This design comes from an exercise in tuning for small area and a short achievable clock period on the open sky130 flow, not from production work.
RTL that was checked went through simulation tests only; none was proved equivalent to the original.
Not every run is shown, and edits may drop behaviour that the tests do not exercise.
The RTL of runs 2 to 8 was laid out without a check of its function.

[constraint.sdc]
create_clock -name core_clock -period 12.0 [get_ports {clk}]
set_input_delay 2.4000 -clock core_clock [delete_from_list [all_inputs] [get_ports {clk}]]
set_output_delay 2.4000 -clock core_clock [all_outputs]
set_load 0.01 [all_outputs]
[run.sh]
#!/bin/bash
# synth_recipe.tcl (not shown) runs the flow's synth.tcl, then flattens the netlist and writes it again
# the make line also repeats each setting of config.mk as NAME=value (left out here)
make -C /OpenROAD-flow-scripts/flow DESIGN_CONFIG=/design/flow/config.mk WORK_HOME=/design/flow/orfs CLKGATE_MAP_FILE= SYNTH_SCRIPT=/design/flow/synth_recipe.tcl finish
[design.v]
module register(data_out, data_in, clk, en, valid_out, rst);
	output reg [31:0] data_out;
	output reg valid_out;
	input [31:0] data_in;
	input clk,en,rst;
	always @(posedge clk)
	begin
	if (rst==1'b1 || en == 1'b0) begin
		data_out <= 32'b0;
		valid_out <= 1'b0;
		end
		else begin
		  	data_out <= data_in;
			valid_out <= 1'b1;
        end
	end
endmodule
module Floatmulti (data_out,x,y,valid_in,valid_out,clk,rst);
output reg [31:0] data_out;
output reg valid_out;
input [31:0] x,y;
input valid_in;
input clk, rst;
 reg [47:0] mz;
 reg [23:0] mx,my;
 reg [31:0] res;
 always @(*)
 begin
	res = 32'b0;
	mx = {1'b1,x[22:0]};
	my = {1'b1,y[22:0]};
	mz = mx * my;
	if (x[30:23] != 8'd0 && y[30:23] != 8'd0)
	begin
		if (x[31] == y[31] ) begin
			res[31] = 0;
			end
			else begin
			res[31] = 1;
			end
			res[30:23] = x [30:23] + y [30:23] - 8'd127;
			if (mz[47] == 0)
			begin
				res[22:0] = mz[45:23];
			end
			else
			begin
				res[30:23] = res[30:23] + 1;
				res[22:0] = mz[46:24];
			end
	end
 end
 always @(posedge clk)
 begin
	if (valid_in==1'b1)
		data_out <= res;
	else
		data_out <= 32'b0;
	valid_out <= valid_in & ~rst;
 end
endmodule
module Floatadder(data_out,x,y,valid_inx,valid_iny,valid_out,clk,rst);
  input [31:0] x,y;
  input clk, rst, valid_inx, valid_iny;
  output reg valid_out;
  output reg [31:0] data_out;
reg [7:0] ex, ey;
reg [23:0] mx, my;
reg [24:0] mout;
reg [7:0] bias;
reg [31:0] res;
always @(*)
begin
  res = 32'b0;
  bias = 8'd0;
  mout = 25'd0;
  mx = {1'd1, x[22:0]};
  my = {1'd1, y[22:0]};
  ex = x[30:23];
  ey = y[30:23];
if (ey == 8'd0)
  res = x;
else if (ex == 8'd0)
  res = y;
else begin
if (ex < ey) 
  begin
    bias = ey - ex;
    ex = ey;
    mx = mx >> bias;
  end
else 
  begin
    bias = ex - ey;
    ey = ex;
    my = my >> bias;
  end
if (x[31]==y[31]) 
  begin
    mout = mx + my;
    res[31] = x[31];
  end
else
    if (mx > my)
      begin
        mout = mx - my;
        res[31] = x[31];
      end
else
  if (mx < my) 
    begin
      mout = my - mx;
      res[31]= y[31];
    end
else
  begin
    mout = mx - my;
    res[31] = 1'd0;
  end
    if (mout[24] == 1) begin		
				res[22:0] = mout[23:1];
				res[30:23] = ex+8'd1;
		end
		else if(mout[23] == 1) begin 					
				res[22:0] = mout[22:0];
				res[30:23] = ex;
		end
		else if (mout[22] == 1) begin
					res[22:0] = {mout[21:0],1'd0};
					res[30:23] = ex - 1;
				end
		else if (mout[21] == 1) begin
					res[22:0] = {mout[20:0],2'd0};
					res[30:23] = ex - 2;	
				end
		else if (mout[20] == 1) begin
					res[22:0] = {mout[19:0],3'd0};
					res[30:23] = ex - 3;	
				end
		else if (mout[19] == 1) begin
					res[22:0] = {mout[18:0],4'd0};
					res[30:23] = ex - 4;
				end
		else if (mout[18] == 1) begin
					res[22:0] = {mout[17:0],5'd0};
					res[30:23] = ex - 5;
				end
		else if (mout[17] == 1) begin
					res[22:0] = {mout[16:0],6'd0};
					res[30:23] = ex - 6;
				end		
		else if (mout[16] == 1) begin
					res[22:0] = {mout[15:0],7'd0};
					res[30:23] = ex - 7;
				end		
		else if (mout[15] == 1) begin
					res[22:0] = {mout[14:0],8'd0};
					res[30:23] = ex - 8;
				end
		else if (mout[14] == 1) begin
					res[22:0] = {mout[13:0],9'd0};
					res[30:23] = ex - 9;
				end
		else if (mout[13] == 1) begin
					res[22:0] = {mout[12:0],10'd0};
					res[30:23] = ex - 10;
				end
		else if (mout[12] == 1) begin
					res[22:0] = {mout[11:0],11'd0};
					res[30:23] = ex - 11;
				end
		else if (mout[11] == 1) begin
					res[22:0] = {mout[10:0],12'd0};
					res[30:23] = ex - 12;
				end
		else if (mout[10] == 1) begin
					res[22:0] = {mout[9:0],13'd0};
					res[30:23] = ex - 13;
				end
		else if (mout[9] == 1) begin
					res[22:0] = {mout[8:0],14'd0};
					res[30:23] = ex - 14;
				end
		else if (mout[8] == 1) begin
					res[22:0] = {mout[7:0],15'd0};
					res[30:23] = ex - 15;
				end
		else if (mout[7] == 1) begin
					res[22:0] = {mout[6:0],16'd0};
					res[30:23] = ex - 16;
				end
		else if (mout[6] == 1) begin
					res[22:0] = {mout[5:0],17'd0};
					res[30:23] = ex - 17;
				end
		else if (mout[5] == 1) begin
					res[22:0] = {mout[4:0],18'd0};
					res[30:23] = ex - 18;
				end
		else if (mout[4] == 1) begin
					res[22:0] = {mout[3:0],19'd0};
					res[30:23] = ex - 19;
				end
		else if (mout[3] == 1) begin
					res[22:0] = {mout[2:0],20'd0};
					res[30:23] = ex - 20;
				end
		else if (mout[2] == 1) begin
					res[22:0] = {mout[1:0],21'd0};
					res[30:23] = ex - 21;
				end
		else if (mout[1] == 1) begin
					res[22:0] = {mout[0],22'd0};
					res[30:23] = ex - 22;
				end
		else if (mout[0] == 1) begin
					res[22:0] = {23'd0};
					res[30:23] = ex - 23;
				end
		else res[30:0] = 0;	
end
end
always @(posedge clk)
begin
if ((valid_inx == 1'b1) && (valid_iny == 1'b1))
  data_out <= res;
else
  data_out <= 32'b0;
valid_out <= valid_inx & valid_iny & ~rst;
end
endmodule
module ALU (r,g,b,clk,rst,valid_inr,valid_ing,valid_inb,gray,valid_gray);
input [31:0] r,g,b;
input clk, rst, valid_inr,valid_ing,valid_inb;
wire valid_outmulr, valid_outmulg, valid_outmulb;
wire valid_out, valid_bd;
output [31:0] gray;
output valid_gray;
wire [31:0] rout,gout,bout,bout_d,t;
Floatmulti multir (rout, 32'b00111110100110010001011010000111, r, valid_inr, valid_outmulr, clk, rst);
Floatmulti multig (gout, 32'b00111111000101100100010110100010, g, valid_ing, valid_outmulg, clk, rst);
Floatmulti multib (bout, 32'b00111101111010010111100011010101, b, valid_inb, valid_outmulb, clk, rst);
register regbd(bout_d, bout, clk, valid_outmulb, valid_bd, rst);
Floatadder addrg(t, gout, rout, valid_outmulg, valid_outmulr, valid_out, clk, rst);
Floatadder addrgb(gray, bout_d , t, valid_bd, valid_out, valid_gray, clk, rst);
endmodule
module RGBtoGray (r, g, b, valid_in, clk , rst , grayout, valid_out);
  input [31:0] r,g,b;
  wire [31:0] rout, gout, bout;
  input valid_in, clk, rst;
  output [31:0] grayout;
  output valid_out;
  wire valid_outr,valid_outg,valid_outb;
register regr(rout,r,clk,valid_in,valid_outr, rst);
register regg(gout,g,clk,valid_in,valid_outg, rst);
register regb(bout,b,clk,valid_in,valid_outb, rst);
ALU ALU1(rout,gout,bout,clk,rst,valid_outr,valid_outg,valid_outb, grayout, valid_out);
endmodule
[config.mk]
export PLATFORM = sky130hd
export DESIGN_NAME = RGBtoGray
export DESIGN_NICKNAME = RGBtoGray
export VERILOG_FILES = /design/flow/design.v
export SDC_FILE = /design/flow/constraint.sdc
export NUM_CORES = 4
export LEC_CHECK = 0
export CAP_MARGIN = 20
export CORE_MARGIN = 2
export CORE_UTILIZATION = 40
export PLACE_DENSITY = 0.6
export SLEW_MARGIN = 20
==> impl_metrics.json, run 1 <==
{
  "outcome": "complete, no violations",
  "cp_max_fo": 20,
  "routed_via_density": 6.24,
  "clk_pin_slew_ns": 0.07,
  "grt_pass1_wl_um": 397000,
  "antenna_found_initial": 12,
  "max_slew_margin": 0.210,
  "hold_depth": 1,
  "synth_fp_nets": 9918,
  "worstMarginPinSlew_ns": 1.18,
  "post-route-period-util": 0.887,
  "cts_root_buf": "clkbuf_16",
  "rows": 148,
  "die-width_um": 408,
  "synth_enable_flop_cells": 0,
  "cts_resized": 0,
  "r2r_slack_ns": 1.36,
  "grt_util_met2": 0.472,
  "syn_to_final_growth_pct": 7.85,
  "gr-usage-met1": 0.408,
  "crit_cells": 31,
  "holdPathEnd": "ALU1.regbd.data_out[20]",
  "place.gp.congestion": 1.07,
  "vias": 64400,
  "critPathKind": "flop to flop",
  "synth_flop_cell": "dfxtp_1",
  "drv_cap": 0,
  "cts_tree": "yes",
  "rr_endpoint": "ALU1.addrgb.data_out[11]",
  "postRouteAntennaNets": 0,
  "end_kind": "flop",
  "htree_num_levels": 2,
  "fin_ws_ns": 1.36,
  "drt_wl_total_um": 265000,
  "groute.usage.overall": 0.308,
  "top_usage_layer": "met2",
  "place_ws_ns": 1.64,
  "numPortBuffers": 131,
  "period_minus_slack_ns": 10.64,
  "synth_cell_types": 107,
  "slew_viol_final": 0,
  "fin_hold_ws_ns": 0.379,
  "ys_warn_count": 3,
  "syn-mean-instance-area_um2": 7.88,
  "fp.dieArea_um2": 166000,
  "grt_start_max_net_pins": 62,
  "clock-sinks": 292,
  "rsz0062_at_grt": "no",
  "synth-seq-area-share": 0.0897,
  "dr.pass1.iters": 8,
  "fmax_mhz": 93.9
}
run 1: cells by family after synthesis:
group,Yosys count,share of synthesized area
xor+xnor,256,0.0348
compound gates,2296,0.238
flops,292,0.0897
simple gates,2118,0.155
mux,132,0.0278
fa+ha+maj,1546,0.360
buf+inv,1633,0.0961
run 1: final cells by class:
cell class / instances / area [um2]
fillers: 16500 / 92100
multi-input cells: 6348 / 53500
flip-flops and latches: 292 / 5850
inverters: 1115 / 4190
well taps: 2175 / 2720
repair buffers: 316 / 2710
clock buffers: 48 / 1090
clock inverters: 21 / 225
diodes: 5 / 12.5
run 1: per-layer routing:
metal | vias up | routed length, um
li1 | 28700 | -
met1 | 31000 | 109000
met2 | 3805 | 114000
met3 | 847 | 28300
met4 | 8 | 14200
met5 | - | 65
run 1: registers in the layout, indices dropped and copies added (netlist names):
name	cells
ALU1.addrg.data_out	32
ALU1.addrgb.data_out	32
ALU1.multib.data_out	32
ALU1.multig.data_out	32
ALU1.multir.data_out	32
ALU1.regbd.data_out	32
regb.data_out	32
regg.data_out	32
regr.data_out	32
ALU1.addrg.valid_out	1
ALU1.addrgb.valid_out	1
ALU1.multib.valid_out	1
regb.valid_out	1
run 1: synth_stat cells (53+ instances only):
cell,n,area (um2)
nand2b_1,67,419
o31ai_1,55,413
o22ai_1,65,407
a21oi_1,571,2860
nand3_1,163,816
nor2_1,508,1910
or3_1,59,369
buf_2,65,325
ha_1,1000,12500
o21a_1,57,428
a21o_1,98,736
nor2b_1,53,332
nor3_1,193,966
inv_1,1105,4150
xnor2_1,195,1710
a221oi_1,62,543
o211ai_1,112,841
and3_1,59,369
clkbuf_1,398,1490
xor2_1,57,499
and2_1,169,1060
mux2i_1,73,731
o221ai_1,86,753
fa_1,546,10900
o21ai_0,414,2070
a31oi_1,112,701
dfxtp_1,292,5850
nand2_1,658,2470
a211oi_1,125,938
run 1: metrics by stage:
stage | instances | instance area, um2
final | 10300 | 70300
after global routing | 10300 | 70300
after CTS | 10300 | 70300
after detailed placement | 10200 | 69000
after global placement | 10200 | 69000
after floorplan | 8273 | 65200
run 1: worst reg2reg max path, delay by kind of cell, from the launching register on:
family	cells	cell delay, ns
buf+inv	3	0.89
fa+ha+maj	3	1.19
flops	1	0.42
simple gates	7	2.09
compound gates	18	5.92
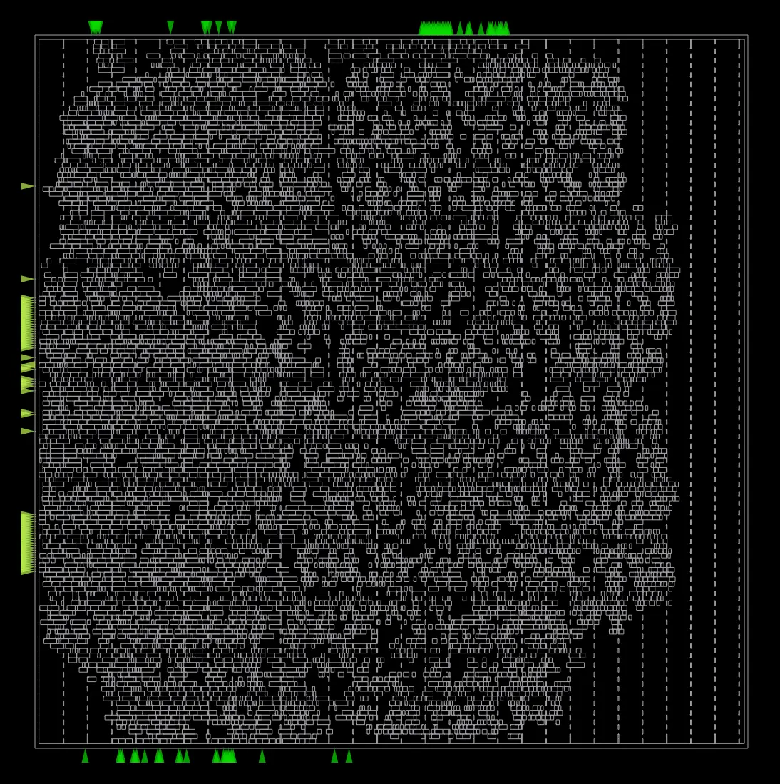
Run 1: placement view
Finished Layout Cells: 10300
sequential cell count: 292
filler instances: 16500
final core utilization: 0.433
Core Box Area: 162000 um2

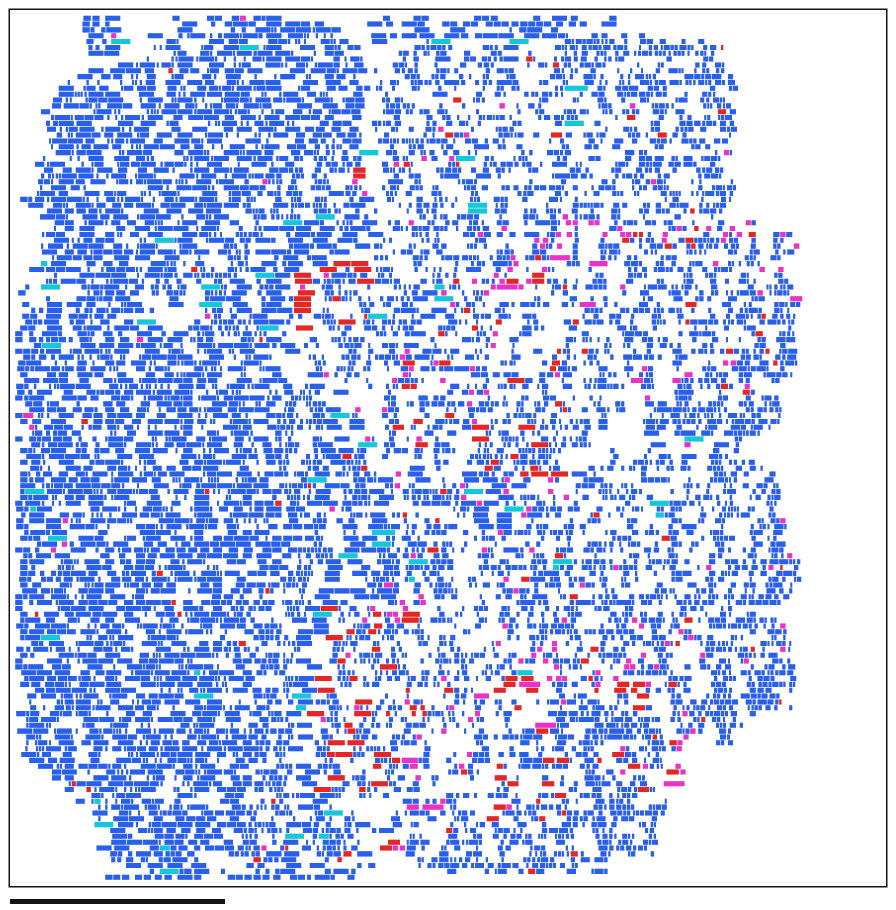
Run 1: drive-strength map
Bar = 100 um.
Blue marks _0 and _1 cells, cells 7677, share 94%. Magenta marks _3 and _4 cells, cells 207, share 2.5%. Red marks _2 cells, cells 200, share 2.5%. Cyan marks _6 and larger, cells 56, share 0.69%.

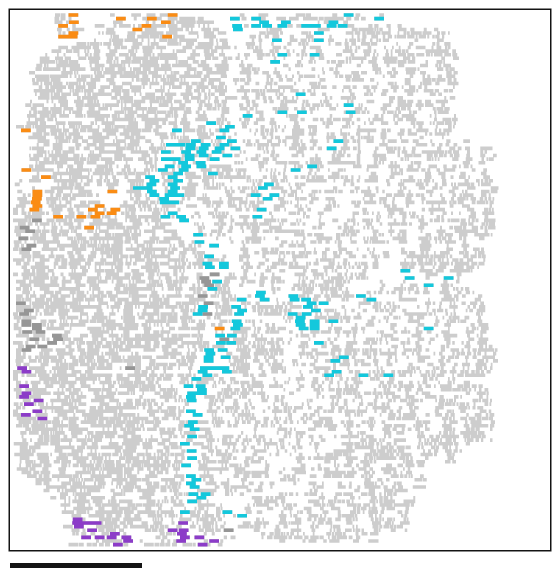
Run 1: flops by top-level scope
Bar = 100 um. Other sequential cells in the stronger gray, the rest of the logic in the fainter gray.
Purple marks regr, placed flops 32. Orange marks regb, placed flops 33. Cyan marks ALU1, placed flops 195.

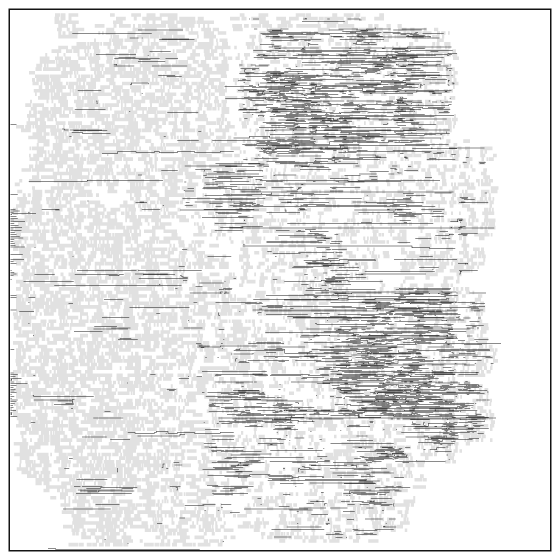
Run 1: met3 routing
Cells faint in the background.
The layer holds 11% of the routed length. The wires run mostly horizontal. The longest straight run is 200 um.

==> run 2: too many edits to list; what changed since run 1 <==
design.v: 258 -> 2494 lines; modules unchanged: 0
  mul_R: new, 519 lines
  mul_G: new, 531 lines
  mul_B: new, 594 lines
  mul_R_ct: new, 45 lines
  mul_R_ad: new, 92 lines
  mul_G_ct: new, 45 lines
  mul_G_ad: new, 92 lines
  mul_B_ct: new, 45 lines
  mul_B_ad: new, 92 lines
  a1_ct31: new, 61 lines
  a2_ct31: new, 61 lines
  add8: new, 25 lines
  add24: new, 89 lines
  RGBtoGray: edited, 12 -> 203 lines
  removed: register, Floatmulti, Floatadder, ALU
==> module mul_B as of run 2 <==
module mul_B(input [22:0] f, output [24:0] p);
  wire [22:0] fn = ~f;
  wire w1;
  wire w2;
  assign {w2,w1} = f[21] + f[19] + f[17];
  wire w3;
  wire w4;
  assign {w4,w3} = f[22] + f[20] + f[18];
  wire w5;
  wire w6;
  assign {w6,w5} = f[21] + f[19] + fn[17];
  wire w7;
  wire w8;
  assign {w8,w7} = f[22] + f[20] + fn[18];
  wire w9;
  wire w10;
  assign {w10,w9} = f[21] + fn[19] + f[17];
  wire w11;
  wire w12;
  assign {w12,w11} = f[22] + fn[20];
  wire w13;
  wire w14;
  assign {w14,w13} = fn[21] + f[19];
  wire w15;
  wire w16;
  assign {w16,w15} = f[11] + f[9];
  wire w17;
  wire w18;
  assign {w18,w17} = f[12] + f[10];
  wire w19;
  wire w20;
  assign {w20,w19} = f[13] + f[11];
  wire w21;
  wire w22;
  assign {w22,w21} = f[14] + f[12];
  wire w23;
  wire w24;
  assign {w24,w23} = f[15] + f[13] + f[11];
  wire w25;
  wire w26;
  assign {w26,w25} = fn[9] + f[7];
  wire w27;
  wire w28;
  assign {w28,w27} = f[16] + f[14] + f[12];
  wire w29;
  wire w30;
  assign {w30,w29} = fn[10] + f[8];
  wire w31;
  wire w32;
  assign {w32,w31} = f[17] + f[15] + f[13];
  wire w33;
  wire w34;
  assign {w34,w33} = fn[11] + f[9] + fn[6];
  wire w35;
  wire w36;
  assign {w36,w35} = f[18] + f[16] + f[14];
  wire w37;
  wire w38;
  assign {w38,w37} = fn[12] + f[10] + fn[7];
  wire w39;
  wire w40;
  assign {w40,w39} = f[19] + f[17] + f[15];
  wire w41;
  wire w42;
  assign {w42,w41} = fn[13] + f[11] + fn[8];
  wire w43;
  wire w44;
  assign {w44,w43} = fn[4] + f[2];
  wire w45;
  wire w46;
  assign {w46,w45} = f[20] + f[18] + f[16];
  wire w47;
  wire w48;
  assign {w48,w47} = fn[14] + f[12] + fn[9];
  wire w49;
  wire w50;
  assign {w50,w49} = fn[5] + f[3] + f[1];
  wire w51;
  wire w52;
  assign {w52,w51} = w1 + fn[15] + f[13];
  wire w53;
  wire w54;
  assign {w54,w53} = fn[10] + fn[6] + f[4];
  wire w55;
  wire w56;
  assign {w56,w55} = f[2] + fn[0] + 1'b1;
  wire w57;
  wire w58;
  assign {w58,w57} = w2 + w3 + fn[16];
  wire w59;
  wire w60;
  assign {w60,w59} = f[14] + fn[11] + fn[7];
  wire w61;
  wire w62;
  assign {w62,w61} = f[5] + f[3] + fn[1];
  wire w63;
  wire w64;
  assign {w64,w63} = w4 + w5 + f[15];
  wire w65;
  wire w66;
  assign {w66,w65} = fn[12] + fn[8] + f[6];
  wire w67;
  wire w68;
  assign {w68,w67} = f[4] + fn[2] + 1'b1;
  wire w69;
  wire w70;
  assign {w70,w69} = w6 + w7 + f[16];
  wire w71;
  wire w72;
  assign {w72,w71} = fn[13] + fn[9] + f[7];
  wire w73;
  wire w74;
  assign {w74,w73} = f[5] + fn[3] + f[0];
  wire w75;
  wire w76;
  assign {w76,w75} = w8 + w9 + fn[14];
  wire w77;
  wire w78;
  assign {w78,w77} = fn[10] + f[8] + f[6];
  wire w79;
  wire w80;
  assign {w80,w79} = fn[4] + f[1] + 1'b1;
  wire w81;
  wire w82;
  assign {w82,w81} = w10 + w11 + f[18];
  wire w83;
  wire w84;
  assign {w84,w83} = fn[15] + fn[11] + f[9];
  wire w85;
  wire w86;
  assign {w86,w85} = f[7] + fn[5] + f[2];
  wire w87;
  wire w88;
  assign {w88,w87} = w12 + w13 + fn[16];
  wire w89;
  wire w90;
  assign {w90,w89} = fn[12] + f[10] + f[8];
  wire w91;
  wire w92;
  assign {w92,w91} = fn[6] + f[3] + 1'b1;
  wire w93;
  wire w94;
  assign {w94,w93} = w14 + fn[22] + f[20];
  wire w95;
  wire w96;
  assign {w96,w95} = fn[17] + fn[13] + f[11];
  wire w97;
  wire w98;
  assign {w98,w97} = f[9] + fn[7] + f[4];
  wire w99;
  wire w100;
  assign {w100,w99} = f[21] + fn[18] + fn[14];
  wire w101;
  wire w102;
  assign {w102,w101} = f[12] + f[10] + fn[8];
  wire w103;
  wire w104;
  assign {w104,w103} = f[22] + fn[19] + fn[15];
  wire w105;
  wire w106;
  assign {w106,w105} = f[13] + f[11] + fn[9];
  wire w107;
  wire w108;
  assign {w108,w107} = fn[20] + fn[16] + f[14];
  wire w109;
  wire w110;
  assign {w110,w109} = fn[21] + fn[17];
  wire w111;
  wire w112;
  assign {w112,w111} = fn[22] + fn[18];
  wire w113;
  wire w114;
  assign {w114,w113} = f[6] + f[4];
  wire w115;
  wire w116;
  assign {w116,w115} = f[7] + f[5];
  wire w117;
  wire w118;
  assign {w118,w117} = f[8] + f[6] + f[4];
  wire w119;
  wire w120;
  assign {w120,w119} = f[9] + f[7] + f[5];
  wire w121;
  wire w122;
  assign {w122,w121} = f[10] + f[8] + f[6];
  wire w123;
  wire w124;
  assign {w124,w123} = w15 + f[7] + fn[5];
  wire w125;
  wire w126;
  assign {w126,w125} = f[3] + fn[0];
  wire w127;
  wire w128;
  assign {w128,w127} = w16 + w17 + f[8];
  wire w129;
  wire w130;
  assign {w130,w129} = fn[6] + f[4] + fn[1];
  wire w131;
  wire w132;
  assign {w132,w131} = w18 + w19 + f[9];
  wire w133;
  wire w134;
  assign {w134,w133} = fn[7] + f[5] + fn[2];
  wire w135;
  wire w136;
  assign {w136,w135} = w20 + w21 + f[10];
  wire w137;
  wire w138;
  assign {w138,w137} = fn[8] + f[6] + fn[3];
  wire w139;
  wire w140;
  assign {w140,w139} = w22 + w23 + w25;
  wire w141;
  wire w142;
  assign {w142,w141} = fn[4] + fn[0] + 1'b1;
  wire w143;
  wire w144;
  assign {w144,w143} = w24 + w26 + w27;
  wire w145;
  wire w146;
  assign {w146,w145} = w29 + fn[5] + fn[1];
  wire w147;
  wire w148;
  assign {w148,w147} = w28 + w30 + w31;
  wire w149;
  wire w150;
  assign {w150,w149} = w33 + fn[2] + f[0];
  wire w151;
  wire w152;
  assign {w152,w151} = w32 + w34 + w35;
  wire w153;
  wire w154;
  assign {w154,w153} = w37 + fn[3] + f[1];
  wire w155;
  wire w156;
  assign {w156,w155} = w36 + w38 + w39;
  wire w157;
  wire w158;
  assign {w158,w157} = w41 + w43 + f[0];
  wire w159;
  wire w160;
  assign {w160,w159} = w40 + w42 + w44;
  wire w161;
  wire w162;
  assign {w162,w161} = w45 + w47 + w49;
  wire w163;
  wire w164;
  assign {w164,w163} = w46 + w48 + w50;
  wire w165;
  wire w166;
  assign {w166,w165} = w51 + w53 + w55;
  wire w167;
  wire w168;
  assign {w168,w167} = w52 + w54 + w56;
  wire w169;
  wire w170;
  assign {w170,w169} = w57 + w59 + w61;
  wire w171;
  wire w172;
  assign {w172,w171} = w58 + w60 + w62;
  wire w173;
  wire w174;
  assign {w174,w173} = w63 + w65 + w67;
  wire w175;
  wire w176;
  assign {w176,w175} = w64 + w66 + w68;
  wire w177;
  wire w178;
  assign {w178,w177} = w69 + w71 + w73;
  wire w179;
  wire w180;
  assign {w180,w179} = w70 + w72 + w74;
  wire w181;
  wire w182;
  assign {w182,w181} = w75 + w77 + w79;
  wire w183;
  wire w184;
  assign {w184,w183} = w76 + w78 + w80;
  wire w185;
  wire w186;
  assign {w186,w185} = w81 + w83 + w85;
  wire w187;
  wire w188;
  assign {w188,w187} = w82 + w84 + w86;
  wire w189;
  wire w190;
  assign {w190,w189} = w87 + w89 + w91;
  wire w191;
  wire w192;
  assign {w192,w191} = w88 + w90 + w92;
  wire w193;
  wire w194;
  assign {w194,w193} = w93 + w95 + w97;
  wire w195;
  wire w196;
  assign {w196,w195} = w94 + w96 + w98;
  wire w197;
  wire w198;
  assign {w198,w197} = w99 + w101 + f[5];
  wire w199;
  wire w200;
  assign {w200,w199} = w100 + w102 + w103;
  wire w201;
  wire w202;
  assign {w202,w201} = w105 + f[6] + 1'b1;
  wire w203;
  wire w204;
  assign {w204,w203} = w104 + w106 + w107;
  wire w205;
  wire w206;
  assign {w206,w205} = f[12] + fn[10] + f[7];
  wire w207;
  wire w208;
  assign {w208,w207} = w108 + w109 + f[15];
  wire w209;
  wire w210;
  assign {w210,w209} = f[13] + fn[11] + f[8];
  wire w211;
  wire w212;
  assign {w212,w211} = w110 + w111 + f[16];
  wire w213;
  wire w214;
  assign {w214,w213} = f[14] + fn[12] + f[9];
  wire w215;
  wire w216;
  assign {w216,w215} = w112 + fn[19] + f[17];
  wire w217;
  wire w218;
  assign {w218,w217} = f[15] + fn[13] + f[10];
  wire w219;
  wire w220;
  assign {w220,w219} = fn[20] + f[18] + f[16];
  wire w221;
  wire w222;
  assign {w222,w221} = fn[14] + f[11] + 1'b1;
  wire w223;
  wire w224;
  assign {w224,w223} = fn[21] + f[19] + f[17];
  wire w225;
  wire w226;
  assign {w226,w225} = fn[15] + f[12] + 1'b1;
  wire w227;
  wire w228;
  assign {w228,w227} = fn[22] + f[20] + f[18];
  wire w229;
  wire w230;
  assign {w230,w229} = fn[16] + f[13] + 1'b1;
  wire w231;
  wire w232;
  assign {w232,w231} = f[21] + f[19] + fn[17];
  wire w233;
  wire w234;
  assign {w234,w233} = f[14] + 1'b1;
  wire w235;
  wire w236;
  assign {w236,w235} = f[22] + f[20] + fn[18];
  wire w237;
  wire w238;
  assign {w238,w237} = w113 + f[2];
  wire w239;
  wire w240;
  assign {w240,w239} = w114 + w115 + f[3];
  wire w241;
  wire w242;
  assign {w242,w241} = w116 + w117 + fn[2];
  wire w243;
  wire w244;
  assign {w244,w243} = w118 + w119 + fn[3];
  wire w245;
  wire w246;
  assign {w246,w245} = w120 + w121 + fn[4];
  wire w247;
  wire w248;
  assign {w248,w247} = w122 + w123 + w125;
  wire w249;
  wire w250;
  assign {w250,w249} = w124 + w126 + w127;
  wire w251;
  wire w252;
  assign {w252,w251} = w128 + w130 + w131;
  wire w253;
  wire w254;
  assign {w254,w253} = w132 + w134 + w135;
  wire w255;
  wire w256;
  assign {w256,w255} = w136 + w138 + w139;
  wire w257;
  wire w258;
  assign {w258,w257} = w140 + w142 + w143;
  wire w259;
  wire w260;
  assign {w260,w259} = w144 + w146 + w147;
  wire w261;
  wire w262;
  assign {w262,w261} = w148 + w150 + w151;
  wire w263;
  wire w264;
  assign {w264,w263} = w152 + w154 + w155;
  wire w265;
  wire w266;
  assign {w266,w265} = w156 + w158 + w159;
  wire w267;
  wire w268;
  assign {w268,w267} = w160 + w162 + w163;
  wire w269;
  wire w270;
  assign {w270,w269} = w164 + w166 + w167;
  wire w271;
  wire w272;
  assign {w272,w271} = w168 + w170 + w171;
  wire w273;
  wire w274;
  assign {w274,w273} = w172 + w174 + w175;
  wire w275;
  wire w276;
  assign {w276,w275} = w176 + w178 + w179;
  wire w277;
  wire w278;
  assign {w278,w277} = w180 + w182 + w183;
  wire w279;
  wire w280;
  assign {w280,w279} = w184 + w186 + w187;
  wire w281;
  wire w282;
  assign {w282,w281} = w188 + w190 + w191;
  wire w283;
  wire w284;
  assign {w284,w283} = w192 + w194 + w195;
  wire w285;
  wire w286;
  assign {w286,w285} = w196 + w198 + w199;
  wire w287;
  wire w288;
  assign {w288,w287} = w200 + w202 + w203;
  wire w289;
  wire w290;
  assign {w290,w289} = w204 + w206 + w207;
  wire w291;
  wire w292;
  assign {w292,w291} = w208 + w210 + w211;
  wire w293;
  wire w294;
  assign {w294,w293} = w212 + w214 + w215;
  wire w295;
  wire w296;
  assign {w296,w295} = w216 + w218 + w219;
  wire w297;
  wire w298;
  assign {w298,w297} = w220 + w222 + w223;
  wire w299;
  wire w300;
  assign {w300,w299} = w224 + w226 + w227;
  wire w301;
  wire w302;
  assign {w302,w301} = w228 + w230 + w231;
  wire w303;
  wire w304;
  assign {w304,w303} = w232 + w234 + w235;
  wire w305;
  wire w306;
  assign {w306,w305} = w236 + f[21] + fn[19];
  wire w307;
  wire w308;
  assign {w308,w307} = f[22] + fn[20];
  wire w309;
  wire w310;
  assign {w310,w309} = fn[21] + f[18];
  wire w311;
  wire w312;
  assign {w312,w311} = f[4] + f[2];
  wire w313;
  wire w314;
  assign {w314,w313} = f[5] + f[3] + f[1];
  wire w315;
  wire w316;
  assign {w316,w315} = w237 + fn[0] + 1'b1;
  wire w317;
  wire w318;
  assign {w318,w317} = w238 + w239 + fn[1];
  wire w319;
  wire w320;
  assign {w320,w319} = w240 + w241 + f[0];
  wire w321;
  wire w322;
  assign {w322,w321} = w242 + w243 + f[1];
  wire w323;
  wire w324;
  assign {w324,w323} = w244 + w245 + f[2];
  wire w325;
  wire w326;
  assign {w326,w325} = w246 + w247 + 1'b1;
  wire w327;
  wire w328;
  assign {w328,w327} = w248 + w249 + w129;
  wire w329;
  wire w330;
  assign {w330,w329} = w250 + w251 + w133;
  wire w331;
  wire w332;
  assign {w332,w331} = w252 + w253 + w137;
  wire w333;
  wire w334;
  assign {w334,w333} = w254 + w255 + w141;
  wire w335;
  wire w336;
  assign {w336,w335} = w256 + w257 + w145;
  wire w337;
  wire w338;
  assign {w338,w337} = w258 + w259 + w149;
  wire w339;
  wire w340;
  assign {w340,w339} = w260 + w261 + w153;
  wire w341;
  wire w342;
  assign {w342,w341} = w262 + w263 + w157;
  wire w343;
  wire w344;
  assign {w344,w343} = w264 + w265 + w161;
  wire w345;
  wire w346;
  assign {w346,w345} = w266 + w267 + w165;
  wire w347;
  wire w348;
  assign {w348,w347} = w268 + w269 + w169;
  wire w349;
  wire w350;
  assign {w350,w349} = w270 + w271 + w173;
  wire w351;
  wire w352;
  assign {w352,w351} = w272 + w273 + w177;
  wire w353;
  wire w354;
  assign {w354,w353} = w274 + w275 + w181;
  wire w355;
  wire w356;
  assign {w356,w355} = w276 + w277 + w185;
  wire w357;
  wire w358;
  assign {w358,w357} = w278 + w279 + w189;
  wire w359;
  wire w360;
  assign {w360,w359} = w280 + w281 + w193;
  wire w361;
  wire w362;
  assign {w362,w361} = w282 + w283 + w197;
  wire w363;
  wire w364;
  assign {w364,w363} = w284 + w285 + w201;
  wire w365;
  wire w366;
  assign {w366,w365} = w286 + w287 + w205;
  wire w367;
  wire w368;
  assign {w368,w367} = w288 + w289 + w209;
  wire w369;
  wire w370;
  assign {w370,w369} = w290 + w291 + w213;
  wire w371;
  wire w372;
  assign {w372,w371} = w292 + w293 + w217;
  wire w373;
  wire w374;
  assign {w374,w373} = w294 + w295 + w221;
  wire w375;
  wire w376;
  assign {w376,w375} = w296 + w297 + w225;
  wire w377;
  wire w378;
  assign {w378,w377} = w298 + w299 + w229;
  wire w379;
  wire w380;
  assign {w380,w379} = w300 + w301 + w233;
  wire w381;
  wire w382;
  assign {w382,w381} = w302 + w303 + f[15];
  wire w383;
  wire w384;
  assign {w384,w383} = w304 + w305 + f[16];
  wire w385;
  wire w386;
  assign {w386,w385} = w306 + w307 + f[17];
  wire w387;
  wire w388;
  assign {w388,w387} = w308 + w309 + 1'b1;
  wire w389;
  wire w390;
  assign {w390,w389} = w310 + fn[22] + f[19];
  wire [47:0] ra = {1'b0,f[22],f[21],w390,w388,w386,w384,w382,w380,w378,w376,w374,w372,w370,w368,w366,w364,w362,w360,w358,w356,w354,w352,w350,w348,w346,w344,w342,w340,w338,w336,w334,w332,w330,w328,w326,w324,w322,w320,w318,w316,w314,w312,w311,f[3],f[2],f[1],f[0]};
  wire [47:0] rb = {1'b0,1'b1,1'b1,f[20],w389,w387,w385,w383,w381,w379,w377,w375,w373,w371,w369,w367,w365,w363,w361,w359,w357,w355,w353,w351,w349,w347,w345,w343,w341,w339,w337,w335,w333,w331,w329,w327,w325,w323,w321,w319,w317,w315,w313,f[0],f[1],f[0],1'b0,1'b0};
  wire cl;
  mul_B_ct ulo(.a(ra[22:0]), .b(rb[22:0]), .ci(1'b0), .co(cl));
  wire chi;
  mul_B_ad uhi(.a(ra[47:23]), .b(rb[47:23]), .ci(cl), .s(p), .co(chi));
endmodule
==> module mul_R_ct as of run 2 <==
module mul_R_ct(input [22:0] a, input [22:0] b, input ci, output co);
  wire [22:0] p = a ^ b;
  wire [22:0] g = a & b;
  wire G0c = g[0] | (p[0] & ci);
  wire T1 = g[1] | (p[1] & G0c);
  wire T2 = g[3] | (p[3] & g[2]);
  wire Q2 = p[3] & p[2];
  wire T3 = g[5] | (p[5] & g[4]);
  wire Q3 = p[5] & p[4];
  wire T4 = g[7] | (p[7] & g[6]);
  wire Q4 = p[7] & p[6];
  wire T5 = g[9] | (p[9] & g[8]);
  wire Q5 = p[9] & p[8];
  wire T6 = g[11] | (p[11] & g[10]);
  wire Q6 = p[11] & p[10];
  wire T7 = g[13] | (p[13] & g[12]);
  wire Q7 = p[13] & p[12];
  wire T8 = g[15] | (p[15] & g[14]);
  wire Q8 = p[15] & p[14];
  wire T9 = g[17] | (p[17] & g[16]);
  wire Q9 = p[17] & p[16];
  wire T10 = g[19] | (p[19] & g[18]);
  wire Q10 = p[19] & p[18];
  wire T11 = g[21] | (p[21] & g[20]);
  wire Q11 = p[21] & p[20];
  wire T12 = T2 | (Q2 & T1);
  wire T13 = T4 | (Q4 & T3);
  wire Q13 = Q4 & Q3;
  wire T14 = T6 | (Q6 & T5);
  wire Q14 = Q6 & Q5;
  wire T15 = T8 | (Q8 & T7);
  wire Q15 = Q8 & Q7;
  wire T16 = T10 | (Q10 & T9);
  wire Q16 = Q10 & Q9;
  wire T17 = g[22] | (p[22] & T11);
  wire Q17 = p[22] & Q11;
  wire T18 = T13 | (Q13 & T12);
  wire T19 = T15 | (Q15 & T14);
  wire Q19 = Q15 & Q14;
  wire T20 = T17 | (Q17 & T16);
  wire Q20 = Q17 & Q16;
  wire T21 = T19 | (Q19 & T18);
  wire T22 = T20 | (Q20 & T21);
  assign co = T22;
endmodule
--- a/config.mk
+++ b/config.mk
@@ -6,4 +6,5 @@
 export NUM_CORES = 4
 export LEC_CHECK = 0
+export ABC_AREA = 1
 export CAP_MARGIN = 20
 export CORE_MARGIN = 2
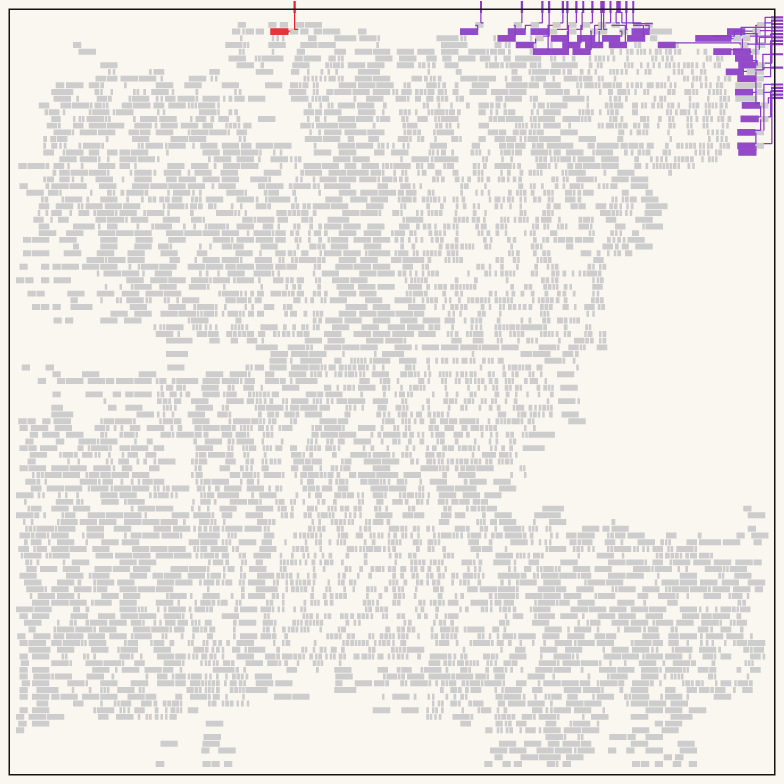
Run 2: port wiring
Purple marks grayout, bits 32, direction output, edge 16 top, 16 right, end cells 32, buffers 32, wire 547 um. Red marks valid_out, bits 1, direction output, edge top, end cells 1, buffers 1, wire 10.6 um.

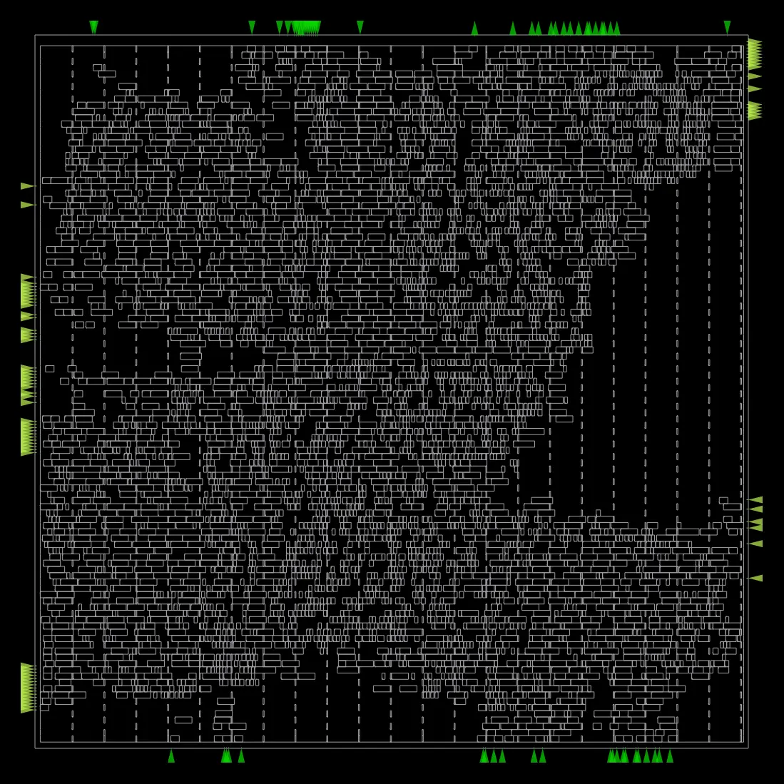
Run 2: placement view
Core Box Area: 92100 um2
filler instances: 9178
n_taps: 1243
fraction of area in registers: 0.194

==> run 2 against run 1 <==
  * Non-clock buffer count is 173 lower
  * Final cell count is 43% lower
  * Sequential cell count is 110 higher
  * Core utilization is 1.7 points higher
  * Global-route usage is 11 points lower
  * Still clean
  * Sequential share of layout area is 11 points higher
  * Critical endpoint is now fB2_q2[17]
  * Via count is 56% lower
  * Hold slack worse by 0.053 ns
==> impl_metrics.json, run 2 <==
{
  "synth_enable_flop_cells": 0,
  "fmax_mhz": 135,
  "synth_fp_nets": 5439,
  "synth_flop_cell": "dfxtp_1",
  "dr.pass1.iters": 5,
  "place_area_um2": 39700,
  "rows": 111,
  "period_minus_slack_ns": 7.42,
  "synth_cell_types": 66,
  "antenna_found_initial": 0,
  "yosysMostFrequentCell": "nand2_1",
  "hold_depth": 0,
  "place_ws_ns": 4.56,
  "outcome": "complete, no violations",
  "synth-seq-area-share": 0.216,
  "syn-mean-instance-area_um2": 8.28,
  "syn-cell-area_um2": 37300,
  "layout_commonest_cell": "nand2_1",
  "cts_tree": "yes",
  "holdPathEnd": "eB2_q3[1]",
  "die-width_um": 309,
  "num_io_pins": 132,
  "rr_endpoint": "fB2_q2[17]",
  "rsz0062_at_grt": "no",
  "seq_area_um2": 8050,
  "synth_area_leaders": "fa_1, dfxtp_1, ha_1",
  "drt_wl_total_um": 93000,
  "fin_hold_ws_ns": 0.326,
  "end_kind": "flop",
  "hpwl_um": 76500,
  "critPathKind": "flop to flop",
  "grt_pass1_wl_um": 153000,
  "dr.first_iter.drc_count": 1723,
  "synth_top_area_share": 0.268,
  "required_ns": 12.54,
  "yosysTopAreaCell": "fa_1",
  "routed_via_density": 4.79,
  "slew_viol_final": 0,
  "vias": 28100,
  "dp.cells": 5772,
  "worstMarginPinSlew_ns": 1.09,
  "multi_input_area_um2": 25600,
  "grt_overflow": 0,
  "cp_slowest_cell": "dfxtp_1",
  "fp.dieArea_um2": 95700,
  "fin_area_um2": 41400,
  "fin_nets": 5515,
  "place.gp.congestion": 0.920,
  "htree_num_levels": 2,
  "post-route-period-util": 0.619,
  "ys_warn_count": 1,
  "drv_cap": 0,
  "clock-sinks": 402,
  "crit_path_max_incr_delay_ns": 0.64,
  "clk_pin_slew_ns": 0.07,
  "fin_cells": 5860,
  "antennaDiodeCount": 0,
  "postRouteAntennaNets": 0,
  "reg2reg_from": "b_q1[19]",
  "cts_root_buf": "clkbuf_16",
  "cts_setup_buffers": 0,
  "setup_viol": 0,
  "cp_max_fo": 7,
  "post-route-util": 0.450,
  "max_slew_margin": 0.277,
  "groute.usage.overall": 0.202,
  "synthTopCellsByCount": "nand2_1, inv_1, fa_1, dfxtp_1, nand3_1",
  "reg2reg_depth": 27,
  "numPortBuffers": 131,
  "r2r_slack_ns": 4.58,
  "syn_to_final_growth_pct": 11.0,
  "cts_resized": 0,
  "fin_ws_ns": 4.58,
  "grt_start_max_net_pins": 88
}
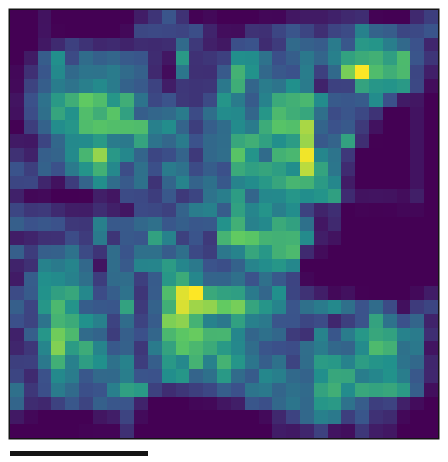
Run 2: wire density map
Bar = 100 um. The die is cut into 31 by 31 equal tiles; dark purple is low, yellow is high, scaled to the fullest tile. Values are wire area over tile area, all layers added.
19% of the tiles are over half the peak. The mean over all tiles is 0.15. 16% of the tiles are nearly empty.

-- run 2: cell count changes after synthesis, moves of 104 or more --
cell	delta
a211oi_1	-116
a21oi_1	-406
a31oi_1	-104
and2_1	-166
clkbuf_1	-345
dfxtp_1	+110
ha_1	-662
inv_1	-309
nand2_1	+341
nand3_1	+208
nor2_1	-318
nor3_1	-170
o21ai_0	-224
xnor2_1	-161
-- run 2: routing by layer --
layer  routed length [um]  track usage  up-vias  share of wire
met5                    0            0        -              0
met2                41700        0.325      621           0.45
met4                 2280       0.0536        0          0.024
met1                44200        0.281    13200           0.48
met3                 4780       0.0322      116          0.051
li1                     -            -    14200              -
-- run 2: worst max-delay path by stage --
stage	from	slack, ns	to
6_report	b_q1[19]	4.58	fB2_q2[17]
5_1_grt	eG_q2[0]	3.99	a1_m_q3[23]
4_1_cts	b_q1[15]	4.57	fB2_q2[17]
3_5_place_dp	b_q1[17]	4.56	fB2_q2[17]
3_3_place_gp	b_q1[15]	4.67	fB2_q2[17]
2_1_floorplan	b_q1[17]	5.37	fB2_q2[17]
-- run 2: worst max-delay path: cells and delay by family, from the launching register on --
| kind | cells | cell delay (ns) |
|---|---|---|
| adders and majority gates | 9 | 3.99 |
| buffers and inverters | 3 | 0.38 |
| and+or+nand+nor | 8 | 0.68 |
| xor gates and xnor gates | 1 | 0.22 |
| AOI/OAI and AO/OA | 6 | 1.41 |
| DFF | 1 | 0.64 |
-- run 2: final cells by class --
class | count | area share
clock buffer | 60 | 0.0318
timing repair buffer | 143 | 0.0338
tap | 1243 | 0.0376
clock inverter | 28 | 0.0103
multi-input combinational | 3159 | 0.617
sequential | 402 | 0.194
inverter | 825 | 0.0749
-- run 2: logic make-up after synthesis --
kind of cell	after synthesis	share of synthesized area
compound gates	479	0.0726
xor+xnor	140	0.0334
fa+ha+maj	837	0.381
buf+inv	942	0.0993
flops	402	0.216
mux	8	0.00222
simple gates	1695	0.195
--- run 3 (diff from run 2) ---
--- a/config.mk
+++ b/config.mk
@@ -11,3 +11,4 @@
 export CORE_UTILIZATION = 40
 export PLACE_DENSITY = 0.6
+export SETUP_SLACK_MARGIN = 5
 export SLEW_MARGIN = 20
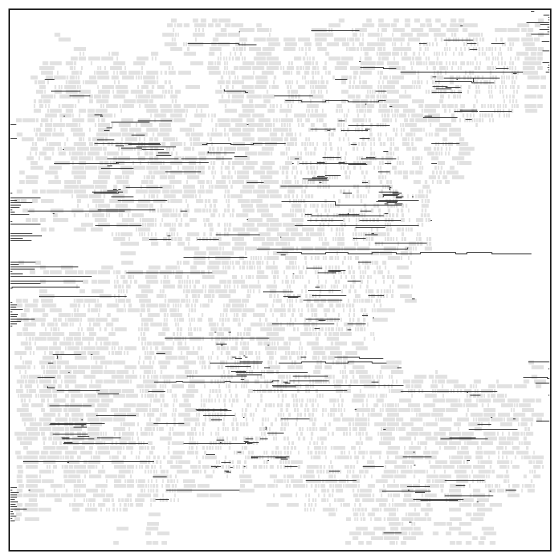
Run 3: met3 routing
Cells faint in the background.
The layer holds 5.1% of the routed length. The longest straight run is 86.3 um.

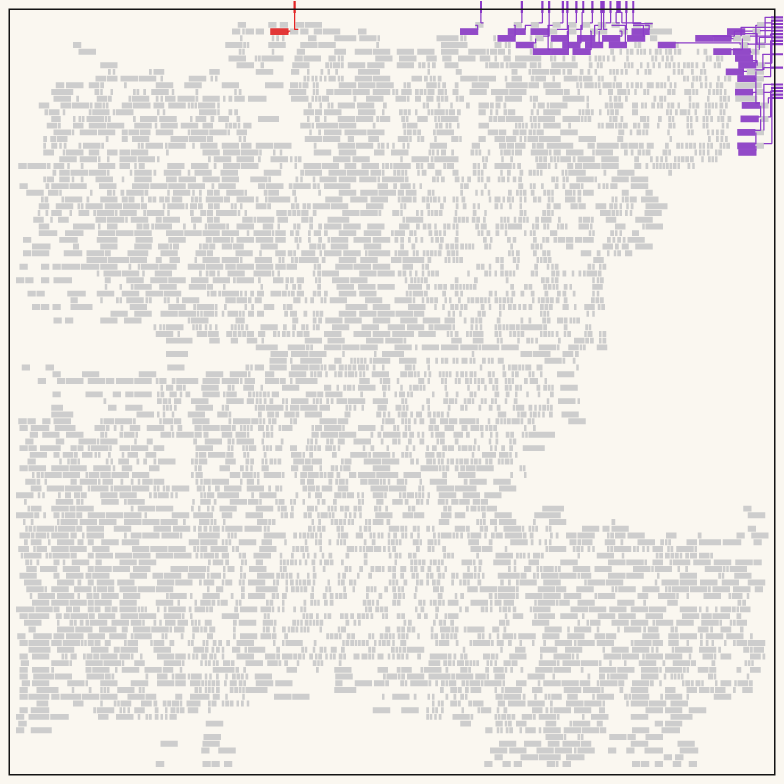
Run 3: port wiring
Red marks valid_out, bits 1, direction output, edge top, end cells 1, buffers 1, wire 10.6 um. Purple marks grayout, bits 32, direction output, edge 16 top, 16 right, end cells 32, buffers 32, wire 547 um.

==> run 3 against run 2 <==
  * Global-route usage about the same
  * First-iteration DRC count increased by 5.7%
  * Setup slack improved by 0.85 ns
  * Critical path depth unchanged
  * Final cell count increased by 1.0%
  * Largest cell class unchanged
==> impl_metrics.json, run 3 <==
{
  "syn_to_final_growth_pct": 13.0,
  "synth_mux_area_frac": 0.00221,
  "syn-mean-instance-area_um2": 8.28,
  "antenna_found_initial": 0,
  "end_kind": "flop",
  "synth_top_family_by_area": "adder cells",
  "cp_max_fo": 6,
  "synth-adder-area-share": 0.381,
  "dr.pass1.iters": 9,
  "fmax_mhz": 152,
  "rsz0062_at_grt": "no",
  "critPathKind": "flop to flop",
  "synth_area_leaders": "fa_1, dfxtp_1, ha_1",
  "outcome": "complete, no violations",
  "synth-compound-area-share": 0.0726,
  "synth_top_area_share": 0.268,
  "cp-start-kind": "flop",
  "max_slew_margin": 0.382,
  "post-route-period-util": 0.548,
  "layout_commonest_cell": "nand2_1",
  "required_ns": 12.53,
  "place_area_um2": 39700,
  "numPortBuffers": 131,
  "clock-sinks": 402,
  "reg2reg_depth": 27,
  "seq_area_um2": 8130,
  "core_um2": 92100,
  "fin_area_um2": 42100,
  "synthTopCellsByCount": "nand2_1, inv_1, fa_1, dfxtp_1, nand3_1",
  "clk_pin_slew_ns": 0.06,
  "postRouteAntennaNets": 0,
  "place.gp.congestion": 0.920,
  "grt_pass1_wl_um": 153000,
  "cts_tree": "yes",
  "r2r_slack_ns": 5.43,
  "num_io_pins": 132,
  "drt_wl_total_um": 93500,
  "fin_ws_ns": 5.43,
  "synth_flop_cell": "dfxtp_1",
  "fp.dieArea_um2": 95700,
  "ys_warn_count": 1,
  "yosys.area_share.simple": 0.195,
  "synth_enable_flop_cells": 0,
  "synth-xor-area-share": 0.0334,
  "grt_overflow": 0,
  "synth_cell_types": 66,
  "hpwl_um": 76500,
  "multi_input_area_um2": 25600,
  "yosysMostFrequentCell": "nand2_1",
  "yosysTopAreaCell": "fa_1",
  "avgRoutedWirePerCell_um": 15.8,
  "routed_via_density": 4.79,
  "slew_viol_final": 0,
  "htree_num_levels": 2,
  "worstMarginPinSlew_ns": 0.928,
  "grt_pass1_vias": 28800,
  "antennaDiodeCount": 0,
  "vias": 28300,
  "dr.first_iter.drc_count": 1822,
  "synth_fp_nets": 5439,
  "setup_viol": 0,
  "hold_depth": 0,
  "groute.usage.overall": 0.202,
  "synth-seq-area-share": 0.216
}
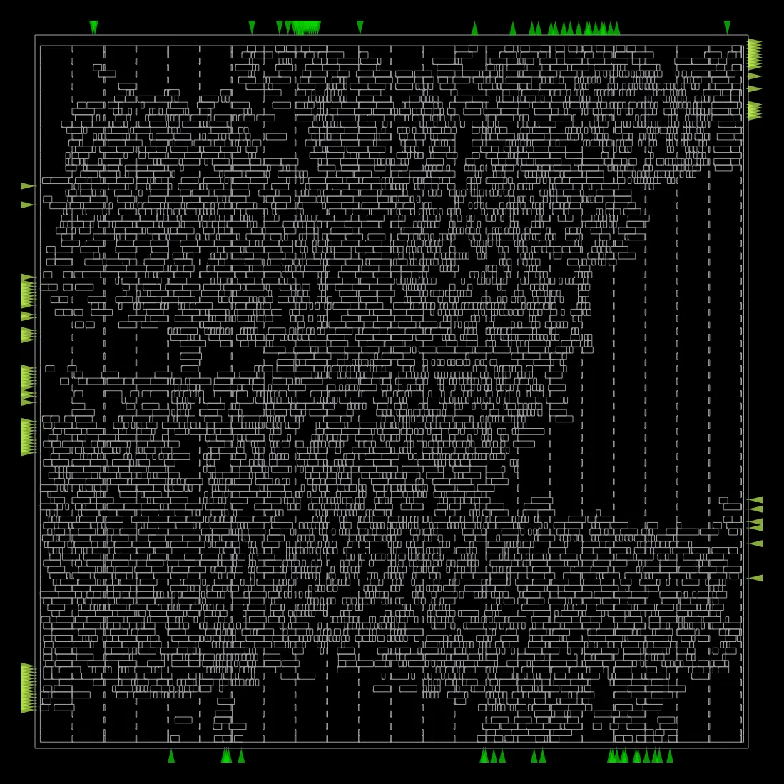
Run 3: placement view
Cell Rows: 111
filler instances: 9108
fraction of area in registers: 0.193
final core utilization: 0.457
sequential cell count: 402

## run 3: repair_timing
item,in CTS,in global routing
endpoints found under the setup margin,20,50
cloned,0,1
pin swaps,0,2
buffers inserted,3,57
gates resized for setup,19,75
## run 3: cells by family (layout without fill, tap and decap cells)
group           Yosys count  after routing
compound gates          479            479
xor+xnor                140            141
fa+ha+maj               837            837
buf+inv                 942           1116
flops                   402            402
mux                       8              8
simple gates           1695           1695
## run 3: worst max-delay path, cell delays in order (launching register included)
cell and delay [ns]:
dfxtp_4 0.38, clkinvlp_4 0.14, fa_1 0.54, fa_1 0.41
fa_1 0.50, fa_1 0.50, fa_1 0.49, inv_1 0.04
ha_1 0.29, nand3_1 0.09, nor3_1 0.05, a221o_1 0.34
fa_1 0.39, fa_1 0.42, nand3_1 0.10, nand2_1 0.10
nand3_1 0.10, nand2_1 0.08, a21o_1 0.19, nand2_1 0.06
nand2_1 0.11, a21boi_2 0.23, o21ai_1 0.15, fa_2 0.38
xnor2_2 0.16, a21oi_1 0.08, o21ai_0 0.09, inv_1 0.06
## run 3: cell type report
type / count / share of cell area
Sequential cell: 402 / 0.193
Multi-Input combinational cell: 3160 / 0.609
Inverter: 825 / 0.0753
Clock inverter: 28 / 0.0102
Clock buffer: 60 / 0.0313
Tap cell: 1243 / 0.0369
Timing Repair Buffer: 203 / 0.0443
## run 3: path summary, 6_finish.rpt
| kind | end | startpoint |
|---|---|---|
| max | fB2_q2[17] | b_q1[17] |
| min | eB2_q3[1] | eB2_q2[1] |
| max reg2reg | fB2_q2[17] | b_q1[17] |
| min reg2reg | eB2_q3[1] | eB2_q2[1] |
## run 3: through the flow
stage               std cells   util  hold WS, ns
floorplan                4503      -        0.310
global placement         5772  0.431        0.311
detailed placement       5772  0.431        0.312
CTS                      5863  0.450        0.326
global route             5921  0.457        0.329
finish                   5921  0.457        0.326
## run 3: metal layers
| metal | track usage | wire [um] | up-vias |
|---|---|---|---|
| li1 | - | - | 14300 |
| met5 | 0 | 0 | - |
| met1 | 0.281 | 44300 | 13300 |
| met4 | 0.0536 | 2290 | 0 |
| met2 | 0.326 | 42100 | 611 |
| met3 | 0.0322 | 4780 | 119 |
--- run 4 (diff from run 3) ---
--- a/design.v
+++ b/design.v
@@ -2374,13 +2374,14 @@
   wire [23:0] a1_a5 = a1_d[4] ? {16'b0, a1_a4[23:16]} : a1_a4;
   wire [23:0] a1_ms = a1_kill ? 24'd0 : a1_a5;
-  wire [23:0] a1_ma; wire a1_mc;
-  add24 a1_uadd(.a({1'b1, a1_fl}), .b(a1_ms ^ {24{a1_sub}}), .ci(a1_sub), .s(a1_ma), .co(a1_mc));
-  wire [24:0] a1_m = {a1_mc & ~a1_sub, a1_ma};
   reg [7:0] a1_el_q3;
   always @(posedge clk) a1_el_q3 <= a1_el;
-  reg [24:0] a1_m_q3;
-  always @(posedge clk) a1_m_q3 <= a1_m;
+  reg [22:0] a1_fl_q3;
+  always @(posedge clk) a1_fl_q3 <= a1_fl;
+  reg [23:0] a1_ms_q3;
+  always @(posedge clk) a1_ms_q3 <= a1_ms;
   reg [0:0] a1_sl_q3;
   always @(posedge clk) a1_sl_q3 <= a1_sl;
+  reg [0:0] a1_sub_q3;
+  always @(posedge clk) a1_sub_q3 <= a1_sub;
   reg [0:0] a1_zxy_q3;
   always @(posedge clk) a1_zxy_q3 <= a1_zxy;
@@ -2395,5 +2396,8 @@
   reg [0:0] zB_q3;
   always @(posedge clk) zB_q3 <= zB_q2;
-  wire [23:0] a1_n0 = a1_m_q3[23:0];
+  wire [23:0] a1_ma; wire a1_mc;
+  add24 a1_uadd(.a({1'b1, a1_fl_q3}), .b(a1_ms_q3 ^ {24{a1_sub_q3}}), .ci(a1_sub_q3), .s(a1_ma), .co(a1_mc));
+  wire [24:0] a1_m = {a1_mc & ~a1_sub_q3, a1_ma};
+  wire [23:0] a1_n0 = a1_m[23:0];
   wire a1_z16 = (a1_n0[23:8] == 16'd0);
   wire [23:0] a1_n1 = a1_z16 ? {a1_n0[7:0], 16'd0} : a1_n0;
@@ -2406,21 +2410,21 @@
   wire a1_z1 = ~a1_n4[23];
   wire [23:0] a1_n5 = a1_z1 ? {a1_n4[22:0], 1'b0} : a1_n4;
-  wire [0:0] a1_mz = ~a1_m_q3[24] & ~a1_n4[23] & ~a1_n4[22];
-  wire [22:0] a1_fo = a1_m_q3[24] ? a1_m_q3[23:1] : a1_n5[22:0];
-  wire [7:0] a1_lzn = a1_m_q3[24] ? 8'd0 : {3'b111, ~a1_z16, ~a1_z8, ~a1_z4, ~a1_z2, ~a1_z1};
-  wire [7:0] a1_eadd; wire a1_eco;
-  add8 a1_uexp(.a(a1_el_q3), .b(a1_lzn), .ci(1'b1), .s(a1_eadd), .co(a1_eco));
-  wire [7:0] a1_eo = a1_mz ? 8'd0 : a1_eadd;
-  wire [0:0] a1_so = a1_mz ? 1'b0 : a1_sl_q3;
-  wire [22:0] a1_fo2 = a1_fo;
-  wire [0:0] a1_zo = a1_zxy_q3 | (a1_nz_q3 & (a1_eo == 8'd0));
-  reg [0:0] a1_so_q4;
-  always @(posedge clk) a1_so_q4 <= a1_so;
-  reg [7:0] a1_eo_q4;
-  always @(posedge clk) a1_eo_q4 <= a1_eo;
-  reg [22:0] a1_fo2_q4;
-  always @(posedge clk) a1_fo2_q4 <= a1_fo2;
-  reg [0:0] a1_zo_q4;
-  always @(posedge clk) a1_zo_q4 <= a1_zo;
+  wire [0:0] a1_mz = ~a1_m[24] & ~a1_n4[23] & ~a1_n4[22];
+  wire [22:0] a1_fo = a1_m[24] ? a1_m[23:1] : a1_n5[22:0];
+  wire [7:0] a1_lzn = a1_m[24] ? 8'd0 : {3'b111, ~a1_z16, ~a1_z8, ~a1_z4, ~a1_z2, ~a1_z1};
+  reg [7:0] a1_el_q4;
+  always @(posedge clk) a1_el_q4 <= a1_el_q3;
+  reg [7:0] a1_lzn_q4;
+  always @(posedge clk) a1_lzn_q4 <= a1_lzn;
+  reg [22:0] a1_fo_q4;
+  always @(posedge clk) a1_fo_q4 <= a1_fo;
+  reg [0:0] a1_mz_q4;
+  always @(posedge clk) a1_mz_q4 <= a1_mz;
+  reg [0:0] a1_sl_q4;
+  always @(posedge clk) a1_sl_q4 <= a1_sl_q3;
+  reg [0:0] a1_zxy_q4;
+  always @(posedge clk) a1_zxy_q4 <= a1_zxy_q3;
+  reg [0:0] a1_nz_q4;
+  always @(posedge clk) a1_nz_q4 <= a1_nz_q3;
   reg [0:0] sB2_q4;
   always @(posedge clk) sB2_q4 <= sB2_q3;
@@ -2431,19 +2435,41 @@
   reg [0:0] zB_q4;
   always @(posedge clk) zB_q4 <= zB_q3;
+  wire [7:0] a1_eadd; wire a1_eco;
+  add8 a1_uexp(.a(a1_el_q4), .b(a1_lzn_q4), .ci(1'b1), .s(a1_eadd), .co(a1_eco));
+  wire [7:0] a1_eo = a1_mz_q4 ? 8'd0 : a1_eadd;
+  wire [0:0] a1_so = a1_mz_q4 ? 1'b0 : a1_sl_q4;
+  wire [22:0] a1_fo2 = a1_fo_q4;
+  wire [0:0] a1_zo = a1_zxy_q4 | (a1_nz_q4 & (a1_eo == 8'd0));
+  reg [0:0] a1_so_q5;
+  always @(posedge clk) a1_so_q5 <= a1_so;
+  reg [7:0] a1_eo_q5;
+  always @(posedge clk) a1_eo_q5 <= a1_eo;
+  reg [22:0] a1_fo2_q5;
+  always @(posedge clk) a1_fo2_q5 <= a1_fo2;
+  reg [0:0] a1_zo_q5;
+  always @(posedge clk) a1_zo_q5 <= a1_zo;
+  reg [0:0] sB2_q5;
+  always @(posedge clk) sB2_q5 <= sB2_q4;
+  reg [7:0] eB2_q5;
+  always @(posedge clk) eB2_q5 <= eB2_q4;
+  reg [22:0] fB2_q5;
+  always @(posedge clk) fB2_q5 <= fB2_q4;
+  reg [0:0] zB_q5;
+  always @(posedge clk) zB_q5 <= zB_q4;
   wire a2_cmpc;
-  a2_ct31 a2_ucmp(.a({eB2_q4, fB2_q4}), .b(~{a1_eo_q4, a1_fo2_q4}), .ci(1'b1), .co(a2_cmpc));
-  wire [0:0] a2_ybig = ~a1_zo_q4 & (zB_q4 | ~a2_cmpc);
+  a2_ct31 a2_ucmp(.a({eB2_q5, fB2_q5}), .b(~{a1_eo_q5, a1_fo2_q5}), .ci(1'b1), .co(a2_cmpc));
+  wire [0:0] a2_ybig = ~a1_zo_q5 & (zB_q5 | ~a2_cmpc);
   wire [7:0] a2_dxy, a2_dyx; wire a2_cxy, a2_cyx;
-  add8 a2_usxy(.a(eB2_q4), .b(~a1_eo_q4), .ci(1'b1), .s(a2_dxy), .co(a2_cxy));
-  add8 a2_usyx(.a(a1_eo_q4), .b(~eB2_q4), .ci(1'b1), .s(a2_dyx), .co(a2_cyx));
+  add8 a2_usxy(.a(eB2_q5), .b(~a1_eo_q5), .ci(1'b1), .s(a2_dxy), .co(a2_cxy));
+  add8 a2_usyx(.a(a1_eo_q5), .b(~eB2_q5), .ci(1'b1), .s(a2_dyx), .co(a2_cyx));
   wire [7:0] a2_d = ~a2_cxy ? a2_dyx : a2_dxy;
-  wire [7:0] a2_el = a2_ybig ? a1_eo_q4 : eB2_q4;
-  wire [22:0] a2_fl = a2_ybig ? a1_fo2_q4 : fB2_q4;
-  wire [22:0] a2_fs = a2_ybig ? fB2_q4 : a1_fo2_q4;
-  wire [0:0] a2_sl = a2_ybig ? a1_so_q4 : sB2_q4;
-  wire [0:0] a2_sub = sB2_q4 ^ a1_so_q4;
-  wire [0:0] a2_zxy = zB_q4 & a1_zo_q4;
-  wire [0:0] a2_nz = ~zB_q4 & ~a1_zo_q4;
-  wire [0:0] a2_kill = zB_q4 | a1_zo_q4 | (a2_d[7:5] != 3'd0) | (a2_d[4:3] == 2'b11);
+  wire [7:0] a2_el = a2_ybig ? a1_eo_q5 : eB2_q5;
+  wire [22:0] a2_fl = a2_ybig ? a1_fo2_q5 : fB2_q5;
+  wire [22:0] a2_fs = a2_ybig ? fB2_q5 : a1_fo2_q5;
+  wire [0:0] a2_sl = a2_ybig ? a1_so_q5 : sB2_q5;
+  wire [0:0] a2_sub = sB2_q5 ^ a1_so_q5;
+  wire [0:0] a2_zxy = zB_q5 & a1_zo_q5;
+  wire [0:0] a2_nz = ~zB_q5 & ~a1_zo_q5;
+  wire [0:0] a2_kill = zB_q5 | a1_zo_q5 | (a2_d[7:5] != 3'd0) | (a2_d[4:3] == 2'b11);
   wire [23:0] a2_a0 = {1'b1, a2_fs};
   wire [23:0] a2_a1 = a2_d[0] ? {1'b0, a2_a0[23:1]} : a2_a0;
@@ -2453,18 +2479,22 @@
   wire [23:0] a2_a5 = a2_d[4] ? {16'b0, a2_a4[23:16]} : a2_a4;
   wire [23:0] a2_ms = a2_kill ? 24'd0 : a2_a5;
+  reg [7:0] a2_el_q6;
+  always @(posedge clk) a2_el_q6 <= a2_el;
+  reg [22:0] a2_fl_q6;
+  always @(posedge clk) a2_fl_q6 <= a2_fl;
+  reg [23:0] a2_ms_q6;
+  always @(posedge clk) a2_ms_q6 <= a2_ms;
+  reg [0:0] a2_sl_q6;
+  always @(posedge clk) a2_sl_q6 <= a2_sl;
+  reg [0:0] a2_sub_q6;
+  always @(posedge clk) a2_sub_q6 <= a2_sub;
+  reg [0:0] a2_zxy_q6;
+  always @(posedge clk) a2_zxy_q6 <= a2_zxy;
+  reg [0:0] a2_nz_q6;
+  always @(posedge clk) a2_nz_q6 <= a2_nz;
   wire [23:0] a2_ma; wire a2_mc;
-  add24 a2_uadd(.a({1'b1, a2_fl}), .b(a2_ms ^ {24{a2_sub}}), .ci(a2_sub), .s(a2_ma), .co(a2_mc));
-  wire [24:0] a2_m = {a2_mc & ~a2_sub, a2_ma};
-  reg [7:0] a2_el_q5;
-  always @(posedge clk) a2_el_q5 <= a2_el;
-  reg [24:0] a2_m_q5;
-  always @(posedge clk) a2_m_q5 <= a2_m;
-  reg [0:0] a2_sl_q5;
-  always @(posedge clk) a2_sl_q5 <= a2_sl;
-  reg [0:0] a2_zxy_q5;
-  always @(posedge clk) a2_zxy_q5 <= a2_zxy;
-  reg [0:0] a2_nz_q5;
-  always @(posedge clk) a2_nz_q5 <= a2_nz;
-  wire [23:0] a2_n0 = a2_m_q5[23:0];
+  add24 a2_uadd(.a({1'b1, a2_fl_q6}), .b(a2_ms_q6 ^ {24{a2_sub_q6}}), .ci(a2_sub_q6), .s(a2_ma), .co(a2_mc));
+  wire [24:0] a2_m = {a2_mc & ~a2_sub_q6, a2_ma};
+  wire [23:0] a2_n0 = a2_m[23:0];
   wire a2_z16 = (a2_n0[23:8] == 16'd0);
   wire [23:0] a2_n1 = a2_z16 ? {a2_n0[7:0], 16'd0} : a2_n0;
@@ -2477,18 +2507,32 @@
   wire a2_z1 = ~a2_n4[23];
   wire [23:0] a2_n5 = a2_z1 ? {a2_n4[22:0], 1'b0} : a2_n4;
-  wire [0:0] a2_mz = ~a2_m_q5[24] & ~a2_n4[23] & ~a2_n4[22];
-  wire [22:0] a2_fo = a2_m_q5[24] ? a2_m_q5[23:1] : a2_n5[22:0];
-  wire [7:0] a2_lzn = a2_m_q5[24] ? 8'd0 : {3'b111, ~a2_z16, ~a2_z8, ~a2_z4, ~a2_z2, ~a2_z1};
+  wire [0:0] a2_mz = ~a2_m[24] & ~a2_n4[23] & ~a2_n4[22];
+  wire [22:0] a2_fo = a2_m[24] ? a2_m[23:1] : a2_n5[22:0];
+  wire [7:0] a2_lzn = a2_m[24] ? 8'd0 : {3'b111, ~a2_z16, ~a2_z8, ~a2_z4, ~a2_z2, ~a2_z1};
+  reg [7:0] a2_el_q7;
+  always @(posedge clk) a2_el_q7 <= a2_el_q6;
+  reg [7:0] a2_lzn_q7;
+  always @(posedge clk) a2_lzn_q7 <= a2_lzn;
+  reg [22:0] a2_fo_q7;
+  always @(posedge clk) a2_fo_q7 <= a2_fo;
+  reg [0:0] a2_mz_q7;
+  always @(posedge clk) a2_mz_q7 <= a2_mz;
+  reg [0:0] a2_sl_q7;
+  always @(posedge clk) a2_sl_q7 <= a2_sl_q6;
+  reg [0:0] a2_zxy_q7;
+  always @(posedge clk) a2_zxy_q7 <= a2_zxy_q6;
+  reg [0:0] a2_nz_q7;
+  always @(posedge clk) a2_nz_q7 <= a2_nz_q6;
   wire [7:0] a2_eadd; wire a2_eco;
-  add8 a2_uexp(.a(a2_el_q5), .b(a2_lzn), .ci(1'b1), .s(a2_eadd), .co(a2_eco));
-  wire [7:0] a2_eo = a2_mz ? 8'd0 : a2_eadd;
-  wire [0:0] a2_so = a2_mz ? 1'b0 : a2_sl_q5;
-  wire [22:0] a2_fo2 = a2_fo;
+  add8 a2_uexp(.a(a2_el_q7), .b(a2_lzn_q7), .ci(1'b1), .s(a2_eadd), .co(a2_eco));
+  wire [7:0] a2_eo = a2_mz_q7 ? 8'd0 : a2_eadd;
+  wire [0:0] a2_so = a2_mz_q7 ? 1'b0 : a2_sl_q7;
+  wire [22:0] a2_fo2 = a2_fo_q7;
   wire [31:0] gout = {a2_so, a2_eo, a2_fo2};
-  reg [31:0] gout_q6;
-  always @(posedge clk) gout_q6 <= gout;
-  assign grayout = gout_q6;
-  reg [5:0] vp;
-  always @(posedge clk) vp <= rst ? 6'd0 : {vp[4:0], valid_in};
-  assign valid_out = vp[5];
+  reg [31:0] gout_q8;
+  always @(posedge clk) gout_q8 <= gout;
+  assign grayout = gout_q8;
+  reg [7:0] vp;
+  always @(posedge clk) vp <= rst ? 8'd0 : {vp[6:0], valid_in};
+  assign valid_out = vp[7];
 endmodule
--- a/config.mk
+++ b/config.mk
@@ -11,4 +11,3 @@
 export CORE_UTILIZATION = 40
 export PLACE_DENSITY = 0.6
-export SETUP_SLACK_MARGIN = 5
 export SLEW_MARGIN = 20
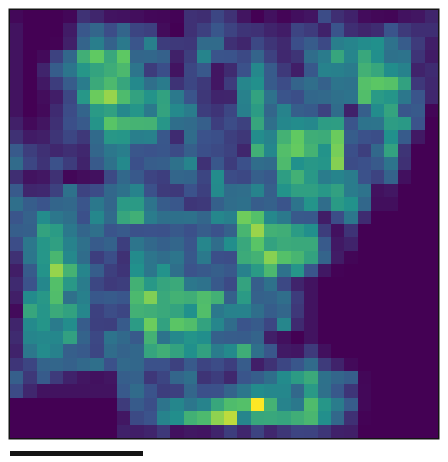
Run 4: wire density map
Bar = 100 um. The die is cut into 32 by 32 equal tiles; dark purple is low, yellow is high, scaled to the fullest tile. Values are wire area over tile area, all layers added.
The emptiest ninth of the die: lower right. The mean over all tiles is 0.15. The fullest tile reaches 0.53.

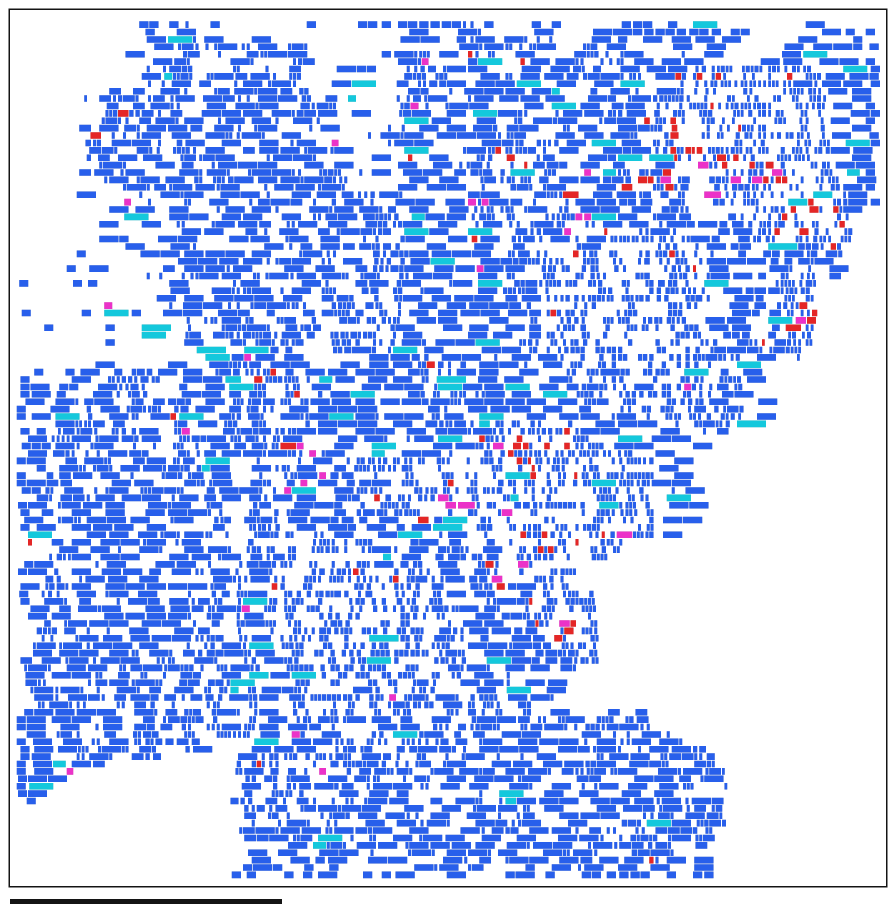
Run 4: drive-strength map
Bar = 100 um.
Cyan marks _6 and larger, cells 94, share 1.9%. Magenta marks _3 and _4 cells, cells 41, share 0.84%. Blue marks _0 and _1 cells, cells 4634, share 95%. Red marks _2 cells, cells 98, share 2.0%.

==> run 4 against run 3 <==
  * Sequential cell count rose by 161
  * Final cell count rose by 5.1%
  * Area after synthesis rose by 8.7%
  * Hold slack got worse by 0.026 ns
  * Fmax fell by 16%
  * Critical path type unchanged
  * Critical endpoint unchanged
  * Largest cell class unchanged
  * Highest routed layer unchanged
==> impl_metrics.json, run 4 <==
{
  "synth_area_leaders": "dfxtp_1, fa_1, ha_1",
  "vias": 29700,
  "synthTopCellsByCount": "nand2_1, inv_1, dfxtp_1, fa_1, nand3_1",
  "critPathKind": "flop to flop",
  "synth_fp_nets": 5648,
  "seq_area_um2": 11300,
  "synth_top_area_share": 0.278,
  "num_io_pins": 132,
  "ys_warn_count": 1,
  "synth-seq-area-share": 0.278,
  "groute.usage.overall": 0.192,
  "htree_num_levels": 3,
  "syn_to_final_growth_pct": 12.1,
  "post-route-period-util": 0.650,
  "cts_tree": "yes",
  "drt_wl_total_um": 95500,
  "synth_cell_types": 63,
  "end_kind": "flop",
  "crit_path_max_incr_delay_ns": 0.65,
  "cpMostUsedCell": "fa_1",
  "grt_overflow": 0,
  "numPortBuffers": 131,
  "dr.first_iter.drc_count": 2216,
  "rows": 116,
  "outcome": "complete, no violations",
  "worstMarginPinSlew_ns": 0.954,
  "setup_viol": 0,
  "postRouteAntennaNets": 0,
  "routed_via_density": 4.77,
  "synth_enable_flop_cells": 0,
  "cp-start-kind": "flop",
  "clk_pin_slew_ns": 0.06,
  "clock-sinks": 563,
  "avgRoutedWirePerCell_um": 15.3,
  "max_slew_margin": 0.364,
  "syn-mean-instance-area_um2": 8.60,
  "required_ns": 12.52,
  "antenna_found_initial": 2,
  "fin_ws_ns": 4.20,
  "cp_slowest_cell": "dfxtp_1",
  "dr.pass1.iters": 5,
  "slew_viol_final": 0,
  "grt_pass1_vias": 30300,
  "fp.dieArea_um2": 104000,
  "multi_input_area_um2": 25700
}
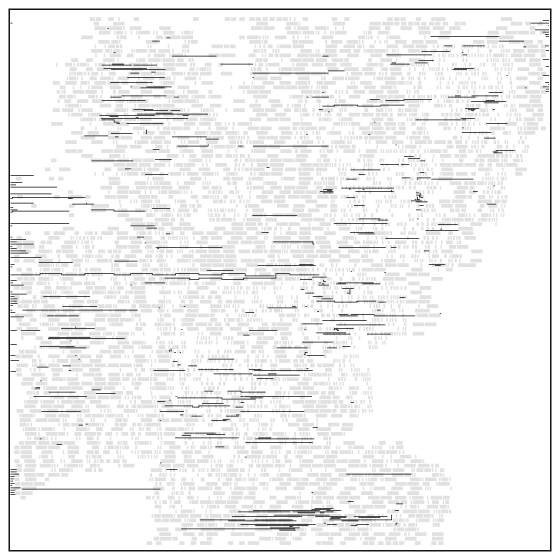
Run 4: met3 routing
Cells faint in the background.
303 nets have wire on it. The longest straight run is 82.6 um. The layer carries 4740 um of wire.

## run 4: cell types whose count changed after synthesis, moves of 11 or more
cell	change
dfxtp_1	+161
nand2_1	+38
nand3_1	+30
clkbuf_1	+22
or2_2	+15
buf_2	-12
nor2_1	+12
buf_6	-11
o21ai_2	-11
## run 4: per-stage QoR
stage | cells | util | instance area [um2] | hold slack, ns
2_1_floorplan | 4712 | - | 40500 | 0.310
3_3_place_gp | 6104 | 0.430 | 43200 | 0.310
3_5_place_dp | 6104 | 0.430 | 43200 | 0.312
4_1_cts | 6224 | 0.453 | 45400 | 0.294
5_1_grt | 6224 | 0.453 | 45400 | 0.312
6_report | 6225 | 0.453 | 45400 | 0.299
## run 4: cells by family (layout without fill, tap and decap cells)
family                     after synthesis  after routing  synth area share
muxes                                    2              2          0.000556
adders and majority gates              837            837             0.351
AOI/OAI and AO/OA                      448            448            0.0615
other                                    0              1                 0
xor gates and xnor gates               138            138            0.0300
DFF                                    563            563             0.278
buffers and inverters                  933           1088            0.0881
and+or+nand+nor                       1791           1791             0.191
## run 4: layout make-up
type,instances,area share
clock inverter,36,0.0104
antenna,1,0.0000551
clock buffer,84,0.0394
sequential,563,0.248
tap,1357,0.0374
inverter,823,0.0680
timing repair buffer,145,0.0312
multi-input combinational,3216,0.566
## run 4: worst max-delay path, delay by kind of cell (launching register included)
family,cells,cell delay (ns)
compound gates,8,1.68
xor+xnor,1,0.20
fa+ha+maj,9,3.99
buf+inv,3,0.39
flops,1,0.65
simple gates,10,0.78
## run 4: path summary, 6_finish.rpt
kind                            cells past startpoint         end      start  slack, ns
worst min register to register                      0   fB2_q5[9]  fB2_q4[9]       0.30
worst min-delay path                                0   fB2_q5[9]  fB2_q4[9]       0.30
worst max register to register                     31  fB2_q2[17]   b_q1[17]       4.20
worst max-delay path                               31  fB2_q2[17]   b_q1[17]       4.20
## run 4: metal layers
metal / GRT usage / routed length [um] / vias up
li1: - / - / 14900
met4: 0.0516 / 2260 / 0
met5: 0 / 0 / -
met2: 0.308 / 43100 / 690
met3: 0.0294 / 4740 / 128
met1: 0.269 / 45500 / 14000
## Run 5: large edit since run 4, in outline
design.v: 2538 -> 2306 lines; modules unchanged: 5
  mul_R: edited, 519 -> 519 lines
  mul_G: edited, 531 -> 531 lines
  mul_B: edited, 594 -> 594 lines
  add25: new, 92 lines
  a1_ct23: new, 45 lines
  a2_ct23: new, 45 lines
  RGBtoGray: edited, 247 -> 231 lines
  removed: mul_R_ad, mul_G_ad, mul_B_ad, a1_ct31, a2_ct31
==> module add25 as of run 5 <==
module add25(input [24:0] a, input [24:0] b, input ci, output [24:0] s, output co);
  wire [24:0] p = a ^ b;
  wire [24:0] g = a & b;
  wire G0c = g[0] | (p[0] & ci);
  wire G1 = g[1] | (p[1] & G0c);
  wire G2 = g[3] | (p[3] & g[2]);
  wire P2 = p[3] & p[2];
  wire G3 = g[5] | (p[5] & g[4]);
  wire P3 = p[5] & p[4];
  wire G4 = g[7] | (p[7] & g[6]);
  wire P4 = p[7] & p[6];
  wire G5 = g[9] | (p[9] & g[8]);
  wire P5 = p[9] & p[8];
  wire G6 = g[11] | (p[11] & g[10]);
  wire P6 = p[11] & p[10];
  wire G7 = g[13] | (p[13] & g[12]);
  wire P7 = p[13] & p[12];
  wire G8 = g[15] | (p[15] & g[14]);
  wire P8 = p[15] & p[14];
  wire G9 = g[17] | (p[17] & g[16]);
  wire P9 = p[17] & p[16];
  wire G10 = g[19] | (p[19] & g[18]);
  wire P10 = p[19] & p[18];
  wire G11 = g[21] | (p[21] & g[20]);
  wire P11 = p[21] & p[20];
  wire G12 = g[23] | (p[23] & g[22]);
  wire P12 = p[23] & p[22];
  wire G13 = g[2] | (p[2] & G1);
  wire G14 = G2 | (P2 & G1);
  wire G15 = g[6] | (p[6] & G3);
  wire P15 = p[6] & P3;
  wire G16 = G4 | (P4 & G3);
  wire P16 = P4 & P3;
  wire G17 = g[10] | (p[10] & G5);
  wire P17 = p[10] & P5;
  wire G18 = G6 | (P6 & G5);
  wire P18 = P6 & P5;
  wire G19 = g[14] | (p[14] & G7);
  wire P19 = p[14] & P7;
  wire G20 = G8 | (P8 & G7);
  wire P20 = P8 & P7;
  wire G21 = g[18] | (p[18] & G9);
  wire P21 = p[18] & P9;
  wire G22 = G10 | (P10 & G9);
  wire P22 = P10 & P9;
  wire G23 = g[22] | (p[22] & G11);
  wire P23 = p[22] & P11;
  wire G24 = G12 | (P12 & G11);
  wire P24 = P12 & P11;
  wire G25 = g[4] | (p[4] & G14);
  wire G26 = G3 | (P3 & G14);
  wire G27 = G15 | (P15 & G14);
  wire G28 = G16 | (P16 & G14);
  wire G29 = g[12] | (p[12] & G18);
  wire P29 = p[12] & P18;
  wire G30 = G7 | (P7 & G18);
  wire P30 = P7 & P18;
  wire G31 = G19 | (P19 & G18);
  wire P31 = P19 & P18;
  wire G32 = G20 | (P20 & G18);
  wire P32 = P20 & P18;
  wire G33 = g[20] | (p[20] & G22);
  wire P33 = p[20] & P22;
  wire G34 = G11 | (P11 & G22);
  wire P34 = P11 & P22;
  wire G35 = G23 | (P23 & G22);
  wire P35 = P23 & P22;
  wire G36 = G24 | (P24 & G22);
  wire P36 = P24 & P22;
  wire G37 = g[8] | (p[8] & G28);
  wire G38 = G5 | (P5 & G28);
  wire G39 = G17 | (P17 & G28);
  wire G40 = G18 | (P18 & G28);
  wire G41 = G29 | (P29 & G28);
  wire G42 = G30 | (P30 & G28);
  wire G43 = G31 | (P31 & G28);
  wire G44 = G32 | (P32 & G28);
  wire G45 = g[24] | (p[24] & G36);
  wire P45 = p[24] & P36;
  wire G46 = g[16] | (p[16] & G44);
  wire G47 = G9 | (P9 & G44);
  wire G48 = G21 | (P21 & G44);
  wire G49 = G22 | (P22 & G44);
  wire G50 = G33 | (P33 & G44);
  wire G51 = G34 | (P34 & G44);
  wire G52 = G35 | (P35 & G44);
  wire G53 = G36 | (P36 & G44);
  wire G54 = G45 | (P45 & G44);
  wire [24:0] c = {G53,G52,G51,G50,G49,G48,G47,G46,G44,G43,G42,G41,G40,G39,G38,G37,G28,G27,G26,G25,G14,G13,G1,G0c,ci};
  assign s = p ^ c;
  assign co = G54;
endmodule
==> module a2_ct23 as of run 5 <==
module a2_ct23(input [22:0] a, input [22:0] b, input ci, output co);
  wire [22:0] p = a ^ b;
  wire [22:0] g = a & b;
  wire G0c = g[0] | (p[0] & ci);
  wire T1 = g[1] | (p[1] & G0c);
  wire T2 = g[3] | (p[3] & g[2]);
  wire Q2 = p[3] & p[2];
  wire T3 = g[5] | (p[5] & g[4]);
  wire Q3 = p[5] & p[4];
  wire T4 = g[7] | (p[7] & g[6]);
  wire Q4 = p[7] & p[6];
  wire T5 = g[9] | (p[9] & g[8]);
  wire Q5 = p[9] & p[8];
  wire T6 = g[11] | (p[11] & g[10]);
  wire Q6 = p[11] & p[10];
  wire T7 = g[13] | (p[13] & g[12]);
  wire Q7 = p[13] & p[12];
  wire T8 = g[15] | (p[15] & g[14]);
  wire Q8 = p[15] & p[14];
  wire T9 = g[17] | (p[17] & g[16]);
  wire Q9 = p[17] & p[16];
  wire T10 = g[19] | (p[19] & g[18]);
  wire Q10 = p[19] & p[18];
  wire T11 = g[21] | (p[21] & g[20]);
  wire Q11 = p[21] & p[20];
  wire T12 = T2 | (Q2 & T1);
  wire T13 = T4 | (Q4 & T3);
  wire Q13 = Q4 & Q3;
  wire T14 = T6 | (Q6 & T5);
  wire Q14 = Q6 & Q5;
  wire T15 = T8 | (Q8 & T7);
  wire Q15 = Q8 & Q7;
  wire T16 = T10 | (Q10 & T9);
  wire Q16 = Q10 & Q9;
  wire T17 = g[22] | (p[22] & T11);
  wire Q17 = p[22] & Q11;
  wire T18 = T13 | (Q13 & T12);
  wire T19 = T15 | (Q15 & T14);
  wire Q19 = Q15 & Q14;
  wire T20 = T17 | (Q17 & T16);
  wire Q20 = Q17 & Q16;
  wire T21 = T19 | (Q19 & T18);
  wire T22 = T20 | (Q20 & T21);
  assign co = T22;
endmodule
==> module a1_ct23 as of run 5 <==
module a1_ct23(input [22:0] a, input [22:0] b, input ci, output co);
  wire [22:0] p = a ^ b;
  wire [22:0] g = a & b;
  wire G0c = g[0] | (p[0] & ci);
  wire T1 = g[1] | (p[1] & G0c);
  wire T2 = g[3] | (p[3] & g[2]);
  wire Q2 = p[3] & p[2];
  wire T3 = g[5] | (p[5] & g[4]);
  wire Q3 = p[5] & p[4];
  wire T4 = g[7] | (p[7] & g[6]);
  wire Q4 = p[7] & p[6];
  wire T5 = g[9] | (p[9] & g[8]);
  wire Q5 = p[9] & p[8];
  wire T6 = g[11] | (p[11] & g[10]);
  wire Q6 = p[11] & p[10];
  wire T7 = g[13] | (p[13] & g[12]);
  wire Q7 = p[13] & p[12];
  wire T8 = g[15] | (p[15] & g[14]);
  wire Q8 = p[15] & p[14];
  wire T9 = g[17] | (p[17] & g[16]);
  wire Q9 = p[17] & p[16];
  wire T10 = g[19] | (p[19] & g[18]);
  wire Q10 = p[19] & p[18];
  wire T11 = g[21] | (p[21] & g[20]);
  wire Q11 = p[21] & p[20];
  wire T12 = T2 | (Q2 & T1);
  wire T13 = T4 | (Q4 & T3);
  wire Q13 = Q4 & Q3;
  wire T14 = T6 | (Q6 & T5);
  wire Q14 = Q6 & Q5;
  wire T15 = T8 | (Q8 & T7);
  wire Q15 = Q8 & Q7;
  wire T16 = T10 | (Q10 & T9);
  wire Q16 = Q10 & Q9;
  wire T17 = g[22] | (p[22] & T11);
  wire Q17 = p[22] & Q11;
  wire T18 = T13 | (Q13 & T12);
  wire T19 = T15 | (Q15 & T14);
  wire Q19 = Q15 & Q14;
  wire T20 = T17 | (Q17 & T16);
  wire Q20 = Q17 & Q16;
  wire T21 = T19 | (Q19 & T18);
  wire T22 = T20 | (Q20 & T21);
  assign co = T22;
endmodule
==> flow/run.sh (new file) <==
#!/bin/bash
set -euo pipefail
bash standard.sh SETUP_SLACK_MARGIN=7.5 finish > standard_flow.log 2>&1
==> standard.sh (new file) <==
#!/bin/bash
# synth_recipe.tcl (not shown) runs the flow's synth.tcl, then flattens the netlist and writes it again
# the make line also repeats each setting of config.mk as NAME=value (left out here)
make -C /OpenROAD-flow-scripts/flow DESIGN_CONFIG=/design/flow/config.mk WORK_HOME=/design/flow/orfs CLKGATE_MAP_FILE= SYNTH_SCRIPT=/design/flow/synth_recipe.tcl "${@:-finish}"
removed: run.sh
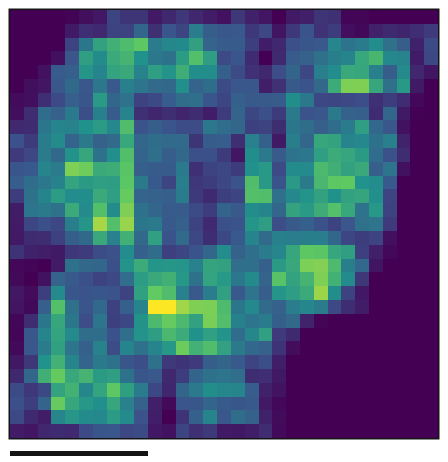
Run 5: wire density map
Bar = 100 um. The die is cut into 31 by 31 equal tiles; dark purple is low, yellow is high, scaled to the fullest tile. Values are wire area over tile area, all layers added.
18% of the tiles are over half the peak. 19% of the tiles are nearly empty. The emptiest ninth of the die: lower right.

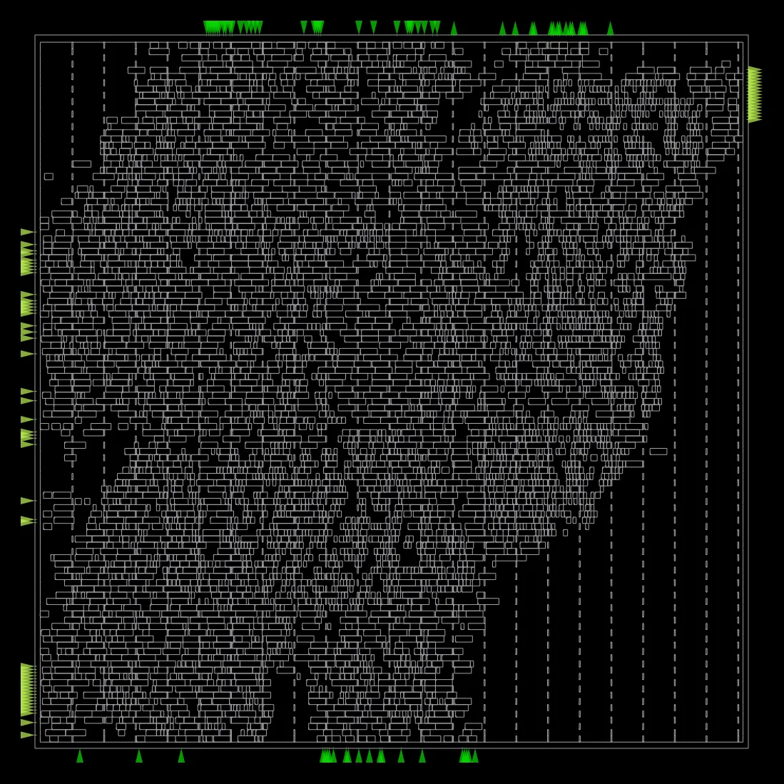
Run 5: placement view
sequential cell count: 422
filler instances: 8788
Core Box Area: 93200 um2
final core utilization: 0.504
Cell Rows: 112

==> run 5 against run 4 <==
  * Fmax up 32%
  * Core utilization up 5.1 points
  * Cell area up 3.3%
  * Critical path type unchanged
  * Largest cell class unchanged
==> impl_metrics.json, run 5 <==
{
  "clock-sinks": 422,
  "dr.pass1.iters": 6,
  "max_slew_margin": 0.402,
  "dr_wl_met2_um": 49400,
  "cpMostUsedCell": "fa_2",
  "worstMarginPinSlew_ns": 0.896,
  "grt_overflow": 0,
  "ys_warn_count": 1,
  "synth_fp_nets": 5430,
  "cp_top_family": "adder cells",
  "cts_tree": "yes",
  "drt_wl_total_um": 105000,
  "htree_num_levels": 2,
  "num_io_pins": 132,
  "groute.usage.overall": 0.210,
  "vias": 30100,
  "postRouteAntennaNets": 0,
  "synth_cell_types": 57,
  "slew_viol_final": 0,
  "outcome": "complete, no violations",
  "fp.dieArea_um2": 96400,
  "post-route-period-util": 0.493,
  "dr.first_iter.drc_count": 1845,
  "synthTopCellsByCount": "nand2_1, inv_1, fa_1, dfxtp_1, o21ai_0",
  "synth_top_area_share": 0.266,
  "syn_to_final_growth_pct": 24.9,
  "met3WireLength_um": 5610,
  "grt_pass1_vias": 29700,
  "critPathKind": "flop to flop",
  "cp-start-kind": "flop",
  "fin_cells": 6149,
  "path_buf_inv": 3,
  "antenna_found_initial": 0,
  "syn-mean-instance-area_um2": 8.36,
  "synth_area_leaders": "fa_1, dfxtp_1, ha_1",
  "fin_hold_ws_ns": 0.325,
  "fin_area_um2": 46900,
  "required_ns": 12.54,
  "clk_pin_slew_ns": 0.06,
  "top_layer": "met4",
  "numPortBuffers": 131
}
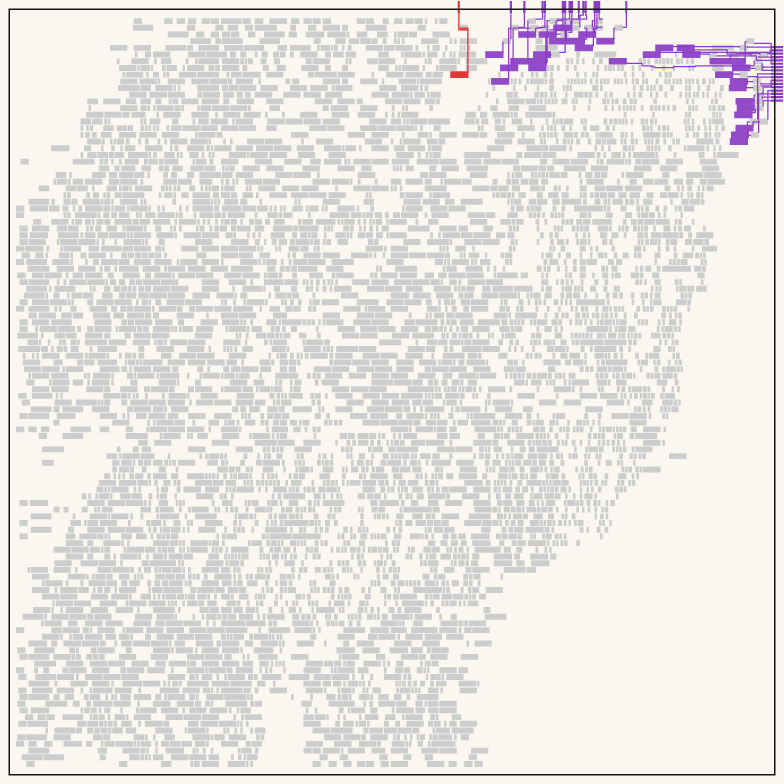
Run 5: port wiring
Red marks valid_out, bits 1, direction output, edge top, end cells 1, buffers 1, wire 32.8 um. Purple marks grayout, bits 32, direction output, edge 17 right, 15 top, end cells 32, buffers 32, wire 686 um.

==> run 5: layout make-up <==
cell class | instances | area [um2]
sequential | 422 | 8680
fill | 8788 | 46300
inverter | 837 | 3390
timing repair inverter | 6 | 37.5
clock buffer | 59 | 1370
tap | 1254 | 1570
multi-input combinational | 3116 | 27400
clock inverter | 32 | 419
timing repair buffer | 423 | 4110
==> run 5: timing repair <==
action,in CTS,in global routing
resized for setup,332,363
pin swaps,137,189
endpoints found under the hold margin,0,0
setup endpoints to repair,128,111
cloned,17,11
setup buffers,131,133
==> run 5: layer usage <==
metal / track usage / vias up
met4: 0.0650 / 0
met5: 0 / -
met2: 0.351 / 783
met1: 0.280 / 14400
li1: - / 14700
met3: 0.0324 / 164
==> run 5: path summary, 6_finish.rpt <==
kind / startpoint / endpoint / slack (ns) / depth (start not counted)
hold reg to reg: eB2_q2[1] / eB2_q3[1] / 0.33 / 0
setup reg to reg: b_q1[21] / fB2_q2[17] / 6.08 / 27
setup / recovery: b_q1[21] / fB2_q2[17] / 6.08 / 27
hold / removal: eB2_q2[1] / eB2_q3[1] / 0.33 / 0
==> run 5: cell families after synthesis <==
logic type | after synthesis | synth area share
AOI/OAI and AO/OA | 712 | 0.103
xor gates and xnor gates | 166 | 0.0387
adders and majority gates | 835 | 0.378
buffers and inverters | 963 | 0.0981
DFF | 422 | 0.225
muxes | 35 | 0.00986
and+or+nand+nor | 1363 | 0.148
==> run 5: stage by stage <==
step           worst slack (ns)  utilization
2_1_floorplan              6.31            -
4_1_cts                    5.87        0.477
6_report                   6.08        0.504
3_3_place_gp               5.59        0.434
5_1_grt                    5.79        0.504
3_5_place_dp               5.48        0.434
--- run 6 (diff from run 5) ---
==> run.sh (new file) <==
#!/bin/bash
# synth_recipe.tcl (not shown) runs the flow's synth.tcl, then flattens the netlist and writes it again
# the make line also repeats each setting of config.mk as NAME=value (left out here)
make -C /OpenROAD-flow-scripts/flow DESIGN_CONFIG=/design/flow/config.mk WORK_HOME=/design/flow/orfs CLKGATE_MAP_FILE= SYNTH_SCRIPT=/design/flow/synth_recipe.tcl finish
removed: flow/run.sh
removed: standard.sh
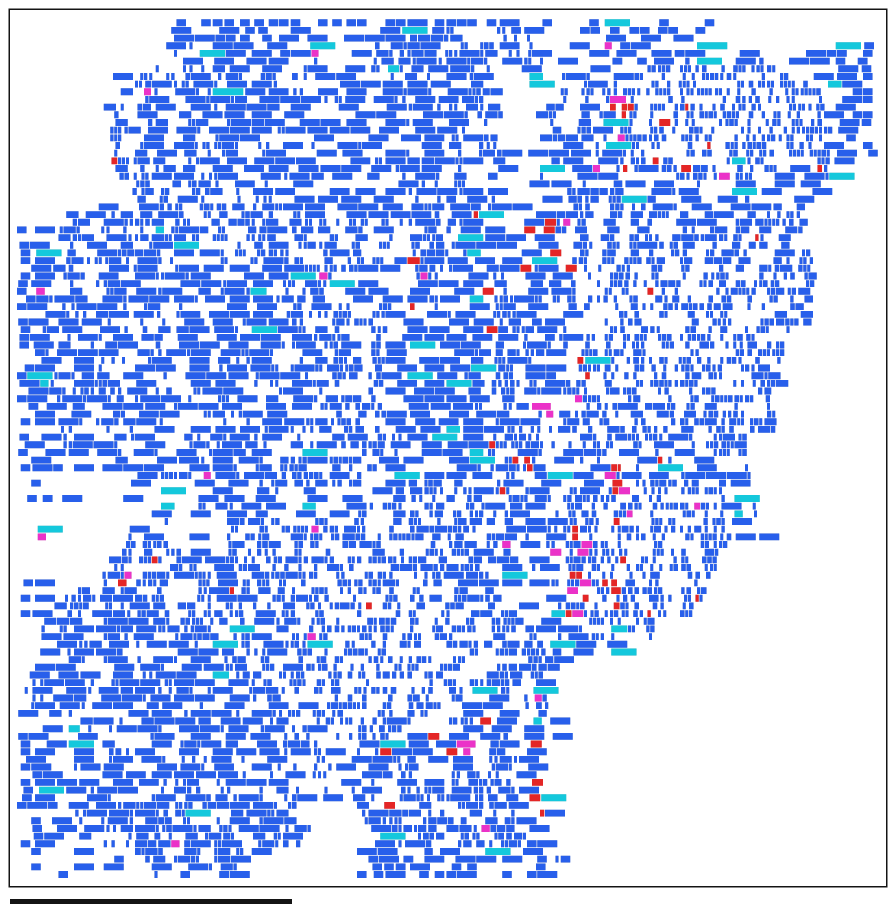
Run 6: drive-strength map
Bar = 100 um.
Blue marks _0 and _1 cells, cells 4435, share 96%. Cyan marks _6 and larger, cells 72, share 1.6%. Magenta marks _3 and _4 cells, cells 35, share 0.76%. Red marks _2 cells, cells 64, share 1.4%.

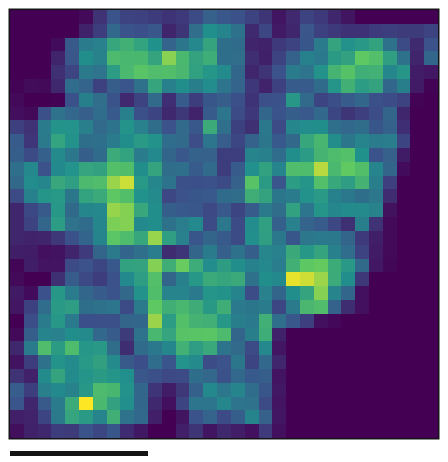
Run 6: wire density map
Bar = 100 um. The die is cut into 31 by 31 equal tiles; dark purple is low, yellow is high, scaled to the fullest tile. Values are wire area over tile area, all layers added.
19% of the tiles are nearly empty. The emptiest ninth of the die: lower right. The fullest tile reaches 0.52. The mean over all tiles is 0.16. 21% of the tiles are over half the peak.

==> run 6 against run 5 <==
  * Still clean
  * First-iteration DRC count fell by 4.0%
  * Clock-buffer cell count rose by 6
  * Core utilization fell by 5.6 points
  * Clock skew fell by 0.0069 ns
  * Hold slack got worse by 0.019 ns
  * Area after synthesis did not move
  * Sequential share of layout area rose by 1.7 points
  * Largest cell class unchanged
==> impl_metrics.json, run 6 <==
{
  "synth_enable_flop_cells": 0,
  "synth_top_area_share": 0.266,
  "clk_pin_slew_ns": 0.06,
  "synth-adder-area-share": 0.378,
  "synthTopCellsByCount": "nand2_1, inv_1, fa_1, dfxtp_1, o21ai_0",
  "grt_overflow": 0,
  "grt_pass1_vias": 28600,
  "groute.usage.overall": 0.201,
  "synth_cell_types": 57,
  "clock-sinks": 422,
  "synth_mux_area_frac": 0.00986,
  "cts_setup_buffers": 0,
  "critPathKind": "flop to flop",
  "yosysTopAreaCell": "fa_1",
  "routed_via_density": 4.80,
  "fp.dieArea_um2": 96400,
  "post-route-period-util": 0.589,
  "cts_tree": "yes",
  "cp-start-kind": "flop",
  "slew_viol_final": 0,
  "ys_seq_elements": 422,
  "cpMostUsedCell": "fa_1",
  "startpoint": "b_q1[17]",
  "place.gp.congestion": 0.948,
  "fin_nets": 5499,
  "finClkSkew_ns": 0.0297,
  "dr.first_iter.drc_count": 1772,
  "synth-seq-area-share": 0.225,
  "ys_warn_count": 1,
  "hold_path_startpoint": "fB2_q2[15]",
  "syn_to_final_growth_pct": 11.1,
  "synth_flop_cell": "dfxtp_1",
  "syn-cell-area_um2": 37600,
  "finalSetupTns_ns": 0,
  "num_io_pins": 132,
  "synth_area_leaders": "fa_1, dfxtp_1, ha_1",
  "outcome": "complete, no violations",
  "min_path_type": "flop to flop",
  "synth_top_family_by_area": "adder cells",
  "syn_inst": 4496,
  "required_ns": 12.51,
  "syn-mean-instance-area_um2": 8.36,
  "antenna_found_initial": 0,
  "core_um2": 93200,
  "crit_path_max_incr_delay_ns": 0.63,
  "vias": 28100,
  "synth-compound-area-share": 0.103,
  "numPortBuffers": 131,
  "path_buf_inv": 3,
  "rsz0062_at_grt": "no",
  "postRouteAntennaNets": 0,
  "max_slew_margin": 0.418,
  "yosys.area_share.simple": 0.148,
  "synth_fp_nets": 5430,
  "reg2reg_from": "b_q1[17]",
  "rows": 112,
  "synth-xor-area-share": 0.0387,
  "dr.pass1.iters": 5,
  "cp_slowest_cell": "dfxtp_1",
  "drt_wl_total_um": 95500,
  "post-route-util": 0.448,
  "ctsHoldBuffers": 0,
  "antennaDiodeCount": 0,
  "cp_top_family": "adder cells",
  "fin_area_um2": 41800,
  "cts_resized": 0,
  "htree_num_levels": 2,
  "worstMarginPinSlew_ns": 0.873
}
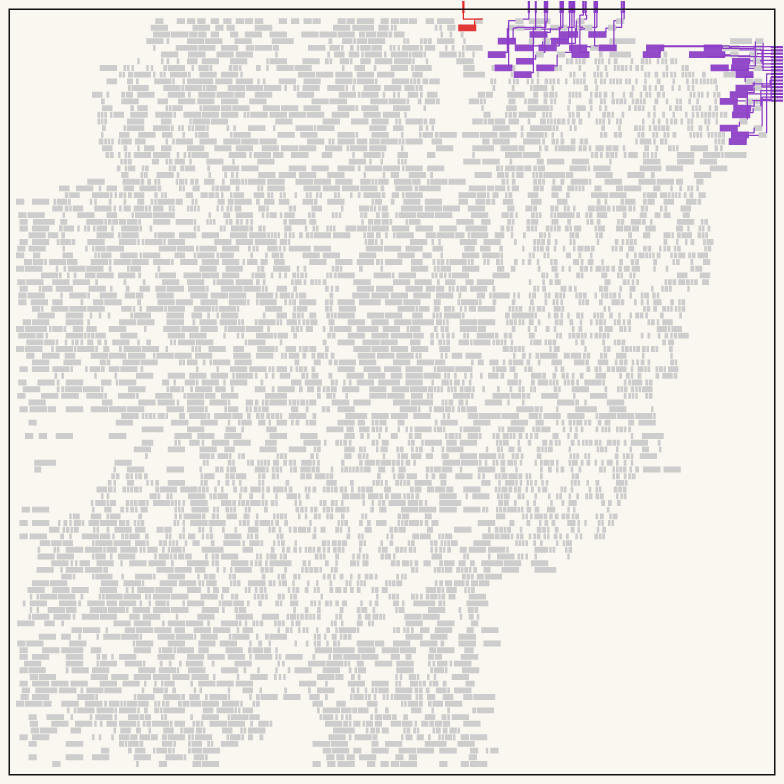
Run 6: port wiring
Purple marks grayout, bits 32, direction output, edge 17 right, 15 top, end cells 32, buffers 32, wire 669 um. Red marks valid_out, bits 1, direction output, edge top, end cells 1, buffers 1, wire 13.7 um.

==> run 6: layout make-up <==
| cell class | count | area, um2 |
|---|---|---|
| Fill cell | 9277 | 51400 |
| Multi-Input combinational cell | 3111 | 25500 |
| Sequential cell | 422 | 8450 |
| Inverter | 837 | 3150 |
| Tap cell | 1254 | 1570 |
| Clock buffer | 65 | 1430 |
| Timing Repair Buffer | 143 | 1400 |
| Clock inverter | 28 | 283 |
==> run 6: cell families (layout without fill, tap and decap cells) <==
family                     after synthesis  in the layout
adders and majority gates              835            835
buffers and inverters                  963           1073
AOI/OAI and AO/OA                      712            712
muxes                                   35             35
xor gates and xnor gates               166            166
DFF                                    422            422
and+or+nand+nor                       1363           1363
==> run 6: per-stage QoR <==
step | std cells | setup slack, ns | hold slack (ns)
5_1_grt | 5860 | 4.33 | 0.314
2_1_floorplan | 4496 | 5.72 | 0.310
4_1_cts | 5860 | 4.90 | 0.302
3_5_place_dp | 5767 | 4.92 | 0.312
6_report | 5860 | 4.93 | 0.306
3_3_place_gp | 5767 | 5.08 | 0.312
==> run 6: metal layers <==
layer	GRT usage	wire (um)	up-vias
li1	-	-	14200
met1	0.273	43800	13300
met2	0.339	45400	594
met3	0.0272	4080	105
met4	0.0509	2180	0
met5	0	0	-
==> run 6: path summary, 6_finish.rpt <==
check               endpoint  slack, ns  cells past startpoint
setup / recovery  fB2_q2[17]       4.93                     27
setup reg to reg  fB2_q2[17]       4.93                     27
hold / removal    fB2_q3[15]       0.31                      0
hold reg to reg   fB2_q3[15]       0.31                      0
--- run 7 (diff from run 6) ---
--- a/config.mk
+++ b/config.mk
@@ -9,5 +9,6 @@
 export CAP_MARGIN = 20
 export CORE_MARGIN = 2
-export CORE_UTILIZATION = 40
-export PLACE_DENSITY = 0.6
+export CORE_UTILIZATION = 65
+export PLACE_DENSITY = 0.8
+export SETUP_SLACK_MARGIN = 5
 export SLEW_MARGIN = 20
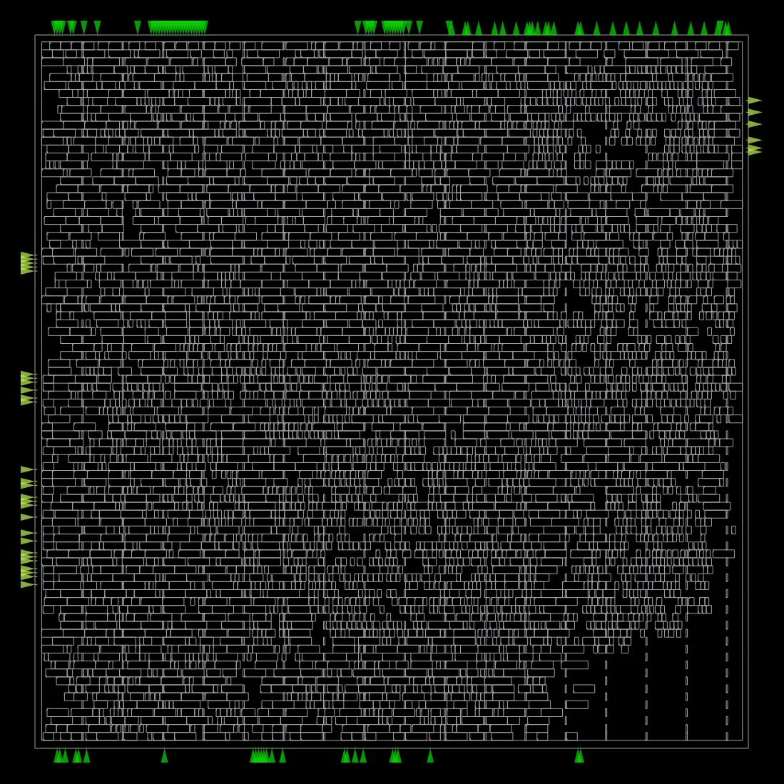
Run 7: placement view
Core Box Area: 57500 um2
filler instances: 4447
n_taps: 765
final core utilization: 0.721
Finished Layout Cells: 5400

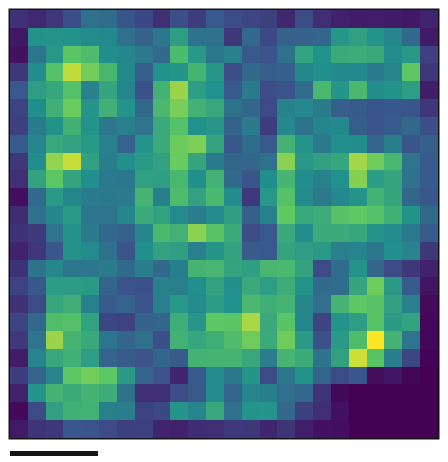
Run 7: wire density map
Bar = 50 um. The die is cut into 24 by 24 equal tiles; dark purple is low, yellow is high, scaled to the fullest tile. Values are wire area over tile area, all layers added.
The densest ninth of the die: center. 38% of the tiles are over half the peak. 3.1% of the tiles are nearly empty.

==> run 7 against run 6 <==
  * Highest routed layer is now met5
  * Cell area fell by 0.72%
  * Synthesized cell count unchanged
  * Core utilization up 27 points
  * Hold slack better by 0.0072 ns
  * Routed wire length is 2.1% lower
  * Fmax grew 6.2%
  * Largest cell class unchanged
  * Setup slack improved by 0.41 ns
  * Critical path depth is 3 higher
  * Area after synthesis stayed put
  * Still clean on timing, DRC and antenna
  * First-iteration DRC count rose by 34%
==> impl_metrics.json, run 7 <==
{
  "outcome": "complete, no violations",
  "place_area_um2": 39400,
  "numPortBuffers": 131,
  "critPathKind": "flop to flop",
  "max_slew_margin": 0.433,
  "finClkSkew_ns": 0.0495,
  "synth_area_leaders": "fa_1, dfxtp_1, ha_1",
  "vias": 29400,
  "postRouteAntennaNets": 0,
  "cts_buffers": 47,
  "ys_warn_count": 1,
  "slew_viol_final": 0,
  "layout_commonest_cell": "nand2_1",
  "drt_wl_total_um": 93500,
  "met3_usage": 0.0335,
  "yosysMostFrequentCell": "nand2_1",
  "post-route-period-util": 0.555,
  "synthTopCellsByCount": "nand2_1, inv_1, fa_1, dfxtp_1, o21ai_0",
  "syn-mean-instance-area_um2": 8.36,
  "min_path_type": "flop to flop",
  "ys_seq_elements": 422,
  "multi_input_area_um2": 25500,
  "groute.usage.overall": 0.318,
  "synth_fp_nets": 5430,
  "place.gp.congestion": 0.971,
  "synthArstFlopShare": 0,
  "htree_num_levels": 2,
  "syn-cell-area_um2": 37600,
  "layout-drive-gt1-share": 0.0535,
  "grt_start_max_net_pins": 103,
  "antennaDiodeCount": 0,
  "num_io_pins": 132,
  "cts_tree": "yes",
  "rsz0062_at_grt": "yes",
  "routed_via_density": 5.44,
  "fin_nets": 5534,
  "dr.pass1.iters": 6,
  "cp_max_fo": 6,
  "clk_pin_slew_ns": 0.06,
  "syn_inst": 4496,
  "rows": 88,
  "cp-start-kind": "flop",
  "synth_flop_cell": "dfxtp_1",
  "grt_pass1_wl_um": 150000,
  "synth_top_area_share": 0.266,
  "required_ns": 12.47,
  "grt_overflow": 0,
  "top_usage_layer": "met2",
  "synth-seq-area-share": 0.225,
  "route.detailed.drc": 0,
  "cp_slowest_cell": "fa_1",
  "dr.first_iter.drc_count": 2383,
  "clock-sinks": 422,
  "avgRoutedWirePerCell_um": 17.3,
  "fmax_mhz": 150,
  "grt_util_met2": 0.542,
  "finalSetupTns_ns": 0,
  "syn_to_final_growth_pct": 10.3,
  "synth_enable_flop_cells": 0,
  "yosysTopAreaCell": "fa_1",
  "fp.dieArea_um2": 59800,
  "place_ws_ns": 5.03,
  "fin_area_um2": 41500,
  "seq_area_um2": 8480,
  "cts_root_buf": "clkbuf_16",
  "fin_hold_ws_ns": 0.313,
  "worstMarginPinSlew_ns": 0.849,
  "final_cell_mix": "nand2_1, inv_1, fa_1",
  "fin_ws_ns": 5.34,
  "crit_path_max_incr_delay_ns": 0.55,
  "synth_cell_types": 57,
  "grt_pass1_vias": 29400,
  "antenna_found_initial": 4,
  "gr-usage-met1": 0.422
}
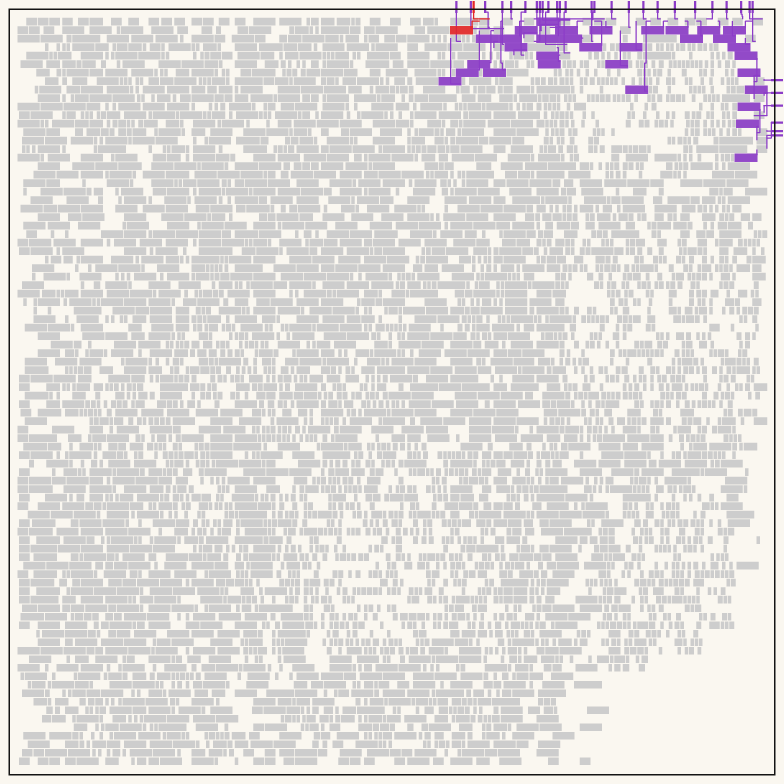
Run 7: port wiring
Red marks valid_out, bits 1, direction output, edge top, end cells 1, buffers 1, wire 12.0 um. Purple marks grayout, bits 32, direction output, edge 26 top, 6 right, end cells 32, buffers 32, wire 488 um.

run 7: through the flow:
stage	instances	utilization
finish	5400	0.721
global route	5400	0.721
CTS	5361	0.714
detailed placement	5277	0.686
global placement	5277	0.686
floorplan	4496	-
run 7: worst max-delay path, delay by kind of cell, from the launching register on:
| kind | cells | cell delay (ns) |
|---|---|---|
| compound gates | 7 | 0.97 |
| xor+xnor | 1 | 0.18 |
| fa+ha+maj | 8 | 3.62 |
| buf+inv | 3 | 0.38 |
| flops | 1 | 0.48 |
| simple gates | 11 | 0.94 |
run 7: worst paths after layout:
| path | from | endpoint | slack [ns] | cells past startpoint |
|---|---|---|---|---|
| worst max-delay path | g_q1[5] | fG_q2[17] | 5.34 | 30 |
| worst min-delay path | fB2_q2[9] | fB2_q3[9] | 0.31 | 0 |
| worst max register to register | g_q1[5] | fG_q2[17] | 5.34 | 30 |
| worst min register to register | fB2_q2[9] | fB2_q3[9] | 0.31 | 0 |
run 7: timing repair:
action                     4_1_cts  5_1_grt
gates resized for setup          0       50
setup buffers                    0       38
setup endpoints to repair        0       34
hold buffers                     0        0
run 7: logic make-up (layout without fill, tap and decap cells):
group,count (synthesis),in the layout,share of synthesized area
xor+xnor,166,166,0.0387
flops,422,422,0.225
simple gates,1363,1364,0.148
compound gates,712,712,0.103
mux,35,35,0.00986
fa+ha+maj,835,835,0.378
buf+inv,963,1101,0.0981
run 7: per-layer routing:
| metal | share of wire | wire length (um) |
|---|---|---|
| met4 | 0.036 | 3400 |
| met1 | 0.42 | 39400 |
| met2 | 0.48 | 45300 |
| met3 | 0.058 | 5430 |
| met5 | 0.000086 | 8 |
run 7: layout make-up:
class | instances | share of cell area
clock buffers | 59 | 0.0324
multi-input cells | 3112 | 0.615
inverters | 837 | 0.0772
clock inverters | 25 | 0.00697
well taps | 765 | 0.0231
flip-flops and latches | 422 | 0.205
repair buffers | 180 | 0.0405
==> run 8: too many edits to list; what changed since run 7 <==
design.v: 2306 -> 2400 lines; modules unchanged: 11
  RGBtoGray: edited, 231 -> 325 lines
--- a/config.mk
+++ b/config.mk
@@ -9,6 +9,5 @@
 export CAP_MARGIN = 20
 export CORE_MARGIN = 2
-export CORE_UTILIZATION = 65
-export PLACE_DENSITY = 0.8
-export SETUP_SLACK_MARGIN = 5
+export CORE_UTILIZATION = 40
+export PLACE_DENSITY = 0.6
 export SLEW_MARGIN = 20
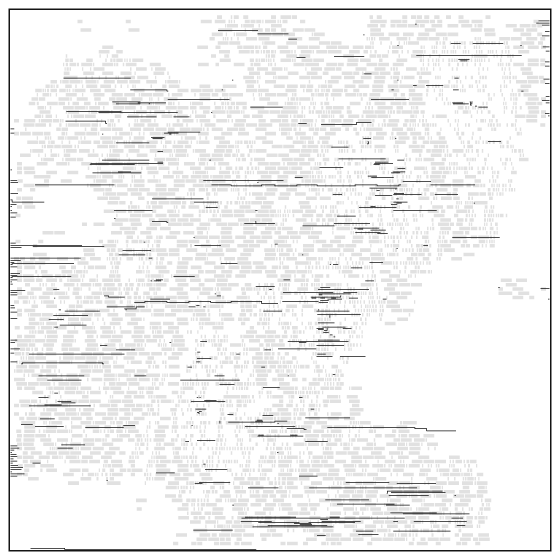
Run 8: met3 routing
Cells faint in the background.
The layer holds 4.6% of the routed length. The layer carries 4700 um of wire. The longest straight run is 121 um.

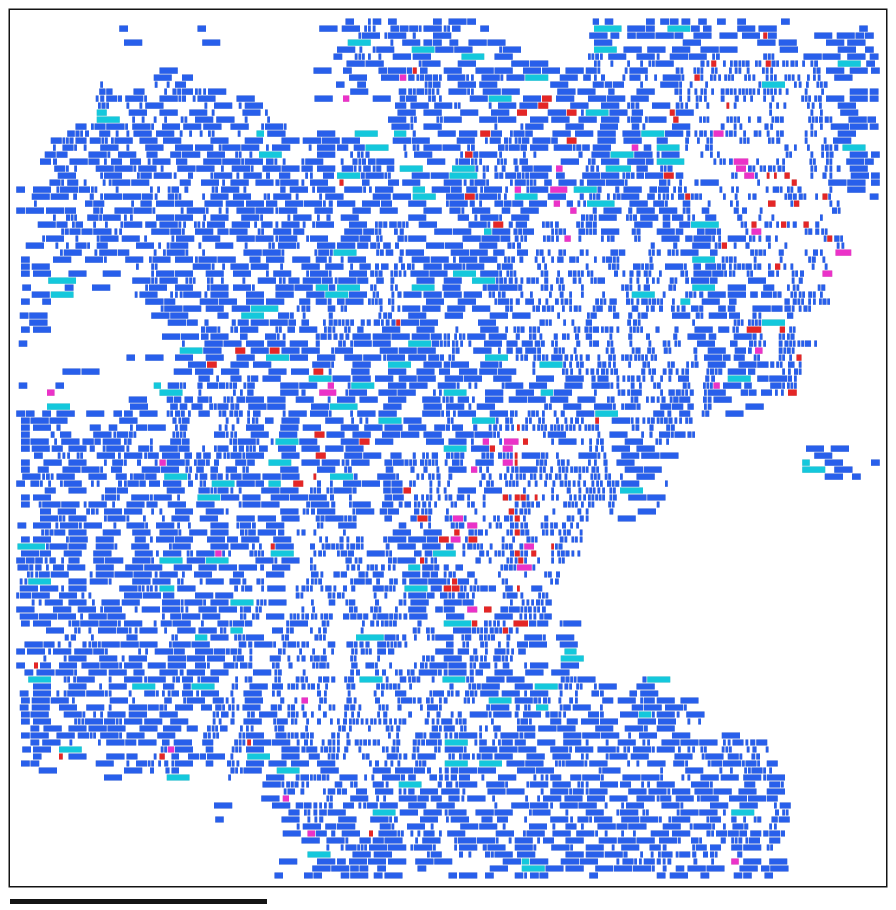
Run 8: drive-strength map
Bar = 100 um.
Red marks _2 cells, cells 84, share 1.6%. Blue marks _0 and _1 cells, cells 4966, share 95%. Magenta marks _3 and _4 cells, cells 39, share 0.75%. Cyan marks _6 and larger, cells 119, share 2.3%.

==> run 8 against run 7 <==
  * Still clean
  * Clock skew increased by 0.0030 ns
  * Core utilization decreased by 27 points
  * Hold slack got worse by 0.0043 ns
  * Global-route usage decreased by 14 points
  * Final cell count increased by 24%
  * First-iteration DRC count decreased by 32%
  * Critical path depth increased by 2
  * Critical endpoint is now a1_fo_q5[14]
==> impl_metrics.json, run 8 <==
{
  "outcome": "complete, no violations",
  "syn_to_final_growth_pct": 12.6,
  "die-width_um": 340,
  "ys_warn_count": 1,
  "critPathKind": "flop to flop",
  "synthTopCellsByCount": "nand2_1, inv_1, dfxtp_1, fa_1, o21ai_0",
  "synth_mux_area_frac": 0.00757,
  "min_path_type": "flop to flop",
  "final_cell_mix": "nand2_1, inv_1, dfxtp_1",
  "ctsHoldBuffers": 0,
  "arrival_ns": 6.29,
  "max_slew_margin": 0.298,
  "cp_top_family": "simple AND/OR/NAND/NOR gates",
  "fmax_mhz": 176,
  "routed_via_density": 4.68,
  "grt_start_max_net_pins": 103,
  "synth_cell_types": 63,
  "fp.dieArea_um2": 116000,
  "clock-sinks": 767,
  "cts_setup_buffers": 0,
  "grt_overflow": 0,
  "ys_seq_elements": 767,
  "vias": 31400,
  "drv_cap": 0,
  "cp_slowest_cell": "nand2_1",
  "slew_viol_final": 0,
  "rr_endpoint": "a1_fo_q5[14]",
  "clk_path_buf_depth": 3,
  "path_buf_inv": 6,
  "yosysMostFrequentCell": "nand2_1",
  "reg2reg_from": "a1_sub_q4",
  "place.gp.congestion": 0.911,
  "num_io_pins": 132,
  "clk_pin_slew_ns": 0.06,
  "cts_root_buf": "clkbuf_16",
  "hpwl_um": 82300,
  "layout-drive-gt1-share": 0.0465,
  "die_height_um": 340,
  "setup_viol": 0,
  "rows": 123,
  "layout_commonest_cell": "nand2_1",
  "rsz0062_at_grt": "no",
  "crit_path_max_incr_delay_ns": 0.44,
  "cp_max_fo": 25,
  "clock_latency_ns": 0.66,
  "synth-xor-area-share": 0.0278,
  "synthArstFlopShare": 0,
  "grt_pass1_vias": 31800,
  "synth_top_family_by_area": "adder cells",
  "drt_wl_total_um": 103000,
  "syn-cell-area_um2": 45300,
  "yosysTopAreaCell": "dfxtp_1",
  "cts_resized": 0,
  "fin_nets": 6075,
  "post-route-period-util": 0.474,
  "dr.first_iter.drc_count": 1626,
  "synth_area_leaders": "dfxtp_1, fa_1, ha_1",
  "period_minus_slack_ns": 5.69,
  "hold_viol": 0,
  "hold_depth": 0,
  "core_um2": 112000,
  "synth_top_area_share": 0.339,
  "cp-start-kind": "flop",
  "grt_pass1_wl_um": 170000,
  "crit_cells": 32,
  "groute.usage.overall": 0.182,
  "finalSetupTns_ns": 0,
  "antenna_found_initial": 1,
  "synth_flop_cell": "dfxtp_1",
  "yosys.area_share.simple": 0.142,
  "syn-mean-instance-area_um2": 8.98,
  "numPortBuffers": 131,
  "worstMarginPinSlew_ns": 1.05,
  "htree_num_levels": 3,
  "hold_path_startpoint": "fB2_q5[22]",
  "synth-seq-area-share": 0.339,
  "synth-compound-area-share": 0.0818,
  "reg2reg_depth": 32,
  "cts_tree": "yes",
  "dr.pass1.iters": 5,
  "end_kind": "flop",
  "synth_enable_flop_cells": 0,
  "finClkSkew_ns": 0.0525,
  "synth-adder-area-share": 0.313,
  "required_ns": 12.60,
  "r2r_slack_ns": 6.31,
  "holdPathEnd": "fB2_q6[22]",
  "cts_buffers": 84,
  "postRouteAntennaNets": 0,
  "avgRoutedWirePerCell_um": 15.3,
  "start_util": 0.403,
  "route.detailed.drc": 0,
  "cpMostUsedCell": "nand2_1",
  "synth_fp_nets": 5976,
  "syn_inst": 5043
}
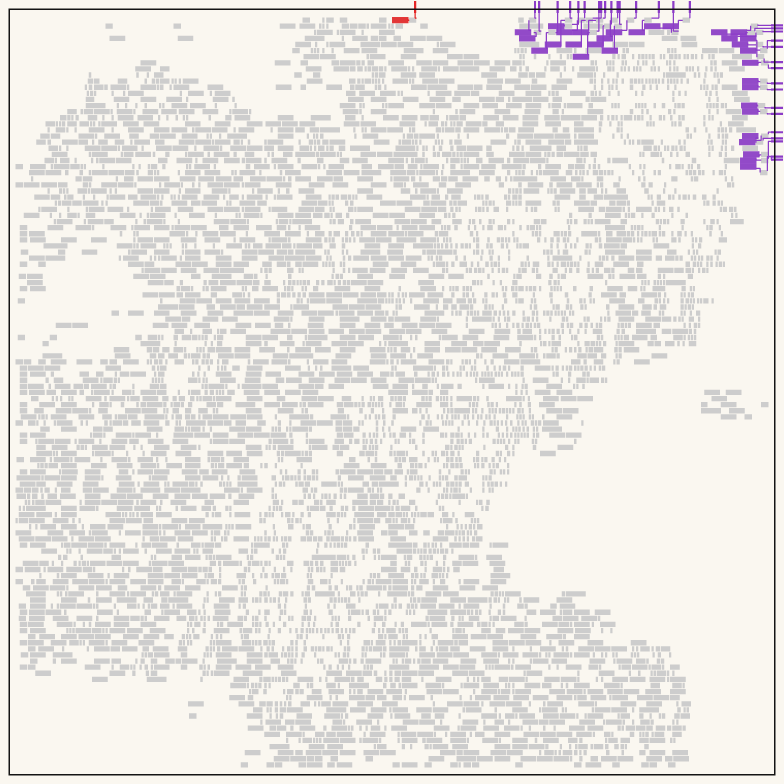
Run 8: port wiring
Red marks valid_out, bits 1, direction output, edge top, end cells 1, buffers 1, wire 5.00 um. Purple marks grayout, bits 32, direction output, edge 16 right, 16 top, end cells 32, buffers 32, wire 373 um.

## run 8: cell count changes in the layout (fill, tap and decap cells not counted), sizes merged, moves of 32 or more
cell,delta
buf,-36
a21oi,-35
xor2,-32
dfxtp,+345
inv,+91
nand2,+153
clkbuf,+54
nand3,+32
## run 8: how the worst max path moves through the flow
| stage | start | to | slack [ns] |
|---|---|---|---|
| 3_5_place_dp | a1_sub_q4 | a1_fo_q5[17] | 6.34 |
| 2_1_floorplan | a2_sub_q7 | a2_fo_q8[2] | 7.26 |
| 4_1_cts | a1_sub_q4 | a1_fo_q5[17] | 6.36 |
| 6_report | a1_sub_q4 | a1_fo_q5[14] | 6.31 |
| 3_3_place_gp | a1_sub_q4 | a1_fo_q5[20] | 6.46 |
| 5_1_grt | a1_sub_q4 | a1_fo_q5[17] | 5.63 |
## run 8: cells by family after synthesis
family | count (synthesis)
simple gates | 1557
mux | 32
buf+inv | 1042
fa+ha+maj | 834
xor+xnor | 142
flops | 767
compound gates | 669
## run 8: final cells by class
cell class / instances / area (um2)
fillers: 11000 / 61400
well taps: 1500 / 1880
repair buffers: 144 / 1430
inverters: 911 / 3420
flip-flops and latches: 767 / 15400
multi-input cells: 3234 / 25900
diodes: 1 / 2.50
clock buffers: 113 / 2410
clock inverters: 39 / 541
## run 8: per-stage QoR
stage	instance area, um2	util	std cells	setup WS, ns	hold slack [ns]
2_1_floorplan	45300	-	5043	7.26	0.310
3_3_place_gp	48000	0.427	6555	6.46	0.310
3_5_place_dp	48000	0.427	6555	6.34	0.312
4_1_cts	50900	0.454	6707	6.36	0.306
5_1_grt	51000	0.454	6708	5.63	0.327
6_report	51000	0.454	6709	6.31	0.309
## run 8: worst reg2reg max path, delay by kind of cell, from the launching register on
| kind | cells | cell delay, ns |
|---|---|---|
| AO/OA/AOI/OAI | 2 | 0.61 |
| XOR/XNOR | 2 | 0.42 |
| adder cells (fa/ha/maj) | 2 | 0.65 |
| buffers and inverters | 6 | 0.93 |
| flip-flops | 1 | 0.30 |
| AND/OR/NAND/NOR | 20 | 2.75 |
## run 8: per-layer routing
layer | vias up | share of wire | global-route usage
li1 | 15800 | - | -
met1 | 14800 | 0.47 | 0.252
met2 | 620 | 0.46 | 0.299
met3 | 140 | 0.046 | 0.0283
met4 | 0 | 0.021 | 0.0468
met5 | - | 0 | 0

-- port drivers added, routing unchanged --
The flow's constraints put no driver on any port. The routed layouts listed below were extracted and timed again, unchanged, in two steps. Step 1 assumes that a clkbuf_16 drives the clock port and a buf_2 every other input. Step 2 also shifts input and output timing later by t, the mid clock arrival at the registers, as if the neighbouring blocks saw the same clock. a / b / c = ideal ports / drivers / drivers and shift; a / b = the first two.
run	shift t [ns]	slack for setup (ns)	slew at the worst register clock pin (ns)	worst slew at a driven data input, ns	pins driven straight from the clock port
run 1	0.704	1.356 / 1.356 / 1.356	0.08 / 0.08	0.07	1
run 2	0.696	4.576 / 4.576 / 4.576	0.07 / 0.07	0.05	1
run 3	0.695	5.427 / 5.427 / 5.427	0.06 / 0.06	0.05	1
run 4	0.678	4.197 / 4.197 / 4.197	0.07 / 0.07	0.06	1
run 5	0.691	6.082 / 6.082 / 6.082	0.07 / 0.07	0.07	1
run 6	0.687	4.927 / 4.927 / 4.927	0.07 / 0.07	0.07	1
run 7	0.653	5.337 / 5.337 / 5.337	0.06 / 0.06	0.06	1
run 8	0.703	6.314 / 6.314 / 6.314	0.06 / 0.06	0.06	1
After both steps every run listed still meets setup and hold.
